Source: an optimization exercise on an open RTL-to-GDS flow (aim: small area). Production flows keep margins and buffers that such runs may drop.
In this exercise RTL edits were held to simulation tests only and were not proved equivalent to the original.
Not every run is shown, and edits may drop behaviour that the tests do not exercise.
In runs 5 to 7 the design's own scripts or RTL, not TritonCTS, make the clock network.
No driver is modelled on the clock port, so clock power and skew are understated where the tree is cut down; a real chip needs a root buffer or a tree.
Power is estimated from default activity; no workload was simulated.

===== design/flow/design.v =====
module hbridgecontroller(
input PCLK, 				 
input PRESERN, 				 
input PSEL, 				 
input PENABLE, 				 
output wire PREADY, 		 
output wire PSLVERR,		 
input PWRITE,				 
input [31:0] PADDR,			 
input wire [31:0] PWDATA,	 
output reg [31:0] PRDATA,	 
output reg motor1_pwm,
output reg motor2_pwm,
output reg [1:0] motor1_ctrl,
output reg [1:0] motor2_ctrl
); 
assign PSLVERR = 0;
assign PREADY = 1;
wire write_enable = (PENABLE && PWRITE && PSEL);
wire read_enable = (!PWRITE && PSEL); 
wire M1CTRL_WRITE = write_enable && (PADDR[15:0] == 16'h0000);
wire M1CTRL_READ = read_enable && (PADDR[15:0] == 16'h0000);
wire M2CTRL_WRITE = write_enable && (PADDR[15:0] == 16'h0004);
wire M2CTRL_READ = read_enable && (PADDR[15:0] == 16'h0004);
wire M1SPEED_WRITE = write_enable && (PADDR[15:0] == 16'h0008);
wire M1SPEED_READ = read_enable && (PADDR[15:0] == 16'h0008);
wire M2SPEED_WRITE = write_enable && (PADDR[15:0] == 16'h000c);
wire M2SPEED_READ = read_enable && (PADDR[15:0] == 16'h000c);
reg [31:0] counter;
parameter PWM_PERIOD = 200000;   
reg [31:0] M1_duty, M2_duty;
reg [31:0] M1_duty_v, M2_duty_v;
always @(posedge PCLK)
begin
    if (!PRESERN) counter = 0;
    else if (counter >= PWM_PERIOD) counter = 0;
    else counter = counter + 1;
    if (counter < M1_duty && M1_duty > (PWM_PERIOD >> 4)) motor1_pwm <= 1;
    else motor1_pwm <= 0;
    if (counter < M2_duty && M2_duty > (PWM_PERIOD >> 4)) motor2_pwm <= 1;
    else motor2_pwm <= 0;
end
always @(posedge PCLK)
begin
    M1_duty_v = M1_duty;
    M2_duty_v = M2_duty;
	if(!PRESERN)
	begin
        M1_duty_v = 0;
        M2_duty_v = 0;
        motor1_ctrl = 2'b10;
        motor2_ctrl = 2'b10;
    end
    if (M1CTRL_WRITE)
    begin
        if (PWDATA != 0) motor1_ctrl = 2'b01;
        else motor1_ctrl = 2'b10;
    end
    else if (M1CTRL_READ)
    begin
        if (motor1_ctrl == 2'b10) PRDATA = 1;
        else PRDATA = 0;
    end
    if (M2CTRL_WRITE)
    begin
        if (PWDATA != 0) motor2_ctrl = 2'b01;
        else motor2_ctrl = 2'b10;
    end
    else if (M2CTRL_READ)
    begin
        if (motor2_ctrl == 2'b10) PRDATA = 1;
        else PRDATA = 0;
    end
    else if (M1SPEED_WRITE) 
    begin
        M1_duty_v = (PWM_PERIOD * PWDATA[15:0]) >> 8;
        if (M1_duty_v > PWM_PERIOD) M1_duty_v = PWM_PERIOD;
    end
    else if (M1SPEED_READ) PRDATA = ( M1_duty_v / PWM_PERIOD );
    else if (M2SPEED_WRITE) 
    begin
        M2_duty_v = (PWM_PERIOD * PWDATA[15:0]) >> 8;
        if (M2_duty_v > PWM_PERIOD) M2_duty_v = PWM_PERIOD;
    end
    else if (M2SPEED_READ) PRDATA = ( M2_duty_v / PWM_PERIOD );
    M1_duty <= M1_duty_v;
    M2_duty <= M2_duty_v;
end
endmodule

===== design/flow/run.sh =====
#!/bin/bash
# synth_recipe.tcl (not shown) runs the flow's synth.tcl, then flattens the netlist and writes it again
# the make line also repeats each setting of config.mk as NAME=value (left out here)
make -C /OpenROAD-flow-scripts/flow DESIGN_CONFIG=/design/flow/config.mk WORK_HOME=/design/flow/orfs CLKGATE_MAP_FILE= SYNTH_SCRIPT=/design/flow/synth_recipe.tcl finish

===== design/flow/config.mk =====
export PLATFORM = sky130hd
export DESIGN_NAME = hbridgecontroller
export DESIGN_NICKNAME = hbridgecontroller
export VERILOG_FILES = /design/flow/design.v
export SDC_FILE = /design/flow/constraint.sdc
export NUM_CORES = 4
export LEC_CHECK = 0
export CAP_MARGIN = 20
export CORE_MARGIN = 2
export CORE_UTILIZATION = 40
export SLEW_MARGIN = 20

===== design/flow/constraint.sdc =====
create_clock -name core_clock -period 30.0 [get_ports {PCLK}]
set_input_delay 6.0000 -clock core_clock [delete_from_list [all_inputs] [get_ports {PCLK}]]
set_output_delay 6.0000 -clock core_clock [all_outputs]
set_load 0.01 [all_outputs]

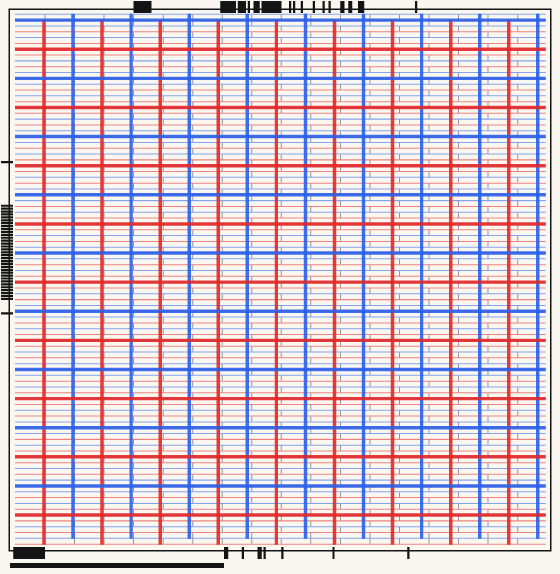
Figure 1: run 1, floorplan with the power grid.
The bar under the picture is 100 um long. Pins as bars on the die edge. Tap cells in gray.
red -> VSS
blue -> VDD
met1 rails = 92
met4 straps = 18
maximum VDD drop: 0.0494 mV
Die H: 252 um
chip width: 252 um
CORE AREA: 0.0614 mm2

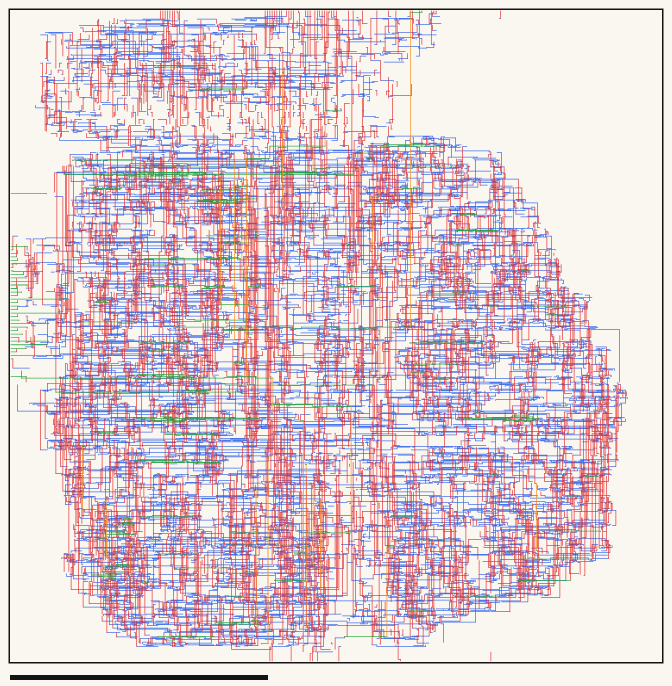
Figure 2: run 1, signal wires by layer.
The bar under the picture is 100 um long.
red -> M2  # wire length 32.1 mm
green -> M3  # wire length 2,650 um
orange -> M4  # wire length 1,070 um
blue -> M1  # wire length 35.7 mm
Vias: 24,500
DR WL/cell: 17.4 um

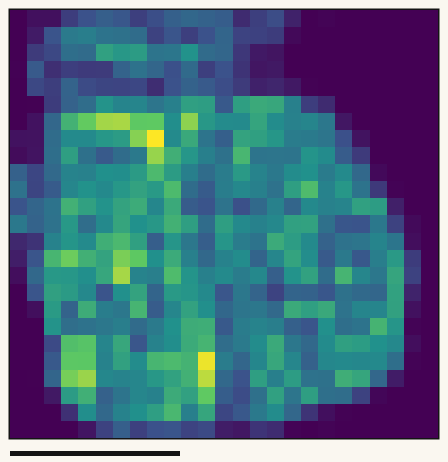
Figure 3: run 1, signal metal coverage by tile.
The bar under the picture is 100 um long. 25 x 25 tiles, from dark purple (low) to yellow (high), scaled to the fullest tile. Values are wire area over tile area, all layers added.
fullest tile = 0.54
nearly empty tiles = 21%
mean over tiles = 0.17
tiles over half the peak = 23%
routed wire length: 71.5 mm
total track usage: 22.3%

==> impl_metrics.yaml, run 1 <==
clocking:
  cts.root.buffer_cell: "clkbuf_16"
  cts_buffers: 17
  clk-insertion-delay-late_ps: 440
  cts_tree: "built"
  holdBufCountCts: 0
  cts_setup_buffers: 0
  cts.sinks: 134
  ctsResizeCount: 0
  cts.path.max_buffers: 2
cells_and_area:
  insertedDiodeCount: 0
  final_cell_mix: "nand2_1, nor2_1, inv_1"
  multi_input_area_mm2: 0.0206
  syn2layout_area_growth_pct: 7.99
  buf_share_pct: 3.76
  inv_count: 205
  seqCellArea_mm2: 0.00268
  flops_and_latches: 134
  fill_cells: 6366
  clkbuf_count: 17
  largestClassByArea: "multi-input combinational cells"
  fin_util_pct: 43.4
  comb.multi_input.count: 2832
  clkCellAreaFrac_pct: 2.18
  nNetsFinal: 3572
  layout_commonest_cell: "nand2_1"
critical_path:
  criticalPathCategory: "primary input to flop"
  cp_top_family: "compound AO/OA/AOI/OAI gates"
  cp_common_cell: "mux2i_1"
  required_ps: 30320
  path_buf_inv: 3
  end_kind: "flop"
  crit_fanout: 60
  start_kind: "primary input"
  cp.arrival_ps: 23020
  slowest_delay_ps: 790
yosys:
  synth_top_area_cell: "dfxtp_1"
  seq_area_frac_synth_pct: 10.9
  async_flop_share_pct: 0
  ys_seq_elements: 134
  synth.area.top_cells: "dfxtp_1, ha_1, nand2_1"
  syn_area_mm2: 0.0247
  synthCells: 3249
  yosys-top-cells-count: "nand2_1, nor2_1, inv_1, a21oi_1, o21ai_0"
  synth_cell_types: 178
  yosysMostFrequentCell: "nand2_1"
  yosysTopAreaCellShare_pct: 10.9
  synth_flop_cell: "dfxtp_1"
global_route:
  gr-total-overflow: 0
  grt_pass1_wl_mm: 119
  grt_pass1_vias: 22700
  met2_usage_pct: 35.6
  antenna_found_initial: 0
  use_met1_pct: 32.4
  use_met3_pct: 1.92
drt:
  met2_wirelength_mm: 32.1
  wl_met1_mm: 35.7
  first_iter_violations: 1683
  drcViolationCount: 0
  routed.top_layer: "met4"
  routed_via_density: 5.98
  route.met3.wl_mm: 2.65
floorplan:
  num_io_pins: 109
  start_util_pct: 40.2
  rows: 91
  die_area_mm2: 0.0636
sta:
  final_hold_viol_count: 0
  whs_ps: 436
  worst_slack_ps: 7300
  fin_crit_ps: 22700
  slew_viol_final: 0
  setup_tns_ps: 0
  clock_skew_ps: 13.0
  rsz0062_at_grt: "no"
  setup_viol: 0
hold_path:
  hp-class: "flop to flop"
run:
  maxCapViolCount: 0
placement:
  place_ws_ps: 7200
  placed_cells: 4065
  gp_congestion: 0.877
outcome:
  status: "finished clean"
[run 1: cells by family (layout without fill, tap and decap cells)]
kind of cell / count (synthesis) / count (layout) / share of synthesized area, %
mux: 111 / 111 / 5.02
buf+inv: 325 / 341 / 6.24
xor+xnor: 164 / 164 / 6.16
other cells: 2 / 44 / 0.0305
simple gates: 1241 / 1241 / 26.4
flops: 134 / 134 / 10.9
compound gates: 1051 / 1051 / 32.8
fa+ha+maj: 221 / 221 / 12.5
[run 1: report_power, final]
| part | switching, mW | leakage (nW) | internal, mW |
|---|---|---|---|
| Sequential | 0.000234 | 1.08 | 0.179 |
| Combinational | 0.151 | 8.82 | 0.115 |
| Clock | 0.0991 | 0.274 | 0.117 |
| Total | 0.250 | 10.2 | 0.411 |
[run 1: path summary, 6_finish.rpt]
kind                       start                 to  slack, ps  cells past startpoint
max                      PRESERN  PRDATA[0]$_DFF_P_       7300                     51
min            PRDATA[2]$_DFF_P_  PRDATA[2]$_DFF_P_        440                      2
min reg2reg    PRDATA[2]$_DFF_P_  PRDATA[2]$_DFF_P_        440                      2
max reg2reg  M1_duty[31]$_DFF_P_  PRDATA[0]$_DFF_P_      12830                     50
## Run 2: what changed since run 1
==> design/flow/design.v (replaced) <==
module hbridgecontroller(
input PCLK,
input PRESERN,
input PSEL,
input PENABLE,
output wire PREADY,
output wire PSLVERR,
input PWRITE,
input [31:0] PADDR,
input wire [31:0] PWDATA,
output wire [31:0] PRDATA,
output reg motor1_pwm,
output reg motor2_pwm,
output wire [1:0] motor1_ctrl,
output wire [1:0] motor2_ctrl
);
assign PSLVERR = 1'b0;
assign PREADY = 1'b1;
wire mapped = ~|PADDR[15:4] & ~|PADDR[1:0];
wire wr = PSEL & PENABLE & PWRITE & mapped;
wire rd = PSEL & ~PWRITE & mapped;
wire [3:0] wsel = {4{wr}} & {PADDR[3] & PADDR[2], PADDR[3] & ~PADDR[2],
                             ~PADDR[3] & PADDR[2], ~PADDR[3] & ~PADDR[2]};
reg [8:0] q;
reg [9:0] r;
reg [8:0] m1, m2;
reg [1:0] k1, k2;
reg rev1, rev2;
reg rdata;
assign PRDATA = {31'b0, rdata};
assign motor1_ctrl = {~rev1, rev1};
assign motor2_ctrl = {~rev2, rev2};
wire [15:0] P = PWDATA[15:0];
wire [6:0] H = P[15:9];
wire h0   = (H == 7'd0);
wire h41  = (H == 7'd41);
wire h42  = (H == 7'd42);
wire h83  = (H == 7'd83);
wire h84  = (H == 7'd84);
wire h125 = (H == 7'd125);
wire h126 = (H == 7'd126);
wire ka = h41 | h42 | h125 | h126;       
wire kb = h83 | h84 | h125 | h126;       
wire lo = h41 | h83 | h125;              
wire [6:0] B = {kb & ka, kb & ~ka, ka | kb, ka ^ kb, ka, kb, ka};
wire [9:0] ac;
wire [8:0] mw;
assign ac[0] = 1'b0;
genvar i;
generate
    for (i = 0; i < 9; i = i + 1) begin : add29
        if (i < 7) begin : fa
            assign mw[i] = P[i] ^ B[i] ^ ac[i];
            assign ac[i+1] = (P[i] & B[i]) | (P[i] & ac[i]) | (B[i] & ac[i]);
        end else begin : ha
            assign mw[i] = P[i] ^ ac[i];
            assign ac[i+1] = P[i] & ac[i];
        end
    end
endgenerate
wire valid = (h0 & (~mw[8] | ~|mw[7:0])) |
             ((ka | kb) & ~(lo ^ ac[9]) & ~mw[8]);
wire lowd = ~|mw[8:4] | (h0 & (mw == 9'd16));
wire keep = valid & ~lowd & PRESERN;
wire [8:0] mst = {(~valid | mw[8]) & PRESERN, mw[7:0] & {8{keep}}};
wire [1:0] kst = {kb, ka} & {2{keep}};
wire ld1 = ~PRESERN | wsel[2];
wire ld2 = ~PRESERN | wsel[3];
wire ovf = (r[9:1] == 9'b110000110) & (r[0] | q[0] | q[1]);
wire wrap = q[8] & r[0];                 
wire restart = ~PRESERN | wrap;
wire clr = restart | ovf;
wire [10:0] rc;
wire [9:0] rinc;
wire [9:0] qc;
wire [8:0] qinc;
assign rc[0] = 1'b1;
assign qc[0] = ovf;
generate
    for (i = 0; i < 10; i = i + 1) begin : rincr
        assign rinc[i] = r[i] ^ rc[i];
        assign rc[i+1] = r[i] & rc[i];
    end
    for (i = 0; i < 9; i = i + 1) begin : qincr
        assign qinc[i] = q[i] ^ qc[i];
        assign qc[i+1] = q[i] & qc[i];
    end
endgenerate
wire [9:0] rn = {rinc[9:1] & {9{~clr}}, (rinc[0] & ~clr) | restart};
wire [8:0] qn = qinc & {9{~restart}};
wire rl0 = ~qn[0] & ~qn[1];                  
wire rl1 = ~(qn[0] ^ qn[1]);                 
wire rl2 = ~(qn[0] & ~qn[1]);                
wire e0 = ~|rn & rl0;                        
wire e1 = ~|rn[9:7];                         
wire e2 = ~rn[9] & ~rn[8] & ~(&rn[7:0] & ~rl2);                  
wire e3 = ~rn[9] & ~(rn[8] & rn[7]) & ~(rn[8] & &rn[6:0] & ~rl1);  
function cmp(input [8:0] m, input [1:0] k, input [3:0] e, input [8:0] qv);
    integer j;
    reg b;
    begin
        b = e[k];
        for (j = 0; j < 9; j = j + 1)
            b = (~qv[j] & m[j]) | (~qv[j] & b) | (m[j] & b);
        cmp = b;
    end
endfunction
always @(posedge PCLK) begin
    q <= qn;
    r <= rn;
    motor1_pwm <= cmp(m1, k1, {e3, e2, e1, e0}, qn);
    motor2_pwm <= cmp(m2, k2, {e3, e2, e1, e0}, qn);
    if (ld1) begin m1 <= mst; k1 <= kst; end
    if (ld2) begin m2 <= mst; k2 <= kst; end
    if (~PRESERN | wsel[0]) rev1 <= PRESERN & |PWDATA;
    if (~PRESERN | wsel[1]) rev2 <= PRESERN & |PWDATA;
    if (rd)
        case (PADDR[3:2])
            2'd0: rdata <= ~rev1;
            2'd1: rdata <= ~rev2;
            2'd2: rdata <= m1[8];
            2'd3: rdata <= m2[8];
        endcase
end
endmodule
--- a/design/flow/config.mk
+++ b/design/flow/config.mk
@@ -6,4 +6,5 @@
 export NUM_CORES = 4
 export LEC_CHECK = 0
+export ABC_AREA = 1
 export CAP_MARGIN = 20
 export CORE_MARGIN = 2
==> impl_metrics.yaml, run 2 <==
global_route:
  grt_pass1_vias: 2362
  grt_pass1_wl_mm: 9.69
  antenna_found_initial: 0
  gr-total-overflow: 0
yosys:
  synth_top_area_cell: "edfxtp_1"
  syn_area_mm2: 0.00313
  postSynthAreaPerCell_um2: 8.42
  seq_area_frac_synth_pct: 37.4
  synth_edf_count: 25
  synthMuxAreaShare_pct: 0
  yosys-top-cells-count: "inv_1, nand2_1, buf_4, nor2_1, edfxtp_1"
  synth-compound-area-share_pct: 8.31
  synth_cell_types: 36
  synth_flop_cell: "edfxtp_1"
  yosysMostFrequentCell: "inv_1"
  synth_fa_ha_area_share_pct: 13.4
  async_flop_share_pct: 0
  synthCells: 372
  synthXorXnorAreaFrac_pct: 0.839
  synth-simple-area-share_pct: 21.5
  ys_seq_elements: 46
  synth_top_family_by_area: "simple AND/OR/NAND/NOR gates"
  synth.area.top_cells: "edfxtp_1, dfxtp_1, ha_1"
  yosysTopAreaCellShare_pct: 24.0
drt:
  dr.pass1.iters: 4
  routed_via_density: 4.54
  drcViolationCount: 0
  first_iter_violations: 79
placement:
  placed_cells: 528
  place_hpwl_mm: 4.78
  gp_congestion: 0.863
  place_ws_ps: 19190
critical_path:
  path_buf_inv: 3
  end_kind: "flop"
  crit_fanout: 10
  cp_common_cell: "fa_1"
  required_ps: 30120
  criticalPathCategory: "primary input to flop"
  r2r_slack_ps: 26850
  slowest_delay_ps: 500
  cp_top_family: "adder cells"
  start_kind: "primary input"
  cpMaxStageDelayCell: "clkdlybuf4s50_1"
  cp.arrival_ps: 10600
floorplan:
  fp.dieW_um: 92.5
  die_area_mm2: 0.00855
  start_util_pct: 40.9
  num_io_pins: 109
  rows: 32
cells_and_area:
  nNetsFinal: 532
  clkCellAreaFrac_pct: 2.87
  fin_util_pct: 49.6
  final_cell_mix: "inv_1, clkdlybuf4s50_1, nand2_1"
  insertedDiodeCount: 0
  drive_above_1_share_pct: 6.45
  comb.multi_input.count: 245
  stdcell_count: 536
  buf_share_pct: 16.0
  top_register: "r"
  flops_and_latches: 46
  clkbuf_count: 5
  multi_input_area_mm2: 0.00151
  syn2layout_area_growth_pct: 21.3
  layout_commonest_cell: "inv_1"
  seqCellArea_mm2: 0.00117
  fill_cells: 736
  inv_count: 74
  largestClassByArea: "multi-input combinational cells"
clocking:
  cts_setup_buffers: 0
  path_clk_slew_ps: 80
  cts_buffers: 5
  clk-insertion-delay-late_ps: 290
  cts.root.buffer_cell: "clkbuf_8"
  cts_tree: "built"
  cts.path.max_buffers: 2
  ctsResizeCount: 0
  cts.sinks: 46
  holdBufCountCts: 0
pwr:
  power_switching_mw: 0.0314
  p_seq_share_pct: 51.9
  internal-power_mw: 0.104
  pwr-share-comb_pct: 15.7
  power.share.clock_pct: 32.4
  p_sw_share_pct: 23.2
  ir_worst_vdd_mv: 0.0203
sta:
  fin_crit_sh_pct: 34.9
  whs_ps: 512
  slew_viol_final: 0
  setup_viol: 0
  max_clock_freq_ghz: 0.0954
  fin_crit_ps: 10480
  setup_tns_ps: 0
  clock_skew_ps: 3.72
  worst_slack_ps: 19520
  rsz0062_at_grt: "no"
  final_hold_viol_count: 0
run:
  maxCapViolCount: 0
hold_path:
  hp-class: "flop to flop"
outcome:
  status: "finished clean"
run 2: cell types whose count changed in the layout (fill, tap and decap cells not counted), sizes merged, moves of 123 or more:
cell   delta
a21oi   -189
ha      -141
inv     -141
nand2   -268
nor2    -240
nor3    -123
o21ai   -211
run 2: power groups by stage:
stage	Clock, mW	Combinational [mW]	Sequential [mW]
finish	0.0438	0.0213	0.0703
global route	0.0483	0.0240	0.0707
CTS	0.0453	0.0215	0.0703
detailed placement	0	0.0214	0.0718
global placement	0	0.0212	0.0718
floorplan	0	0.0143	0.0713
run 2: routing by layer:
layer	track usage (%)	part of all wire (%)
met5	0	0
met2	25.3	49
met4	4.48	1.9
met3	2.85	4.8
met1	16.1	44
run 2: final timing paths:
| kind | depth (start not counted) | end | from |
|---|---|---|---|
| worst max-delay path | 22 | k1[0]$_DFFE_PP_ | PWDATA[15] |
| worst max register to register | 24 | motor2_pwm$_DFF_P_ | r[0]$_DFF_P_ |
| worst min-delay path | 2 | q[8]$_DFF_P_ | q[8]$_DFF_P_ |
| worst min register to register | 2 | q[8]$_DFF_P_ | q[8]$_DFF_P_ |
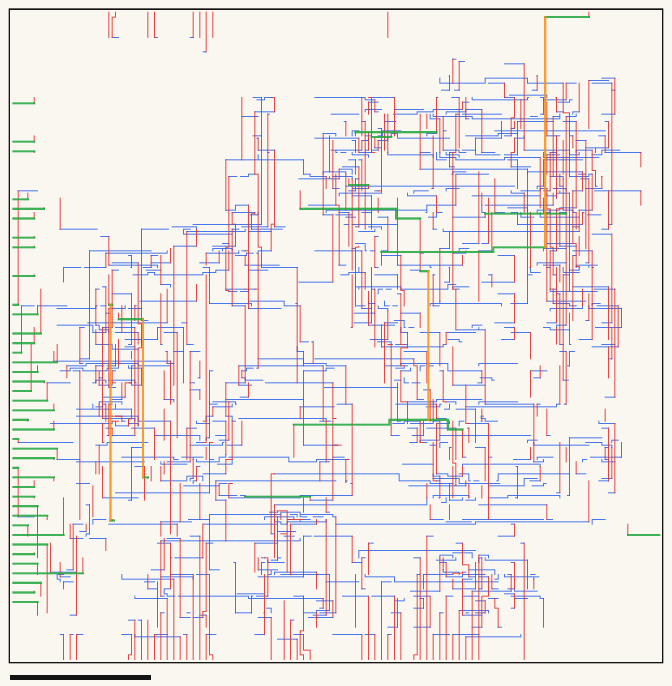
Figure 4: run 2, signal wires by layer.
The bar under the picture is 20 um long.
green -> M3  # wire length 271 um
red -> M2  # wire length 2,780 um
blue -> M1  # wire length 2,460 um
orange -> M4  # wire length 107 um
Vias: 2,436
routed wire length: 5.62 mm
total track usage: 13.8%
DR WL/cell: 10.5 um

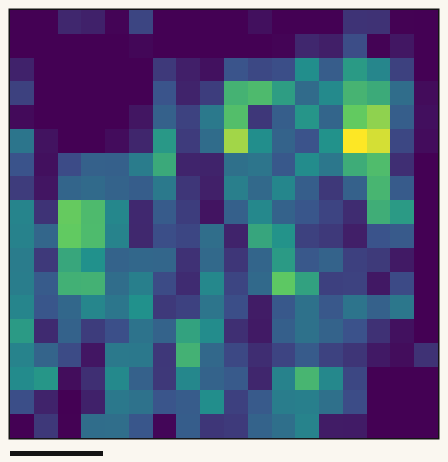
Figure 5: run 2, signal metal coverage by tile.
The bar under the picture is 20 um long. 18 x 18 tiles, from dark purple (low) to yellow (high), scaled to the fullest tile. Values are wire area over tile area, all layers added.
emptiest ninth of the die = upper left
nearly empty tiles = 20%
mean over tiles = 0.11
fullest tile = 0.41

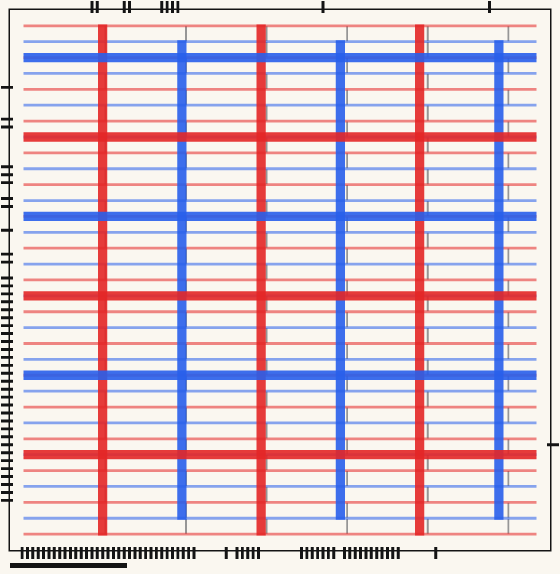
Figure 6: run 2, floorplan with the power grid.
The bar under the picture is 20 um long. Pins as bars on the die edge. Tap cells in gray.
red -> VSS
blue -> VDD
met5 straps = 6
signal pins = 109
Die H: 92.5 um
CORE AREA: 0.00765 mm2

## Run 3: what changed since run 2
==> design/flow/flow/run.sh (new file) <==
#!/bin/bash
# Own layout flow: the standard flow (standard.sh) with
#  - ABC's area-oriented mapper (&nf) in synthesis instead of ORFS's delay-oriented one;
#    everything before ABC, including flip-flop mapping, is the standard flow's synthesis unchanged,
#  - the smallest buffer (buf_1) for the port buffers,
#  - one tie cell per constant instead of one per constant output.
# Each tool's output goes to a log of its own in this folder.
set -euo pipefail
W=$PWD
F=$W/flow
# synthesis: synth_recipe.tcl with ORFS's abc call pointed at flow/abc_area.script
{
  head -n 1 synth_recipe.tcl
  cat <<TCL
proc abc {args} {
  set i [lsearch -exact \$args -script]
  if {\$i >= 0} { lset args [expr {\$i + 1}] $F/abc_area.script }
  yosys abc {*}\$args
}
TCL
  tail -n +2 synth_recipe.tcl
} > flow_synth.tcl
sed "s#SYNTH_SCRIPT=[^ ]*synth_recipe.tcl#SYNTH_SCRIPT=$W/flow_synth.tcl#" standard.sh > flow_standard.sh
grep -q "SYNTH_SCRIPT=$W/flow_synth.tcl" flow_standard.sh
export BUFFER_PORTS_ARGS="-buffer_cell sky130_fd_sc_hd__buf_1"
export SKIP_REPAIR_TIE_FANOUT=1
bash flow_standard.sh synth > synth.log 2>&1
bash flow_standard.sh > layout.log 2>&1
==> design/flow/flow/abc_area.script (new file) <==
strash
&get -n
&st
&b
&syn3
&dch -f
&nf -a -p -F 10 -A 10 -R 1000
&put
topo
==> design/flow/standard.sh (new file) <==
#!/bin/bash
# synth_recipe.tcl (not shown) runs the flow's synth.tcl, then flattens the netlist and writes it again
# the make line also repeats each setting of config.mk as NAME=value (left out here)
make -C /OpenROAD-flow-scripts/flow DESIGN_CONFIG=/design/flow/config.mk WORK_HOME=/design/flow/orfs CLKGATE_MAP_FILE= SYNTH_SCRIPT=/design/flow/synth_recipe.tcl "${@:-finish}"
removed: design/flow/run.sh
==> impl_metrics.yaml, run 3 <==
outcome:
  status: "finished clean"
pwr:
  power.share.clock_pct: 29.2
  pwr-share-comb_pct: 12.3
  power_switching_mw: 0.0293
  p_sw_share_pct: 24.4
critical_path:
  worstReg2RegEnd: "motor2_pwm$_DFF_P_"
  cp.arrival_ps: 10430
  r2r_start: "r[0]$_DFF_P_"
  crit_end: "m2[7]$_DFFE_PP_"
  start_kind: "primary input"
  criticalPathCategory: "primary input to flop"
  r2r_slack_ps: 24890
  end_kind: "flop"
  crit_fanout: 10
  worst-r2r-cell-count: 23
floorplan:
  num_io_pins: 109
  start_util_pct: 41.2
yosys:
  postSynthAreaPerCell_um2: 10.3
  synth-simple-area-share_pct: 16.1
  synth_edf_count: 25
  synth_fa_ha_area_share_pct: 16.9
  yosysMostFrequentCell: "buf_4"
  synthCells: 271
  synthMuxAreaShare_pct: 1.53
  synth-compound-area-share_pct: 9.52
  yosysTopAreaCellShare_pct: 27.0
  seq_area_frac_synth_pct: 42.0
  synth.area.top_cells: "edfxtp_1, dfxtp_1, ha_1"
  synth_top_area_cell: "edfxtp_1"
  async_flop_share_pct: 0
  synth_top_family_by_area: "adder cells"
clocking:
  cts.root.buffer_cell: "clkbuf_8"
  ctsResizeCount: 0
  cts.path.max_buffers: 2
  cts.sinks: 46
  cts_setup_buffers: 0
cells_and_area:
  drive_above_1_share_pct: 3.61
  top_register: "r"
  syn2layout_area_growth_pct: 5.71
  buf_share_pct: 8.29
  multi_input_area_mm2: 0.00126
  inv_count: 22
  seqCellArea_mm2: 0.00117
  fill_cells: 658
  clkbuf_count: 5
  largestClassByArea: "multi-input combinational cells"
  layout_commonest_cell: "buf_1"
sta:
  clock_skew_ps: 7.46
  slew_viol_final: 0
  setup_viol: 0
  fin_crit_sh_pct: 34.3
drt:
  wl_met1_mm: 2.16
  first_iter_violations: 38
hold_path:
  hp-class: "flop to flop"
  worstHoldEndpoint: "motor1_pwm$_DFF_P_"
global_route:
  gr-total-overflow: 0
  met2_usage_pct: 19.3
  use_met3_pct: 3.13
  gr-max-usage-layer: "met2"
placement:
  place_hpwl_mm: 3.72
run:
  maxCapViolCount: 0
-- run 3: critical path: stages --
cell,delay [ps]
buf_1,110
or3_1,410
a221o_1,410
clkinv_1,100
ha_1,140
clkinv_1,70
fa_1,410
fa_1,430
fa_1,400
clkinv_1,70
fa_1,190
fa_1,200
fa_1,180
ha_1,240
nor3_1,240
a21oi_1,100
o32ai_1,160
nand3_1,320
nor2b_1,260
-- run 3: per-stage QoR --
step / instances / total power, mW / util (%) / instance area [um2] / worst slack, ps
2_1_floorplan: 271 / 0.0840 / - / 2790 / 19870
3_3_place_gp: 377 / 0.0864 / 42.3 / 2860 / 19390
3_5_place_dp: 377 / 0.0866 / 42.3 / 2860 / 19350
4_1_cts: 385 / 0.122 / 43.6 / 2940 / 19650
5_1_grt: 385 / 0.127 / 43.6 / 2940 / 19320
6_report: 385 / 0.120 / 43.6 / 2940 / 19700
-- run 3: power by group through the flow --
stage | registers (mW) | logic (mW) | clock network, mW
after detailed placement | 0.0718 | 0.0148 | 0
after global routing | 0.0706 | 0.0171 | 0.0393
after global placement | 0.0717 | 0.0147 | 0
after floorplan | 0.0713 | 0.0127 | 0
final | 0.0703 | 0.0147 | 0.0350
after CTS | 0.0703 | 0.0149 | 0.0368
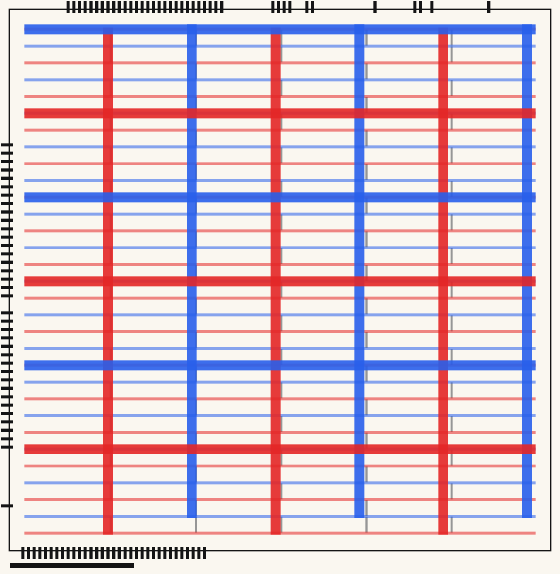
Figure 7: run 3, floorplan with the power grid.
The bar under the picture is 20 um long. Pins as bars on the die edge. Tap cells in gray.
red -> VSS
blue -> VDD
rows = 30
met4 straps = 6
signal pins = 109
tap cells = 80
met5 straps = 6
chip width: 87.4 um
Die H: 87.4 um
maximum VDD drop: 0.0156 mV
CORE AREA: 0.00676 mm2

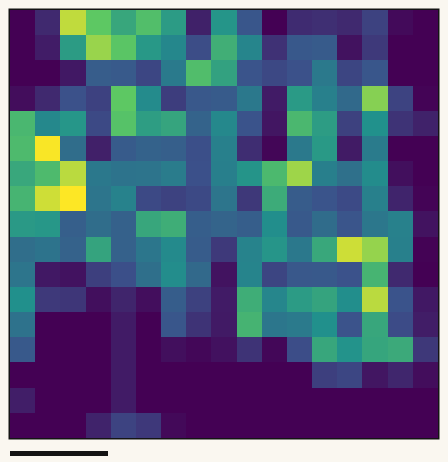
Figure 8: run 3, signal metal coverage by tile.
The bar under the picture is 20 um long. 17 x 17 tiles, from dark purple (low) to yellow (high), scaled to the fullest tile. Values are wire area over tile area, all layers added.
tiles over half the peak = 19%
densest ninth of the die = middle left
emptiest ninth of the die = lower left
mean over tiles = 0.093
fullest tile = 0.34
nearly empty tiles = 23%
Vias: 1,871
routed wire length: 4.52 mm
DR WL/cell: 11.7 um

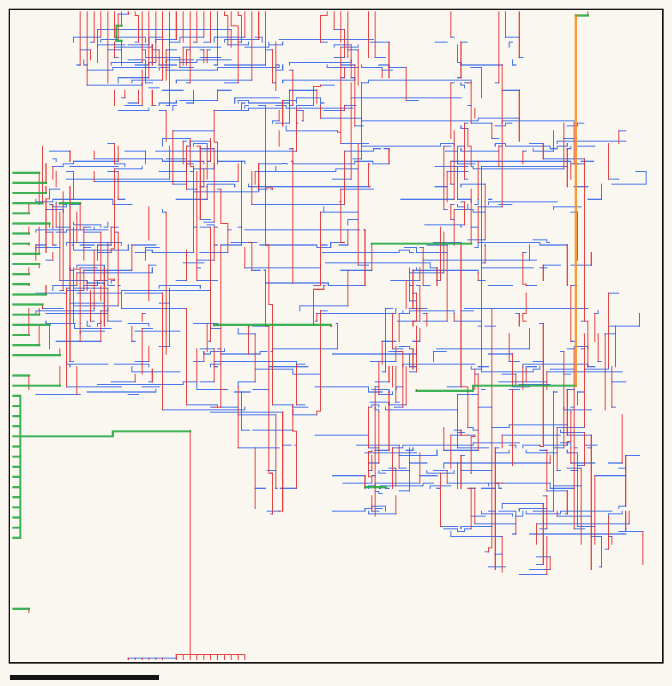
Figure 9: run 3, signal wires by layer.
The bar under the picture is 20 um long.
orange -> M4  # wire length 49.6 um
green -> M3  # wire length 195 um
red -> M2  # wire length 2,110 um
blue -> M1  # wire length 2,160 um
total track usage: 12.4%

## Run 4: what changed since run 3
==> design/flow/flow/run.sh (replaced) <==
#!/bin/bash
# Own layout flow: the standard flow (standard.sh) with
#  - synthesis as the standard flow's, except that ABC maps the logic with flow/abc_area.script
#    (AIG restructuring, then ABC's area-oriented mapper &nf) and adders are left to ABC
#    (ADDER_MAP_FILE empty) instead of ORFS's delay-oriented script; the flip-flops are
#    mapped before ABC runs, exactly as in the standard flow's synthesis,
#  - the smallest buffer (buf_1) for the port buffers,
#  - one tie cell per constant value instead of one per constant output.
# Each tool's output goes to a log of its own in this folder.
set -euo pipefail
W=$PWD
F=$W/flow
{
  head -n 1 synth_recipe.tcl
  cat <<TCL
proc abc {args} {
  set i [lsearch -exact \$args -script]
  if {\$i >= 0} { lset args [expr {\$i + 1}] $F/abc_area.script }
  yosys abc {*}\$args
}
TCL
  tail -n +2 synth_recipe.tcl
} > flow_synth.tcl
sed "s#SYNTH_SCRIPT=[^ ]*synth_recipe.tcl#SYNTH_SCRIPT=$W/flow_synth.tcl ADDER_MAP_FILE=#" standard.sh > flow_standard.sh
grep -q "SYNTH_SCRIPT=$W/flow_synth.tcl ADDER_MAP_FILE=" flow_standard.sh
export BUFFER_PORTS_ARGS="-buffer_cell sky130_fd_sc_hd__buf_1"
export SKIP_REPAIR_TIE_FANOUT=1
bash flow_standard.sh synth > synth.log 2>&1
bash flow_standard.sh > layout.log 2>&1
==> design/flow/flow/abc_area.script (replaced) <==
strash
&get -n
&st
&deepsyn -T 60
&dch -f
&nf -a -p -F 10 -A 10 -R 1000
&put
topo
==> impl_metrics.yaml, run 4 <==
yosys:
  synthCells: 282
  async_flop_share_pct: 0
  synth-simple-area-share_pct: 19.6
  postSynthAreaPerCell_um2: 9.30
  synth_top_family_by_area: "simple AND/OR/NAND/NOR gates"
  synthMuxAreaShare_pct: 1.24
  ys_warn_count: 1
  synth_fa_ha_area_share_pct: 3.82
  yosysTopAreaCellShare_pct: 28.6
  seq_area_frac_synth_pct: 44.7
  synth_top_area_cell: "edfxtp_1"
  syn_area_mm2: 0.00262
  synth-compound-area-share_pct: 12.3
  synth_edf_count: 25
  synth.area.top_cells: "edfxtp_1, dfxtp_1, buf_4"
  yosysMostFrequentCell: "buf_4"
pwr:
  power.total_mw: 0.118
  ir_worst_vdd_mv: 0.0194
  p_leak_nw: 0.894
placement:
  place_ws_ps: 19810
  place_hpwl_mm: 3.77
  placed_cell_area_mm2: 0.00268
  placed_cells: 384
  gp_congestion: 0.798
floorplan:
  core_area_mm2: 0.00635
  fp.dieW_um: 85.0
  die-height_um: 85.0
  num_io_pins: 109
  start_util_pct: 41.3
drt:
  first_iter_violations: 77
  drcViolationCount: 0
cells_and_area:
  syn2layout_area_growth_pct: 5.63
  layout_commonest_cell: "buf_1"
  drive_above_1_share_pct: 3.17
  fill_cells: 611
  stdcell_count: 392
  fin_util_pct: 43.6
  top_register: "r"
  fin_area_mm2: 0.00277
sta:
  setup_viol: 0
  worst_slack_ps: 20120
  fin_crit_sh_pct: 32.9
  setup_tns_ps: 0
  clock_skew_ps: 7.87
  max_clock_freq_ghz: 0.101
  slew_viol_final: 0
clocking:
  cts.root.buffer_cell: "clkbuf_8"
  ctsResizeCount: 0
  cts.sinks: 46
  cts.path.max_buffers: 2
  cts_setup_buffers: 0
outcome:
  status: "finished clean"
critical_path:
  r2r_start: "r[0]$_DFF_P_"
  cpMaxStageDelayCell: "maj3_1"
  worst-r2r-cell-count: 16
  cp_top_family: "simple AND/OR/NAND/NOR gates"
  path_buf_inv: 2
  crit_end: "m1[0]$_DFFE_PP_"
  crit_fanout: 7
  cp.arrival_ps: 9980
  r2r_slack_ps: 25690
  criticalPathCategory: "primary input to flop"
  path_depth: 21
  end_kind: "flop"
  start_kind: "primary input"
  crit_path_cell_trace: "buf_1 > nor2_1 > nor2_1 > o21a_1 > and2_0 > maj3_1 > xnor2_1 > mux2i_1 > maj3_1 > nand2_1 > o21a_1 > maj3_1 > clkinv_1 > nor2_1 > o21ai_0 > nand2_1 > o21ai_0 > o21ai_0 > nand2b_1 > o21bai_1 > nor3_1"
  worstReg2RegEnd: "motor1_pwm$_DFF_P_"
  slowest_delay_ps: 380
  worstSetupStartpoint: "PWDATA[9]"
hold_path:
  holdPathStages: 1
  hp-class: "flop to flop"
  worstHoldEndpoint: "motor1_pwm$_DFF_P_"
run:
  maxCapViolCount: 0
global_route:
  gr-total-overflow: 0
-- run 4: cells by family after synthesis --
logic type	after synthesis
fa+ha+maj	10
xor+xnor	16
buf+inv	53
flops	46
mux	2
simple gates	103
other cells	2
compound gates	50
-- run 4: power by group --
| part | internal [mW] | switching [mW] | total [mW] | leakage, nW |
|---|---|---|---|---|
| Sequential | 0.0687 | 0.00156 | 0.0702 | 0.408 |
| Combinational | 0.00500 | 0.00756 | 0.0126 | 0.448 |
| Clock | 0.0159 | 0.0194 | 0.0352 | 0.0377 |
-- run 4: metal layers --
layer	wire length (um)	share of wire (%)	global-route usage, %
met5	0	0	0
met4	62	1.3	4.76
met3	217	4.6	2.72
met2	2320	49	22.4
met1	2090	45	16.3
-- run 4: area by class of cell --
type                    instances  area, um2  area share [%]
flip-flops and latches         46       1170            42.3
multi-input cells             183       1120            40.3
repair buffers                 61        236            8.54
well taps                      77       96.3            3.48
clock buffers                   5       68.8            2.49
inverters                      17       63.8            2.30
clock inverters                 3       16.3           0.587
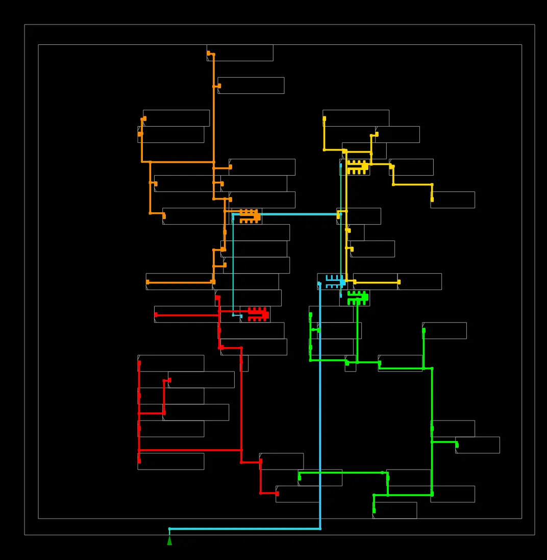
Figure 10: run 4, clock tree after CTS.
seq_cells: 46
H-tree lvl count: 2
CTS buffer count: 5

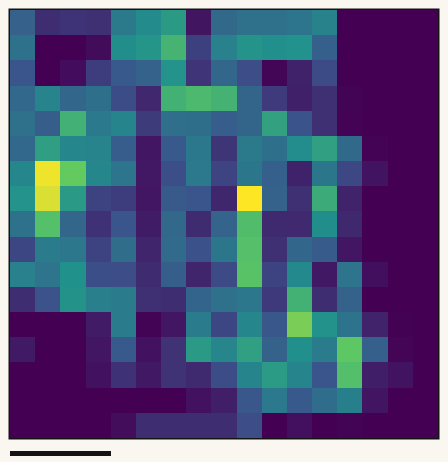
Figure 11: run 4, signal metal coverage by tile.
The bar under the picture is 20 um long. 17 x 17 tiles, from dark purple (low) to yellow (high), scaled to the fullest tile. Values are wire area over tile area, all layers added.
emptiest ninth of the die = lower left
mean over tiles = 0.10
fullest tile = 0.44
total track usage: 13.1%
Vias: 1,964
routed wire length: 4.68 mm
DR WL/cell: 11.9 um

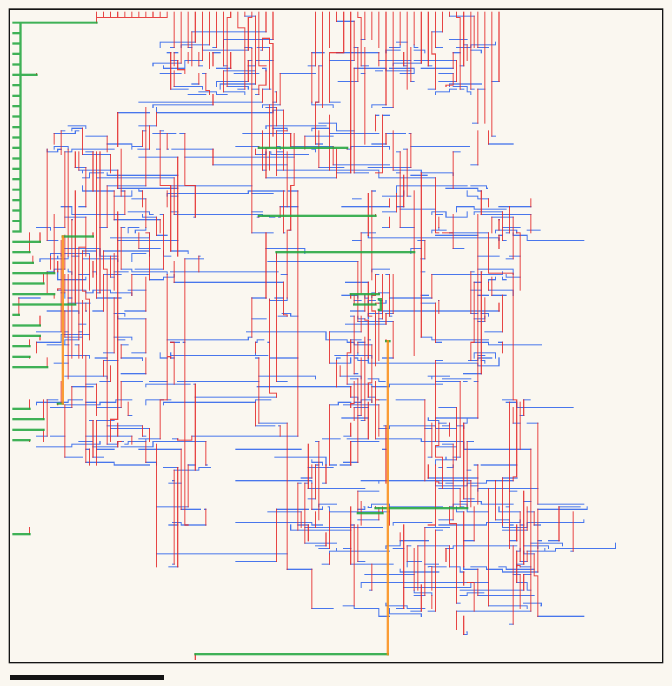
Figure 12: run 4, signal wires by layer.
The bar under the picture is 20 um long.
blue -> M1  # wire length 2,090 um
green -> M3  # wire length 217 um
red -> M2  # wire length 2,320 um
orange -> M4  # wire length 62.6 um

## Run 5: what changed since run 4
--- a/design/flow/design.v
+++ b/design/flow/design.v
@@ -32,15 +32,6 @@
 assign motor2_ctrl = {~rev2, rev2};
 wire [15:0] P = PWDATA[15:0];
-wire [6:0] H = P[15:9];
-wire h0   = (H == 7'd0);
-wire h41  = (H == 7'd41);
-wire h42  = (H == 7'd42);
-wire h83  = (H == 7'd83);
-wire h84  = (H == 7'd84);
-wire h125 = (H == 7'd125);
-wire h126 = (H == 7'd126);
-wire ka = h41 | h42 | h125 | h126;       
-wire kb = h83 | h84 | h125 | h126;       
-wire lo = h41 | h83 | h125;              
+wire ka = P[14];
+wire kb = P[15];
 wire [6:0] B = {kb & ka, kb & ~ka, ka | kb, ka ^ kb, ka, kb, ka};
 wire [9:0] ac;
@@ -59,6 +50,10 @@
     end
 endgenerate
+wire [4:0] H = P[13:9];
+wire [4:0] L = {kb, ka, ka & kb, kb & ~ka, ka | kb};           
+wire [4:0] L1 = {kb, ka, kb, ka, 1'b0};                      
+wire h0 = ~ka & ~kb & ~|H;
 wire valid = (h0 & (~mw[8] | ~|mw[7:0])) |
-             ((ka | kb) & ~(lo ^ ac[9]) & ~mw[8]);
+             ((ka | kb) & (ac[9] ? (H == L) : ((H == L1) & ~mw[8])));
 wire lowd = ~|mw[8:4] | (h0 & (mw == 9'd16));
 wire keep = valid & ~lowd & PRESERN;
==> design/flow/flow/run.sh (replaced) <==
#!/bin/bash
# Own layout flow: the standard flow (standard.sh) with
#  - synthesis as the standard flow's, except that ABC maps the logic with flow/abc_area.script
#    (AIG restructuring, then ABC's area-oriented mapper &nf) and adders are left to ABC
#    (ADDER_MAP_FILE empty) instead of ORFS's delay-oriented script; the flip-flops are
#    mapped before ABC runs, exactly as in the standard flow's synthesis. Synthesis runs four times,
#    with four seeds for ABC's restructuring, and the layout uses the smallest result,
#  - the smallest buffer (buf_1) for the port buffers,
#  - one tie cell per constant value instead of one per constant output,
#  - in place of ORFS's clock tree, three clkbuf_8 buffers driven by the clock port, each driving
#    a group of nearby flip-flops (flow/clock_buffers.tcl, run before CTS's step).
# Each tool's output goes to a log of its own in this folder.
set -euo pipefail
W=$PWD
F=$W/flow
sed "s#SYNTH_SCRIPT=[^ ]*synth_recipe.tcl#SYNTH_SCRIPT=$W/flow_synth.tcl ADDER_MAP_FILE=#" standard.sh > flow_standard.sh
grep -q "SYNTH_SCRIPT=$W/flow_synth.tcl ADDER_MAP_FILE=" flow_standard.sh
export BUFFER_PORTS_ARGS="-buffer_cell sky130_fd_sc_hd__buf_1"
export SKIP_REPAIR_TIE_FANOUT=1
export PRE_CTS_TCL=$F/clock_buffers.tcl
export FLOW_CLOCK_BUFFER=sky130_fd_sc_hd__clkbuf_8
export FLOW_CLOCK_GROUPS=3

synth_variant() {
  local s=$1
  sed "s/&deepsyn -T 60/&deepsyn -T 60 -S $s/" $F/abc_area.script > $W/abc_s$s.script
  {
    head -n 1 synth_recipe.tcl
    cat <<TCL
proc abc {args} {
  set i [lsearch -exact \$args -script]
  if {\$i >= 0} { lset args [expr {\$i + 1}] $W/abc_s$s.script }
  yosys abc {*}\$args
}
TCL
    tail -n +2 synth_recipe.tcl
  } > $W/flow_synth_s$s.tcl
  sed "s#WORK_HOME=[^ ]*#WORK_HOME=$W/orfs_s$s#; s#SYNTH_SCRIPT=$W/flow_synth.tcl#SYNTH_SCRIPT=$W/flow_synth_s$s.tcl#" \
    flow_standard.sh > $W/flow_standard_s$s.sh
  bash $W/flow_standard_s$s.sh synth > $W/synth_s$s.log 2>&1
}
SEEDS="1 2 3 4"
for s in $SEEDS; do synth_variant $s & done
wait
best=""
best_area=""
for s in $SEEDS; do
  f=$W/orfs_s$s/reports/sky130hd/hbridgecontroller/base/synth_stat.txt
  [[ -f $f ]] || continue
  a=$(awk '/Chip area for module/ {print $NF}' $f)
  echo "seed $s: synthesis area $a" | tee -a $W/synth_choice.log
  if [[ -z $best ]] || awk "BEGIN {exit !($a < $best_area)}"; then best=$s; best_area=$a; fi
done
[[ -n $best ]]
echo "using seed $best" | tee -a $W/synth_choice.log
cp $W/abc_s$best.script $W/abc_chosen.script
cp $W/flow_synth_s$best.tcl $W/flow_synth.tcl
rm -rf $W/orfs
mv $W/orfs_s$best $W/orfs
bash flow_standard.sh > layout.log 2>&1
==> design/flow/flow/clock_buffers.tcl (new file) <==
# A few clock buffers, each at the centre of a group of flip-flops and driven by the clock
# port, drive the flip-flops' clock pins: they replace ORFS's clock tree, which is more than
# this design's few flip-flops need. FLOW_CLOCK_BUFFER names the buffer, FLOW_CLOCK_GROUPS
# the number of groups (k-means on the flip-flops' positions).
set cts_block [ord::get_db_block]
set cts_port_net [[$cts_block findBTerm PCLK] getNet]
set cts_master [[ord::get_db] findMaster $::env(FLOW_CLOCK_BUFFER)]
set cts_k $::env(FLOW_CLOCK_GROUPS)
set cts_sinks {}
foreach cts_it [$cts_port_net getITerms] {
  set cts_loc [[$cts_it getInst] getLocation]
  lappend cts_sinks [list $cts_it [lindex $cts_loc 0] [lindex $cts_loc 1]]
}
set cts_sinks [lsort -integer -index 1 $cts_sinks]
set cts_n [llength $cts_sinks]
# start: k groups along x, then Lloyd iterations
set cts_cx {}
set cts_cy {}
for {set g 0} {$g < $cts_k} {incr g} {
  set s [lindex $cts_sinks [expr {int(($g + 0.5) * $cts_n / $cts_k)}]]
  lappend cts_cx [lindex $s 1]
  lappend cts_cy [lindex $s 2]
}
for {set iter 0} {$iter < 50} {incr iter} {
  set cts_grp {}
  foreach s $cts_sinks {
    set best 0
    set bd 1e30
    for {set g 0} {$g < $cts_k} {incr g} {
      set d [expr {abs([lindex $s 1] - [lindex $cts_cx $g]) + abs([lindex $s 2] - [lindex $cts_cy $g])}]
      if {$d < $bd} { set bd $d; set best $g }
    }
    lappend cts_grp $best
  }
  for {set g 0} {$g < $cts_k} {incr g} {
    set sx 0; set sy 0; set c 0
    foreach s $cts_sinks gi $cts_grp {
      if {$gi == $g} { set sx [expr {$sx + [lindex $s 1]}]; set sy [expr {$sy + [lindex $s 2]}]; incr c }
    }
    if {$c > 0} {
      lset cts_cx $g [expr {$sx / $c}]
      lset cts_cy $g [expr {$sy / $c}]
    }
  }
}
for {set g 0} {$g < $cts_k} {incr g} {
  set buf [odb::dbInst_create $cts_block $cts_master clkbuf_${g}_PCLK]
  set net [odb::dbNet_create $cts_block clknet_${g}_PCLK]
  $net setSigType CLOCK
  set c 0
  foreach s $cts_sinks gi $cts_grp {
    if {$gi == $g} {
      set it [lindex $s 0]
      $it disconnect
      $it connect $net
      incr c
    }
  }
  [$buf findITerm A] connect $cts_port_net
  [$buf findITerm X] connect $net
  $buf setLocation [lindex $cts_cx $g] [lindex $cts_cy $g]
  $buf setPlacementStatus PLACED
  puts "clock buffer $g ($::env(FLOW_CLOCK_BUFFER)) drives $c clock pins"
}
proc clock_tree_synthesis {args} {
  set_propagated_clock [all_clocks]
}
==> impl_metrics.yaml, run 5 <==
yosys:
  syn_area_mm2: 0.00256
  seq_area_frac_synth_pct: 45.7
  synth_cell_types: 39
  ys_warn_count: 1
  yosysTopAreaCellShare_pct: 29.3
  async_flop_share_pct: 0
  yosysMostFrequentCell: "buf_4"
  postSynthAreaPerCell_um2: 9.09
  synth_edf_count: 25
  synthCells: 282
  synth_top_area_cell: "edfxtp_1"
  ys_seq_elements: 46
  synth.area.top_cells: "edfxtp_1, dfxtp_1, buf_4"
drt:
  routed.top_layer: "met4"
  postRouteAntennaNets: 0
  routed_via_density: 5.09
  wl_met1_mm: 2.14
  met2_wirelength_mm: 2.09
  first_iter_violations: 81
  drcViolationCount: 0
  route.met3.wl_um: 203
critical_path:
  required_ps: 30010
  r2r_start: "r[0]$_DFF_P_"
  crit_end: "motor2_pwm$_DFF_P_"
  worst-r2r-cell-count: 16
  end_kind: "flop"
  start_kind: "primary input"
  worstReg2RegEnd: "motor2_pwm$_DFF_P_"
  criticalPathCategory: "primary input to flop"
  worstSetupStartpoint: "PRESERN"
  cp.arrival_ps: 9630
  crit_fanout: 10
  r2r_slack_ps: 25870
hold_path:
  worstHoldStart: "r[3]$_DFF_P_"
  holdPathStages: 2
  hp-class: "flop to flop"
  worstHoldEndpoint: "r[3]$_DFF_P_"
placement:
  placed_cells: 384
  placed_cell_area_mm2: 0.00263
  gp_congestion: 0.756
  place_hpwl_mm: 3.61
  place_ws_ps: 20200
sta:
  setup_viol: 0
  clock_skew_ps: 35.9
  setup_tns_ps: 0
  rsz0062_at_grt: "no"
  worst_slack_ps: 20380
  max_clock_freq_ghz: 0.104
  slew_viol_final: 0
  fin_crit_sh_pct: 32.1
clocking:
  ctsResizeCount: 0
  path_clk_slew_ps: 100
  holdBufCountCts: 0
  cts_setup_buffers: 0
cells_and_area:
  stdcell_count: 387
  largest_register_ffs: 10
  fin_area_mm2: 0.00267
  layout_commonest_cell: "buf_1"
  seqCellArea_mm2: 0.00117
  drive_above_1_share_pct: 1.94
  nNetsFinal: 381
  fill_cells: 627
  syn2layout_area_growth_pct: 4.05
  final_cell_mix: "buf_1, nor2_1, edfxtp_1"
  fin_util_pct: 42.5
  top_register: "r"
  multi_input_area_mm2: 0.00105
pwr:
  p_sw_share_pct: 22.3
  maxPowerGroup: "sequential cells"
  power_clock_mw: 0.0234
  p_per_area_mw_per_mm2: 40.4
  powerSeq_mw: 0.0705
  power.share.clock_pct: 21.7
  power_switching_mw: 0.0240
  pwr-share-comb_pct: 12.8
  power.total_mw: 0.108
  p_leak_nw: 0.871
  internal-power_mw: 0.0836
  p_seq_share_pct: 65.5
  comb-power_mw: 0.0137
global_route:
  met2_usage_pct: 21.4
  use_met1_pct: 16.2
  gr-max-usage-layer: "met2"
  gr-total-overflow: 0
  use_met3_pct: 1.29
  antenna_found_initial: 0
  grt_pass1_vias: 1749
floorplan:
  rows: 29
  start_util_pct: 40.8
  core_area_mm2: 0.00628
run:
  maxCapViolCount: 0
outcome:
  status: "finished clean"
[run 5: changes by cell type in the layout (fill, tap and decap cells not counted), sizes merged, moves of 3 or more]
cell    delta
or3        +5
nor3       -4
o22ai      +4
o221ai     -4
xor2       -5
a21oi      +6
nor2b      +5
o21ai      +5
maj3       -8
a221oi     +3
[run 5: final cells by class]
type                    instances  share of cell area (%)
multi-input cells             182                    39.5
well taps                      77                    3.61
flip-flops and latches         46                    43.9
plain buffers                   3                    1.55
inverters                      18                    2.53
repair buffers                 61                    8.87
[run 5: logic make-up after synthesis]
logic type | after synthesis | share of synthesized area [%]
compound gates | 63 | 14.8
xor+xnor | 10 | 3.42
fa+ha+maj | 2 | 0.781
buf+inv | 54 | 13.2
flops | 46 | 45.7
mux | 2 | 1.27
other cells | 2 | 0.293
simple gates | 103 | 20.5
[run 5: worst max-delay path, cell delays in order]
cell and delay [ps]:
buf_1 290, nand2_1 270, or2_0 430, or3_1 430, a2111oi_0 440, o21ai_0 140
and2_0 200, o211ai_1 100, a21oi_1 90, a221oi_1 210, o21ai_0 130, o21ai_0 90
a21oi_1 100, a221oi_1 210, o21ai_0 140, maj3_1 350
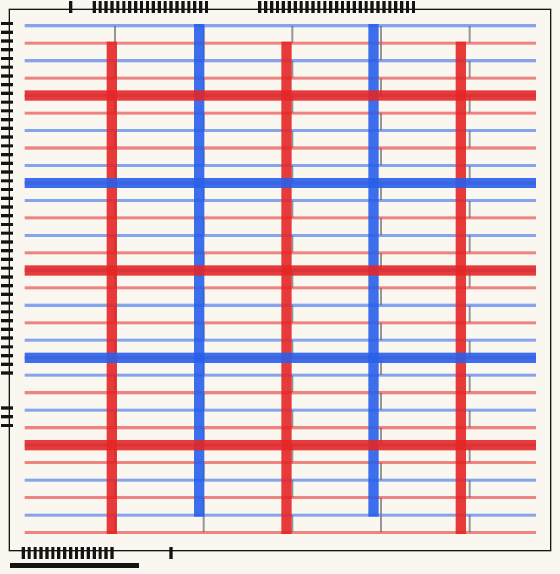
Figure 13: run 5, floorplan with the power grid.
The bar under the picture is 20 um long. Pins as bars on the die edge. Tap cells in gray.
blue -> VDD
red -> VSS
rows = 29
tap cells = 77
signal pins = 109
met4 straps = 5
met1 rails = 30
chip width: 84.0 um
maximum VDD drop: 0.0179 mV

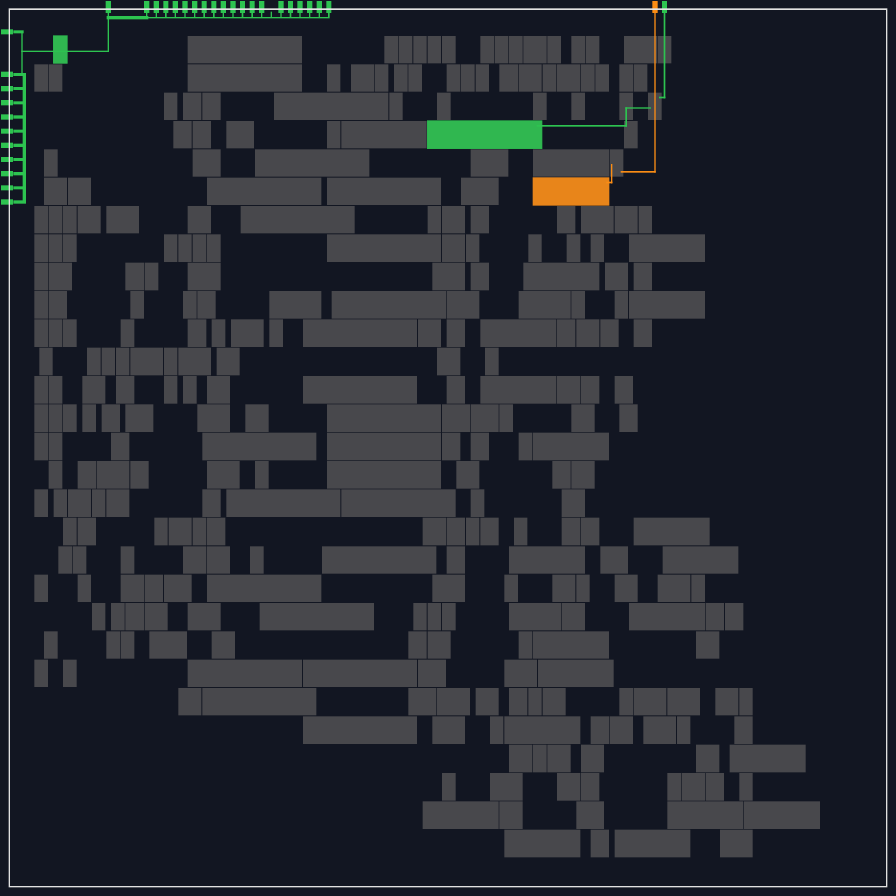
Figure 14: run 5, port wiring.
green -> PRDATA  # bits 32, direction output, edge 21 top, 11 left, end cells 2, wire 90.4 um
orange -> motor1_pwm  # bits 1, direction output, edge top, end cells 1, wire 20.7 um
Ports: 109
I/O Buffers: 59

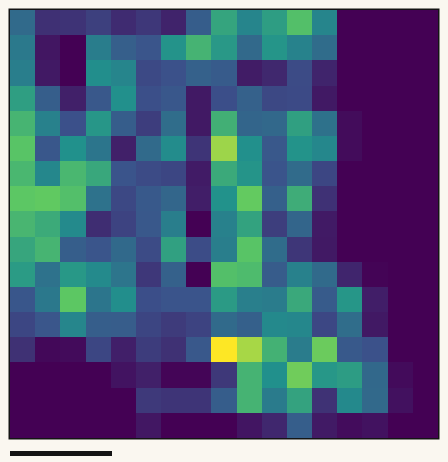
Figure 15: run 5, signal metal coverage by tile.
The bar under the picture is 20 um long. 17 x 17 tiles, from dark purple (low) to yellow (high), scaled to the fullest tile. Values are wire area over tile area, all layers added.
densest ninth of the die = middle left
tiles over half the peak = 18%
emptiest ninth of the die = middle right
nearly empty tiles = 26%
fullest tile = 0.39
total track usage: 12.0%
Vias: 1,969
DR WL/cell: 11.6 um
routed wire length: 4.49 mm

## Run 6: what changed since run 5
--- a/design/flow/design.v
+++ b/design/flow/design.v
@@ -22,5 +22,5 @@
 wire [3:0] wsel = {4{wr}} & {PADDR[3] & PADDR[2], PADDR[3] & ~PADDR[2],
                              ~PADDR[3] & PADDR[2], ~PADDR[3] & ~PADDR[2]};
-reg [8:0] q;
+reg [7:0] q;
 reg [9:0] r;
 reg [8:0] m1, m2;
@@ -57,17 +57,19 @@
              ((ka | kb) & (ac[9] ? (H == L) : ((H == L1) & ~mw[8])));
 wire lowd = ~|mw[8:4] | (h0 & (mw == 9'd16));
-wire keep = valid & ~lowd & PRESERN;
-wire [8:0] mst = {(~valid | mw[8]) & PRESERN, mw[7:0] & {8{keep}}};
-wire [1:0] kst = {kb, ka} & {2{keep}};
+wire zero = valid & lowd;
+wire [8:0] mst = {(~valid | mw[8]) & PRESERN, mw[7:5] & {3{PRESERN}},
+                  mw[4:0] & {5{~zero & PRESERN}}};
+wire [1:0] kst = {kb, ka} & {2{~zero & PRESERN}};
 wire ld1 = ~PRESERN | wsel[2];
 wire ld2 = ~PRESERN | wsel[3];
-wire ovf = (r[9:1] == 9'b110000110) & (r[0] | q[0] | q[1]);
-wire wrap = q[8] & r[0];                 
+wire q255 = &q;
+wire ovf = (r[9:1] == 9'b110000110) & (r[0] | q[0] | q[1]) & ~q255;
+wire wrap = r[9] & r[8] & r[3] & r[2] & r[1];    
 wire restart = ~PRESERN | wrap;
 wire clr = restart | ovf;
 wire [10:0] rc;
 wire [9:0] rinc;
-wire [9:0] qc;
-wire [8:0] qinc;
+wire [8:0] qc;
+wire [7:0] qinc;
 assign rc[0] = 1'b1;
 assign qc[0] = ovf;
@@ -77,5 +79,5 @@
         assign rc[i+1] = r[i] & rc[i];
     end
-    for (i = 0; i < 9; i = i + 1) begin : qincr
+    for (i = 0; i < 8; i = i + 1) begin : qincr
         assign qinc[i] = q[i] ^ qc[i];
         assign qc[i+1] = q[i] & qc[i];
@@ -83,5 +85,6 @@
 endgenerate
 wire [9:0] rn = {rinc[9:1] & {9{~clr}}, (rinc[0] & ~clr) | restart};
-wire [8:0] qn = qinc & {9{~restart}};
+wire [7:0] qn = qinc & {8{~restart}};
+wire last = rn[9] & rn[8] & rn[3] & rn[2] & rn[1];   
 wire rl0 = ~qn[0] & ~qn[1];                  
 wire rl1 = ~(qn[0] ^ qn[1]);                 
@@ -91,12 +94,12 @@
 wire e2 = ~rn[9] & ~rn[8] & ~(&rn[7:0] & ~rl2);                  
 wire e3 = ~rn[9] & ~(rn[8] & rn[7]) & ~(rn[8] & &rn[6:0] & ~rl1);  
-function cmp(input [8:0] m, input [1:0] k, input [3:0] e, input [8:0] qv);
+function cmp(input [8:0] m, input [1:0] k, input [3:0] e, input [7:0] qv, input lst);
     integer j;
     reg b;
     begin
         b = e[k];
-        for (j = 0; j < 9; j = j + 1)
+        for (j = 0; j < 8; j = j + 1)
             b = (~qv[j] & m[j]) | (~qv[j] & b) | (m[j] & b);
-        cmp = b;
+        cmp = b | (m[8] & ~lst);
     end
 endfunction
@@ -104,6 +107,6 @@
     q <= qn;
     r <= rn;
-    motor1_pwm <= cmp(m1, k1, {e3, e2, e1, e0}, qn);
-    motor2_pwm <= cmp(m2, k2, {e3, e2, e1, e0}, qn);
+    motor1_pwm <= cmp(m1, k1, {e3, e2, e1, e0}, qn, last);
+    motor2_pwm <= cmp(m2, k2, {e3, e2, e1, e0}, qn, last);
     if (ld1) begin m1 <= mst; k1 <= kst; end
     if (ld2) begin m2 <= mst; k2 <= kst; end
==> impl_metrics.yaml, run 6 <==
floorplan:
  num_io_pins: 109
  core_area_mm2: 0.00599
  start_util_pct: 41.7
  fp.dieW_um: 83.0
  rows: 28
clocking:
  clk-insertion-delay-late_ps: 150
  path_clk_slew_ps: 90
  cts_setup_buffers: 0
  ctsResizeCount: 0
  holdBufCountCts: 0
global_route:
  grt_pass1_vias: 1808
  grt_pass1_wl_mm: 7.83
  gr-max-usage-layer: "met2"
  antenna_found_initial: 0
  use_met3_pct: 0.994
  use_met1_pct: 17.4
  met2_usage_pct: 22.9
  gr-total-overflow: 0
pwr:
  p_sw_share_pct: 22.9
  power_switching_mw: 0.0249
  pwr-share-comb_pct: 13.6
  p_leak_nw: 0.855
  powerSeq_mw: 0.0714
  power.share.clock_pct: 20.9
  maxPowerGroup: "sequential cells"
  power_clock_mw: 0.0228
  p_seq_share_pct: 65.4
  comb-power_mw: 0.0149
  ir_worst_vdd_mv: 0.0228
  p_per_area_mw_per_mm2: 42.0
drt:
  first_iter_violations: 70
  routed.top_layer: "met4"
  postRouteAntennaNets: 0
  wl_met1_mm: 2.18
  drcViolationCount: 0
  routed_via_density: 5.14
  met2_wirelength_mm: 2.14
placement:
  place_hpwl_mm: 3.73
  placed_cells: 374
  place_ws_ps: 20150
  placed_cell_area_mm2: 0.00256
  io_buffers: 59
  gp_congestion: 0.795
yosys:
  async_flop_share_pct: 0
  synthXorXnorAreaFrac_pct: 4.56
  yosysMostFrequentCell: "buf_4"
  synth_fa_ha_area_share_pct: 0
  yosysTopAreaCellShare_pct: 30.1
  synth_top_family_by_area: "simple AND/OR/NAND/NOR gates"
  synth_top_area_cell: "edfxtp_1"
  synth_cell_types: 41
  synth_edf_count: 25
  synth.area.top_cells: "edfxtp_1, dfxtp_1, buf_4"
  ys_warn_count: 1
  postSynthAreaPerCell_um2: 9.11
  synthCells: 274
  synthMuxAreaShare_pct: 0.902
  synth-compound-area-share_pct: 16.6
  synth-simple-area-share_pct: 18.3
  ys_seq_elements: 45
  seq_area_frac_synth_pct: 46.1
cells_and_area:
  drive_above_1_share_pct: 1.99
  stdcell_count: 377
  nNetsFinal: 373
  top_register: "r"
  largest_register_ffs: 10
  fin_area_mm2: 0.00260
  layout_commonest_cell: "buf_1"
  final_cell_mix: "buf_1, edfxtp_1, nor2_1"
  syn2layout_area_growth_pct: 4.06
sta:
  setup_viol: 0
  fin_crit_sh_pct: 32.1
  slew_viol_final: 0
  tightest_slew_ps: 825
  clock_skew_ps: 16.3
  setup_tns_ps: 0
  rsz0062_at_grt: "no"
  max_clock_freq_ghz: 0.104
  worst_slack_ps: 20370
critical_path:
  end_kind: "flop"
  crit_fanout: 8
  cp.arrival_ps: 9500
  worstReg2RegEnd: "motor2_pwm$_DFF_P_"
  r2r_start: "r[4]$_DFF_P_"
  required_ps: 29860
  r2r_slack_ps: 26150
  start_kind: "primary input"
  worstSetupStartpoint: "PWDATA[15]"
hold_path:
  hp-class: "flop to flop"
outcome:
  status: "finished clean"
run:
  maxCapViolCount: 0
run 6: critical path: stages:
cell and delay, ps:
buf_1 270, xor2_1 130, and3_1 220, nor3_1 310, nand3_1 180, a21oi_1 370, nor2_1 120, a21oi_1 160
xnor2_1 110, a22o_1 220, xor2_1 150, or4_1 410, o21ai_0 670, nand2_1 180
run 6: how the worst min path moves through the flow:
stage / endpoint / depth (start not counted)
floorplan: r[9]$_DFF_P_ / 2
global placement: r[9]$_DFF_P_ / 2
detailed placement: r[9]$_DFF_P_ / 2
CTS: r[9]$_DFF_P_ / 2
global route: r[9]$_DFF_P_ / 2
finish: r[9]$_DFF_P_ / 2
run 6: kinds of logic after synthesis:
kind of cell,after synthesis
multiplexers,1
flip-flops,45
other,2
XOR/XNOR,13
AO/OA/AOI/OAI,70
buffers and inverters,52
AND/OR/NAND/NOR,91
run 6: area by class of cell:
type	instances	area [um2]
fill	589	3390
timing repair buffer	61	236
multi-input combinational	177	1020
buffer	3	41.3
sequential	45	1150
inverter	16	60.1
tap	75	93.8
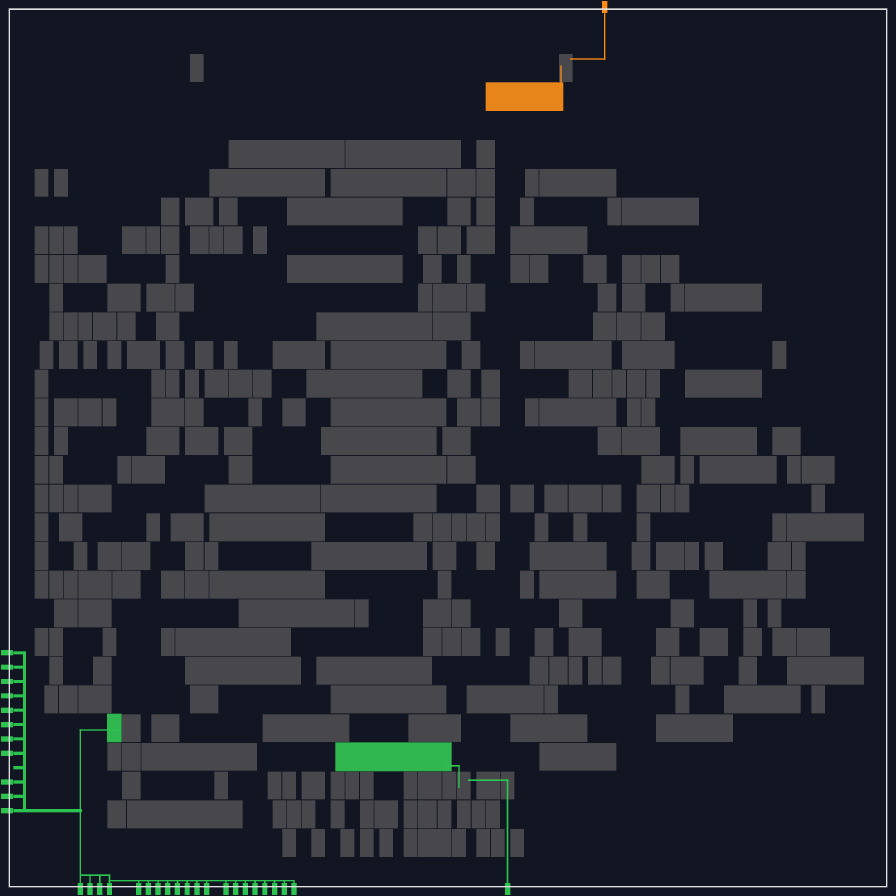
Figure 16: run 6, port wiring.
orange -> motor1_pwm  # bits 1, direction output, edge top, end cells 1, wire 9.50 um
green -> PRDATA  # bits 32, direction output, edge 21 bottom, 11 left, end cells 2, wire 91.0 um

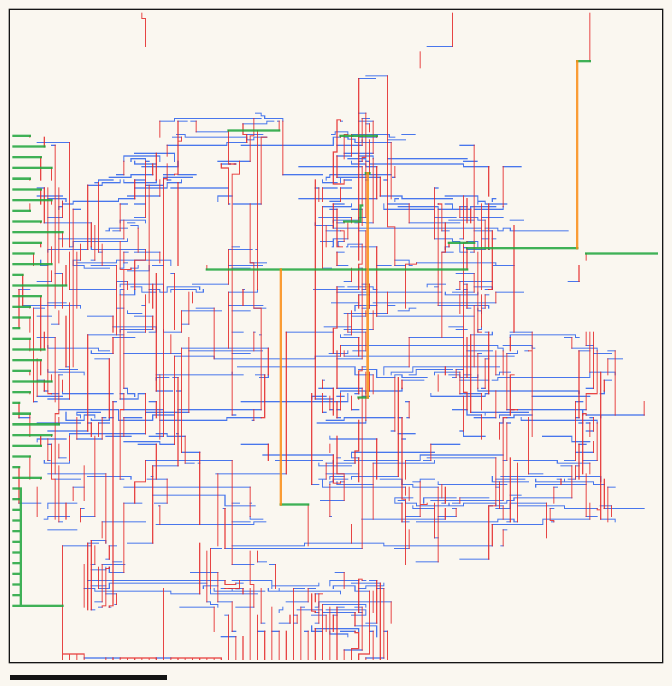
Figure 17: run 6, signal wires by layer.
The bar under the picture is 20 um long.
orange -> M4  # wire length 82.3 um
green -> M3  # wire length 217 um
red -> M2  # wire length 2,140 um
blue -> M1  # wire length 2,180 um
routed wire length: 4.61 mm
DR WL/cell: 12.2 um
Vias: 1,939
total track usage: 12.9%

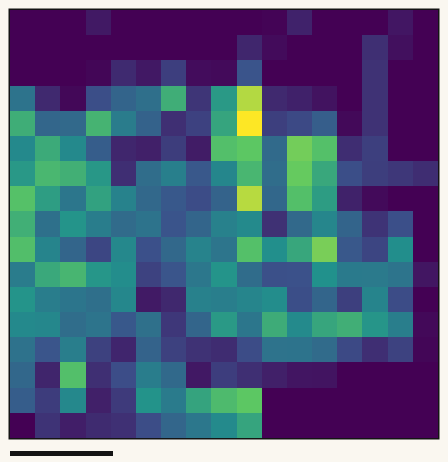
Figure 18: run 6, signal metal coverage by tile.
The bar under the picture is 20 um long. 17 x 17 tiles, from dark purple (low) to yellow (high), scaled to the fullest tile. Values are wire area over tile area, all layers added.
nearly empty tiles = 24%
emptiest ninth of the die = upper right
mean over tiles = 0.11
densest ninth of the die = middle left
tiles over half the peak = 17%
fullest tile = 0.40

## Run 7: what changed since run 6
--- a/design/flow/flow/run.sh
+++ b/design/flow/flow/run.sh
@@ -4,6 +4,8 @@
 #    (AIG restructuring, then ABC's area-oriented mapper &nf) and adders are left to ABC
 #    (ADDER_MAP_FILE empty) instead of ORFS's delay-oriented script; the flip-flops are
-#    mapped before ABC runs, exactly as in the standard flow's synthesis. Synthesis runs four times,
-#    with four seeds for ABC's restructuring, and the layout uses the smallest result,
+#    mapped before ABC runs, exactly as in the standard flow's synthesis. Synthesis runs eight times
+#    (four at a time), with eight seeds for ABC's restructuring, and the layout uses the
+#    smallest result; ABC does not use the _0 variants of cells whose _1 variant has the
+#    same area and drives more,
 #  - the smallest buffer (buf_1) for the port buffers,
 #  - one tie cell per constant value instead of one per constant output,
@@ -31,4 +33,5 @@
   set i [lsearch -exact \$args -script]
   if {\$i >= 0} { lset args [expr {\$i + 1}] $W/abc_s$s.script }
+  foreach c {o21ai_0 and2_0 or2_0 a21boi_0 o311ai_0} { lappend args -dont_use sky130_fd_sc_hd__\$c }
   yosys abc {*}\$args
 }
@@ -40,6 +43,8 @@
   bash $W/flow_standard_s$s.sh synth > $W/synth_s$s.log 2>&1
 }
-SEEDS="1 2 3 4"
-for s in $SEEDS; do synth_variant $s & done
+SEEDS="1 2 3 4 5 6 7 8"
+for s in 1 2 3 4; do synth_variant $s & done
+wait
+for s in 5 6 7 8; do synth_variant $s & done
 wait
 best=""
==> impl_metrics.yaml, run 7 <==
yosys:
  ys_warn_count: 1
  seq_area_frac_synth_pct: 46.2
  synth_cell_types: 40
  ys_seq_elements: 45
  synth_top_area_cell: "edfxtp_1"
  yosysMostFrequentCell: "buf_4"
critical_path:
  required_ps: 29890
  cp_common_cell: "a21oi_1"
  cp_top_family: "simple AND/OR/NAND/NOR gates"
  worstReg2RegEnd: "motor1_pwm$_DFF_P_"
  path_depth: 16
  start_kind: "primary input"
  crit_fanout: 8
  crit_path_cell_trace: "buf_1 > xor2_1 > and3_1 > nor3_1 > clkinv_1 > maj3_1 > nor2_1 > nor2_1 > a21oi_1 > a21oi_1 > and2_1 > o41ai_1 > a21boi_1 > nor4_1 > clkbuf_2 > a21oi_1"
  worstSetupStartpoint: "PWDATA[15]"
outcome:
  status: "finished clean"
cells_and_area:
  layout_commonest_cell: "buf_1"
  largest_register_ffs: 10
  stdcell_count: 370
  top_register: "r"
  syn2layout_area_growth_pct: 3.67
  drive_above_1_share_pct: 1.69
floorplan:
  start_util_pct: 41.8
  fp.dieW_um: 82.9
  num_io_pins: 109
drt:
  routed_via_density: 5.12
  drcViolationCount: 0
sta:
  setup_viol: 0
  clock_skew_ps: 13.9
  worst_slack_ps: 20340
  fin_crit_sh_pct: 32.2
  setup_tns_ps: 0
  slew_viol_final: 0
  rsz0062_at_grt: "no"
  tightest_slew_ps: 979
pwr:
  p_seq_share_pct: 65.0
  comb-power_mw: 0.0153
  p_leak_nw: 0.848
  ir_worst_vdd_mv: 0.0235
  power.share.clock_pct: 21.3
  p_sw_share_pct: 23.6
placement:
  gp_congestion: 0.787
global_route:
  grt_pass1_wl_mm: 7.27
  grt_pass1_vias: 1675
hold_path:
  worstHoldEndpoint: "r[9]$_DFF_P_"
  hp-class: "flop to flop"
clocking:
  ctsResizeCount: 0
## run 7: cell types whose count changed after synthesis, moves of 3 or more
cell	before	now
o21ai_0	22	0
o21ai_1	0	17
a21oi_1	23	13
a221oi_1	0	4
and2_0	4	0
nor2b_1	3	7
and4_1	0	3
nor2_1	24	27
or2_0	3	0
## run 7: cells by family after synthesis
family,Yosys count,synth area share [%]
AOI/OAI and AO/OA,63,16.0
other,2,0.302
and+or+nand+nor,95,19.3
buffers and inverters,50,13.0
adders and majority gates,1,0.402
DFF,45,46.2
muxes,1,0.904
xor gates and xnor gates,11,3.87
## run 7: layout make-up
type	count	area, um2	share of cell area [%]
repair buffers	60	226	8.77
flip-flops and latches	45	1150	44.6
inverters	14	52.6	2.04
well taps	75	93.8	3.64
multi-input cells	173	1020	39.4
plain buffers	3	41.3	1.60
## run 7: layer usage
| metal | GRT usage, % | wire (um) |
|---|---|---|
| met1 | 16.1 | 2080 |
| met2 | 20.9 | 2060 |
| met3 | 1.39 | 280 |
| met4 | 1.34 | 34 |
| met5 | 0 | 0 |
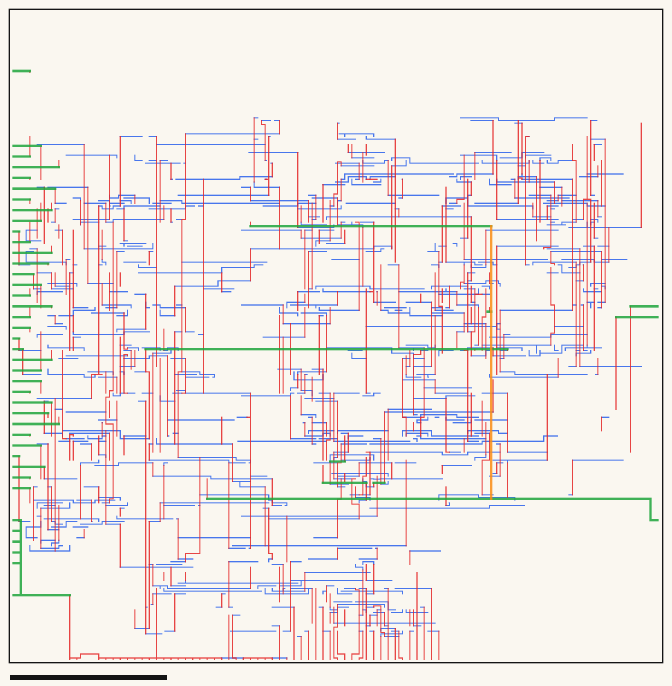
Figure 19: run 7, signal wires by layer.
The bar under the picture is 20 um long.
green -> M3  # wire length 280 um
orange -> M4  # wire length 34.7 um
red -> M2  # wire length 2,060 um
blue -> M1  # wire length 2,080 um
total track usage: 11.9%
routed wire length: 4.46 mm
Vias: 1,895
DR WL/cell: 12.0 um

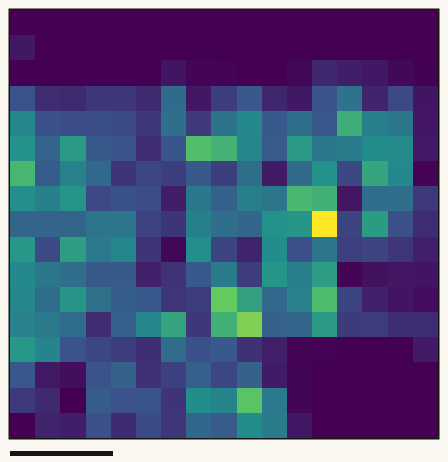
Figure 20: run 7, signal metal coverage by tile.
The bar under the picture is 20 um long. 17 x 17 tiles, from dark purple (low) to yellow (high), scaled to the fullest tile. Values are wire area over tile area, all layers added.
nearly empty tiles = 25%
fullest tile = 0.46
emptiest ninth of the die = lower right
mean over tiles = 0.10
tiles over half the peak = 10%

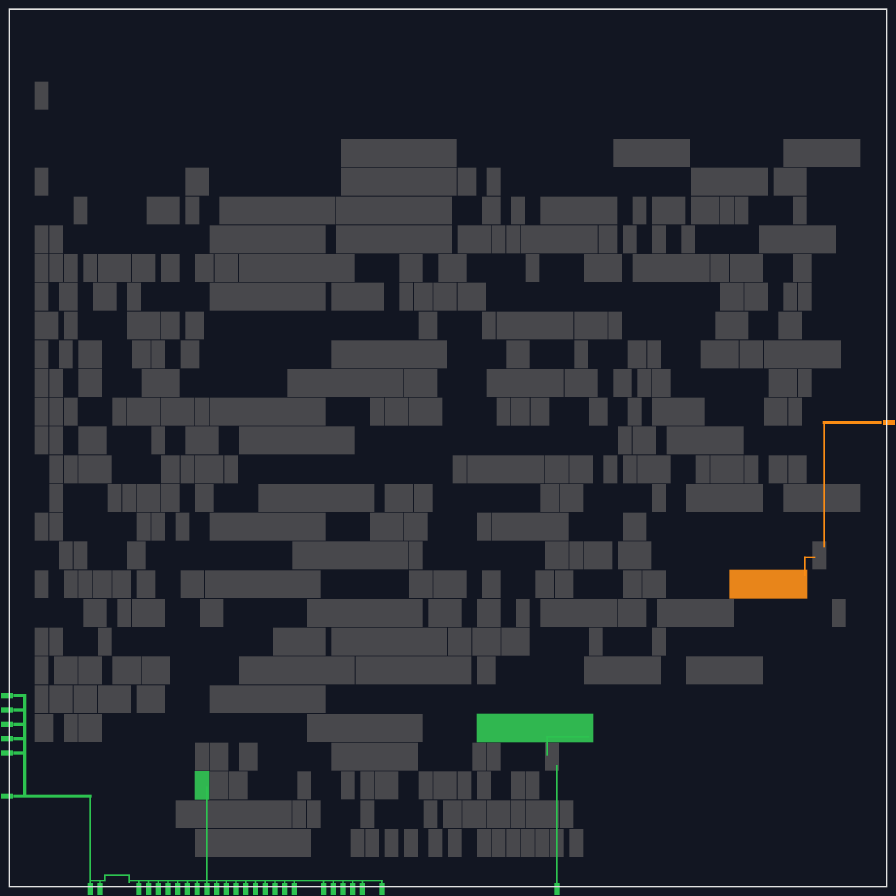
Figure 21: run 7, port wiring.
orange -> motor1_pwm  # bits 1, direction output, edge right, end cells 1, wire 19.6 um
green -> PRDATA  # bits 32, direction output, edge 26 bottom, 6 left, end cells 2, wire 87.8 um


==> notes/layouts.md <==
Pictures saved along the way, in no particular order.

Port wiring.
picture 1
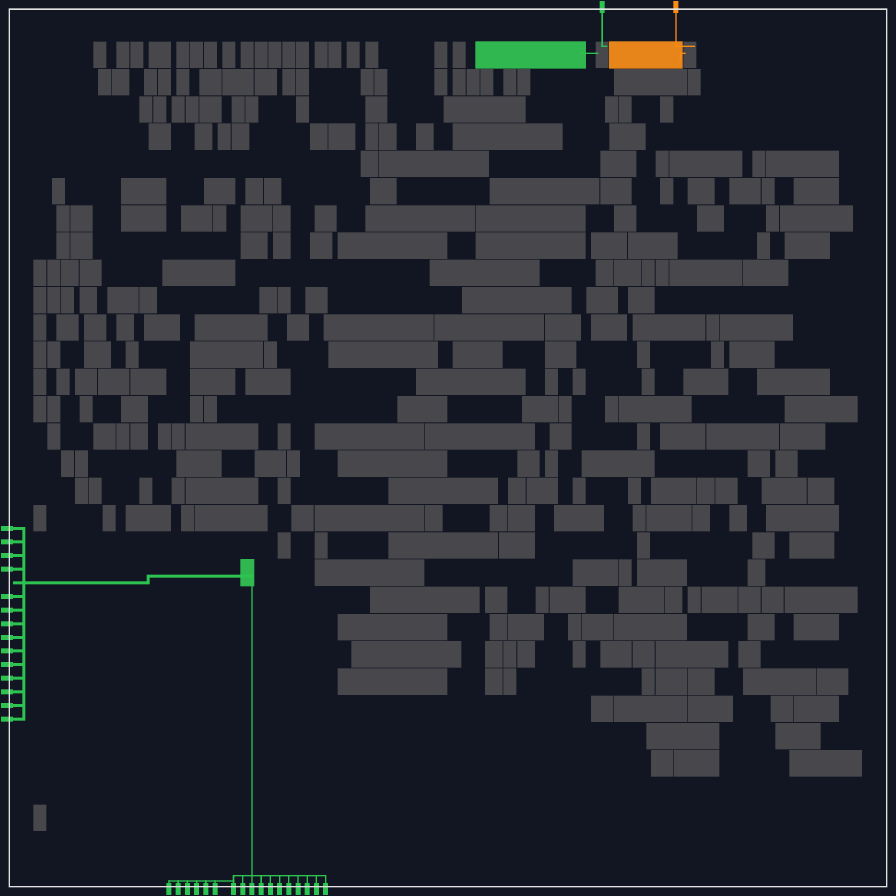
picture 2
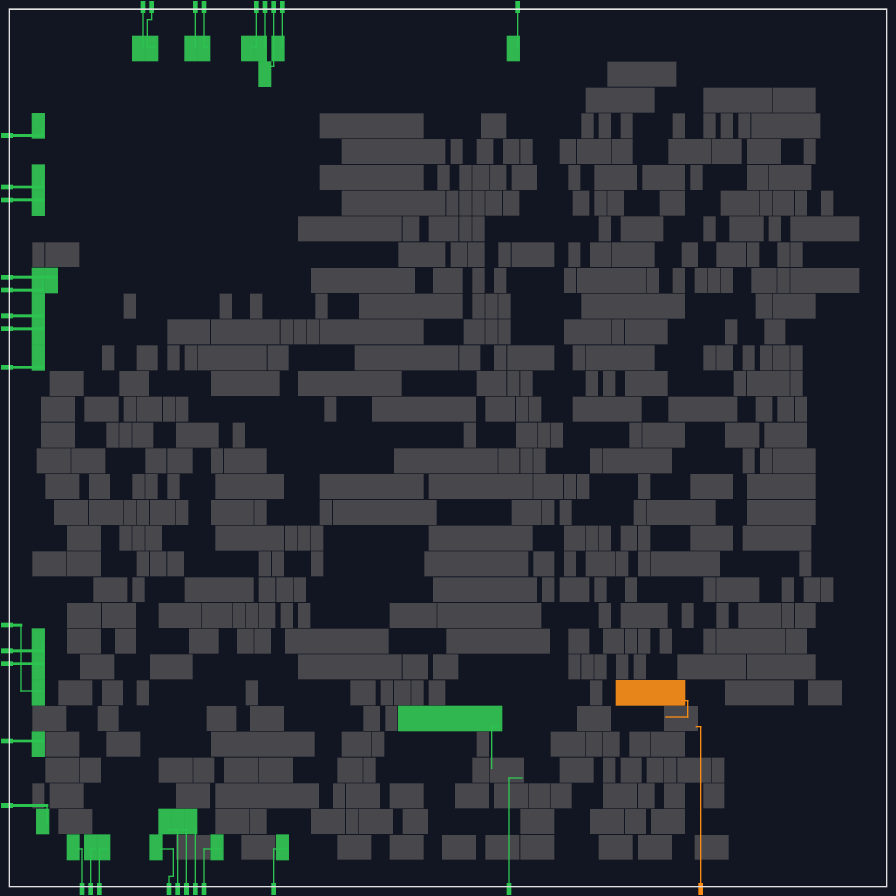
picture 3
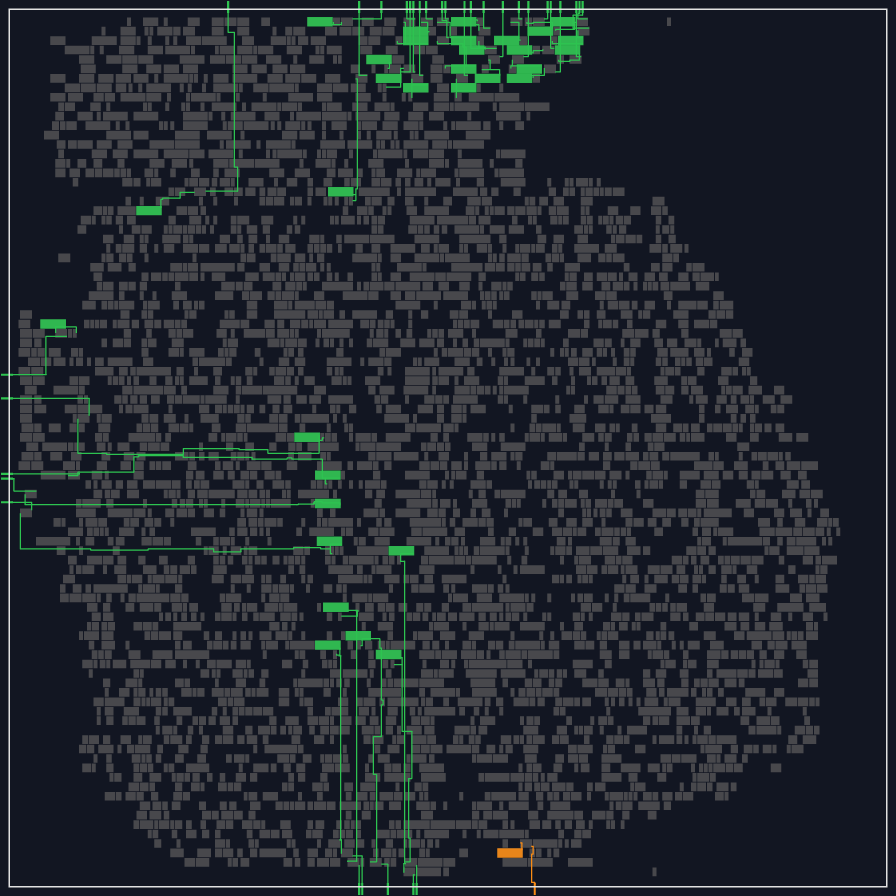
picture 4
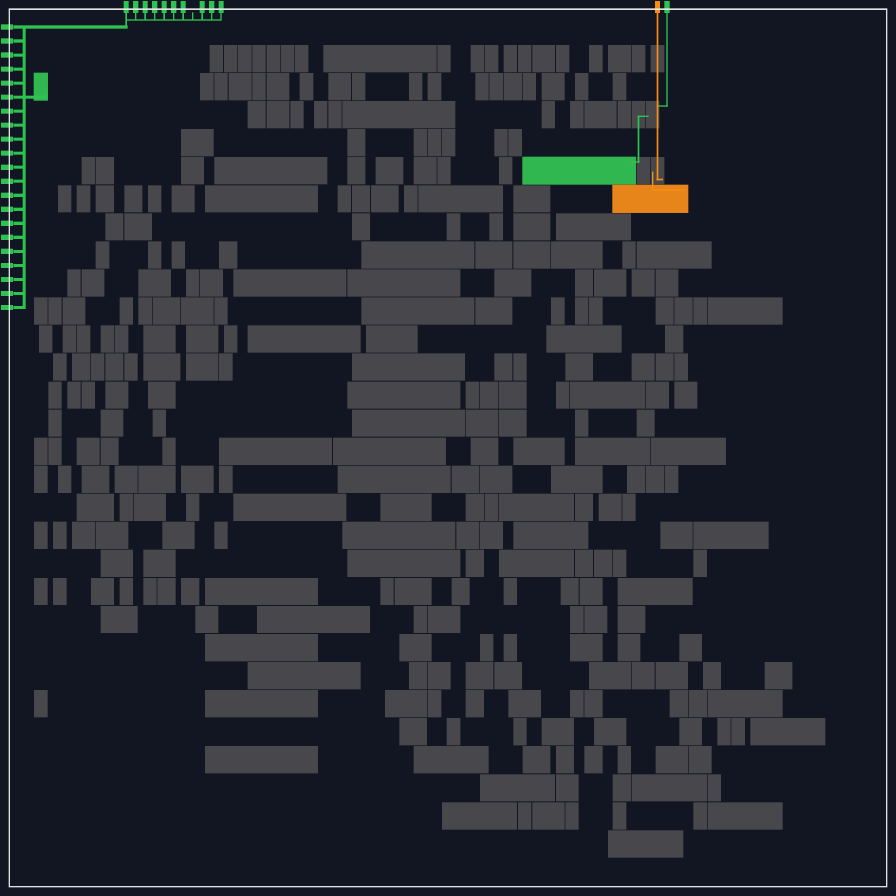
run 3 -> picture 1
run 1 -> picture 3
run 2 -> picture 2
run 4 -> picture 4
The one with the most cells is picture 3.


==> notes/layouts.md <==
Pictures saved along the way, in no particular order.

Floorplan with the power grid.
The bar under the picture is 20 um long. Pins as bars on the die edge. Tap cells in gray.
shot_01.png
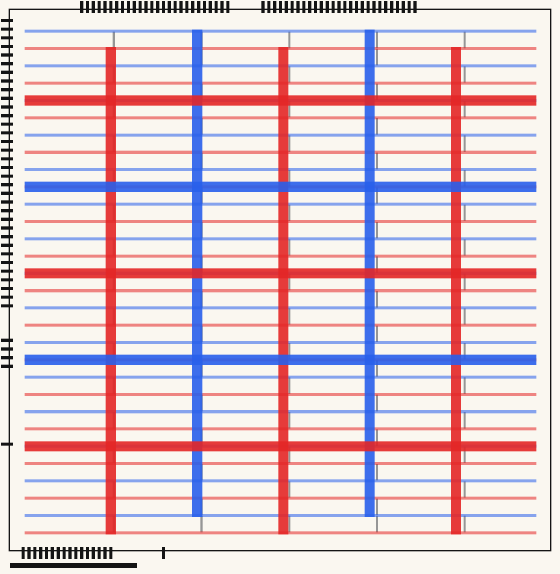
shot_02.png
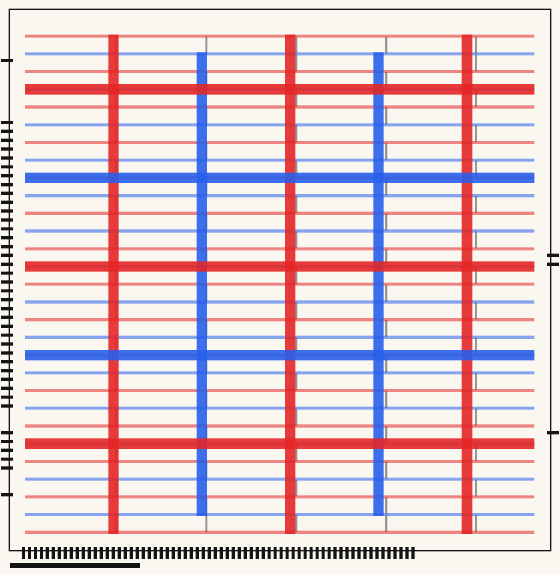
run 4: shot_01.png
run 7: shot_02.png

Key to shot_02.png:
blue -> VDD
red -> VSS
met5 straps = 5
met4 straps = 5

-- separate check: timing with driven ports --
How much do the figures lean on ideal ports? The routed layouts below were timed once more, with nothing changed but the port constraints.
Step 1, drivers: a clkbuf_16 drives PCLK and a buf_2 each remaining input, both assumed.
Step 2 times the ports against the registers' clock, not the clock port: input delays grow and output delays shrink by t, the midpoint of the rising clock arrivals with the driver on.
a / b / c = no drivers / after step 1 / after step 2; a / b = the first two.
run	t (ns)	setup WS [ns]	worst register clock-pin slew, ns
run 1	0.490	7.295 / 7.328 / 6.838	0.07 / 0.07
run 2	0.319	19.515 / 19.519 / 19.201	0.08 / 0.08
run 3	0.313	19.697 / 19.706 / 19.393	0.09 / 0.09
run 4	0.307	20.122 / 20.129 / 19.821	0.08 / 0.08
run 5	0.187	20.377 / 20.397 / 20.210	0.10 / 0.10
run 6	0.191	20.366 / 20.390 / 20.199	0.09 / 0.09
run 7	0.198	20.335 / 20.360 / 20.162	0.10 / 0.10
After both steps every run listed still meets setup and hold. For run 1, which loses most, drivers alone change the setup slack by +0.033 ns; drivers and shift together by -0.457 ns.
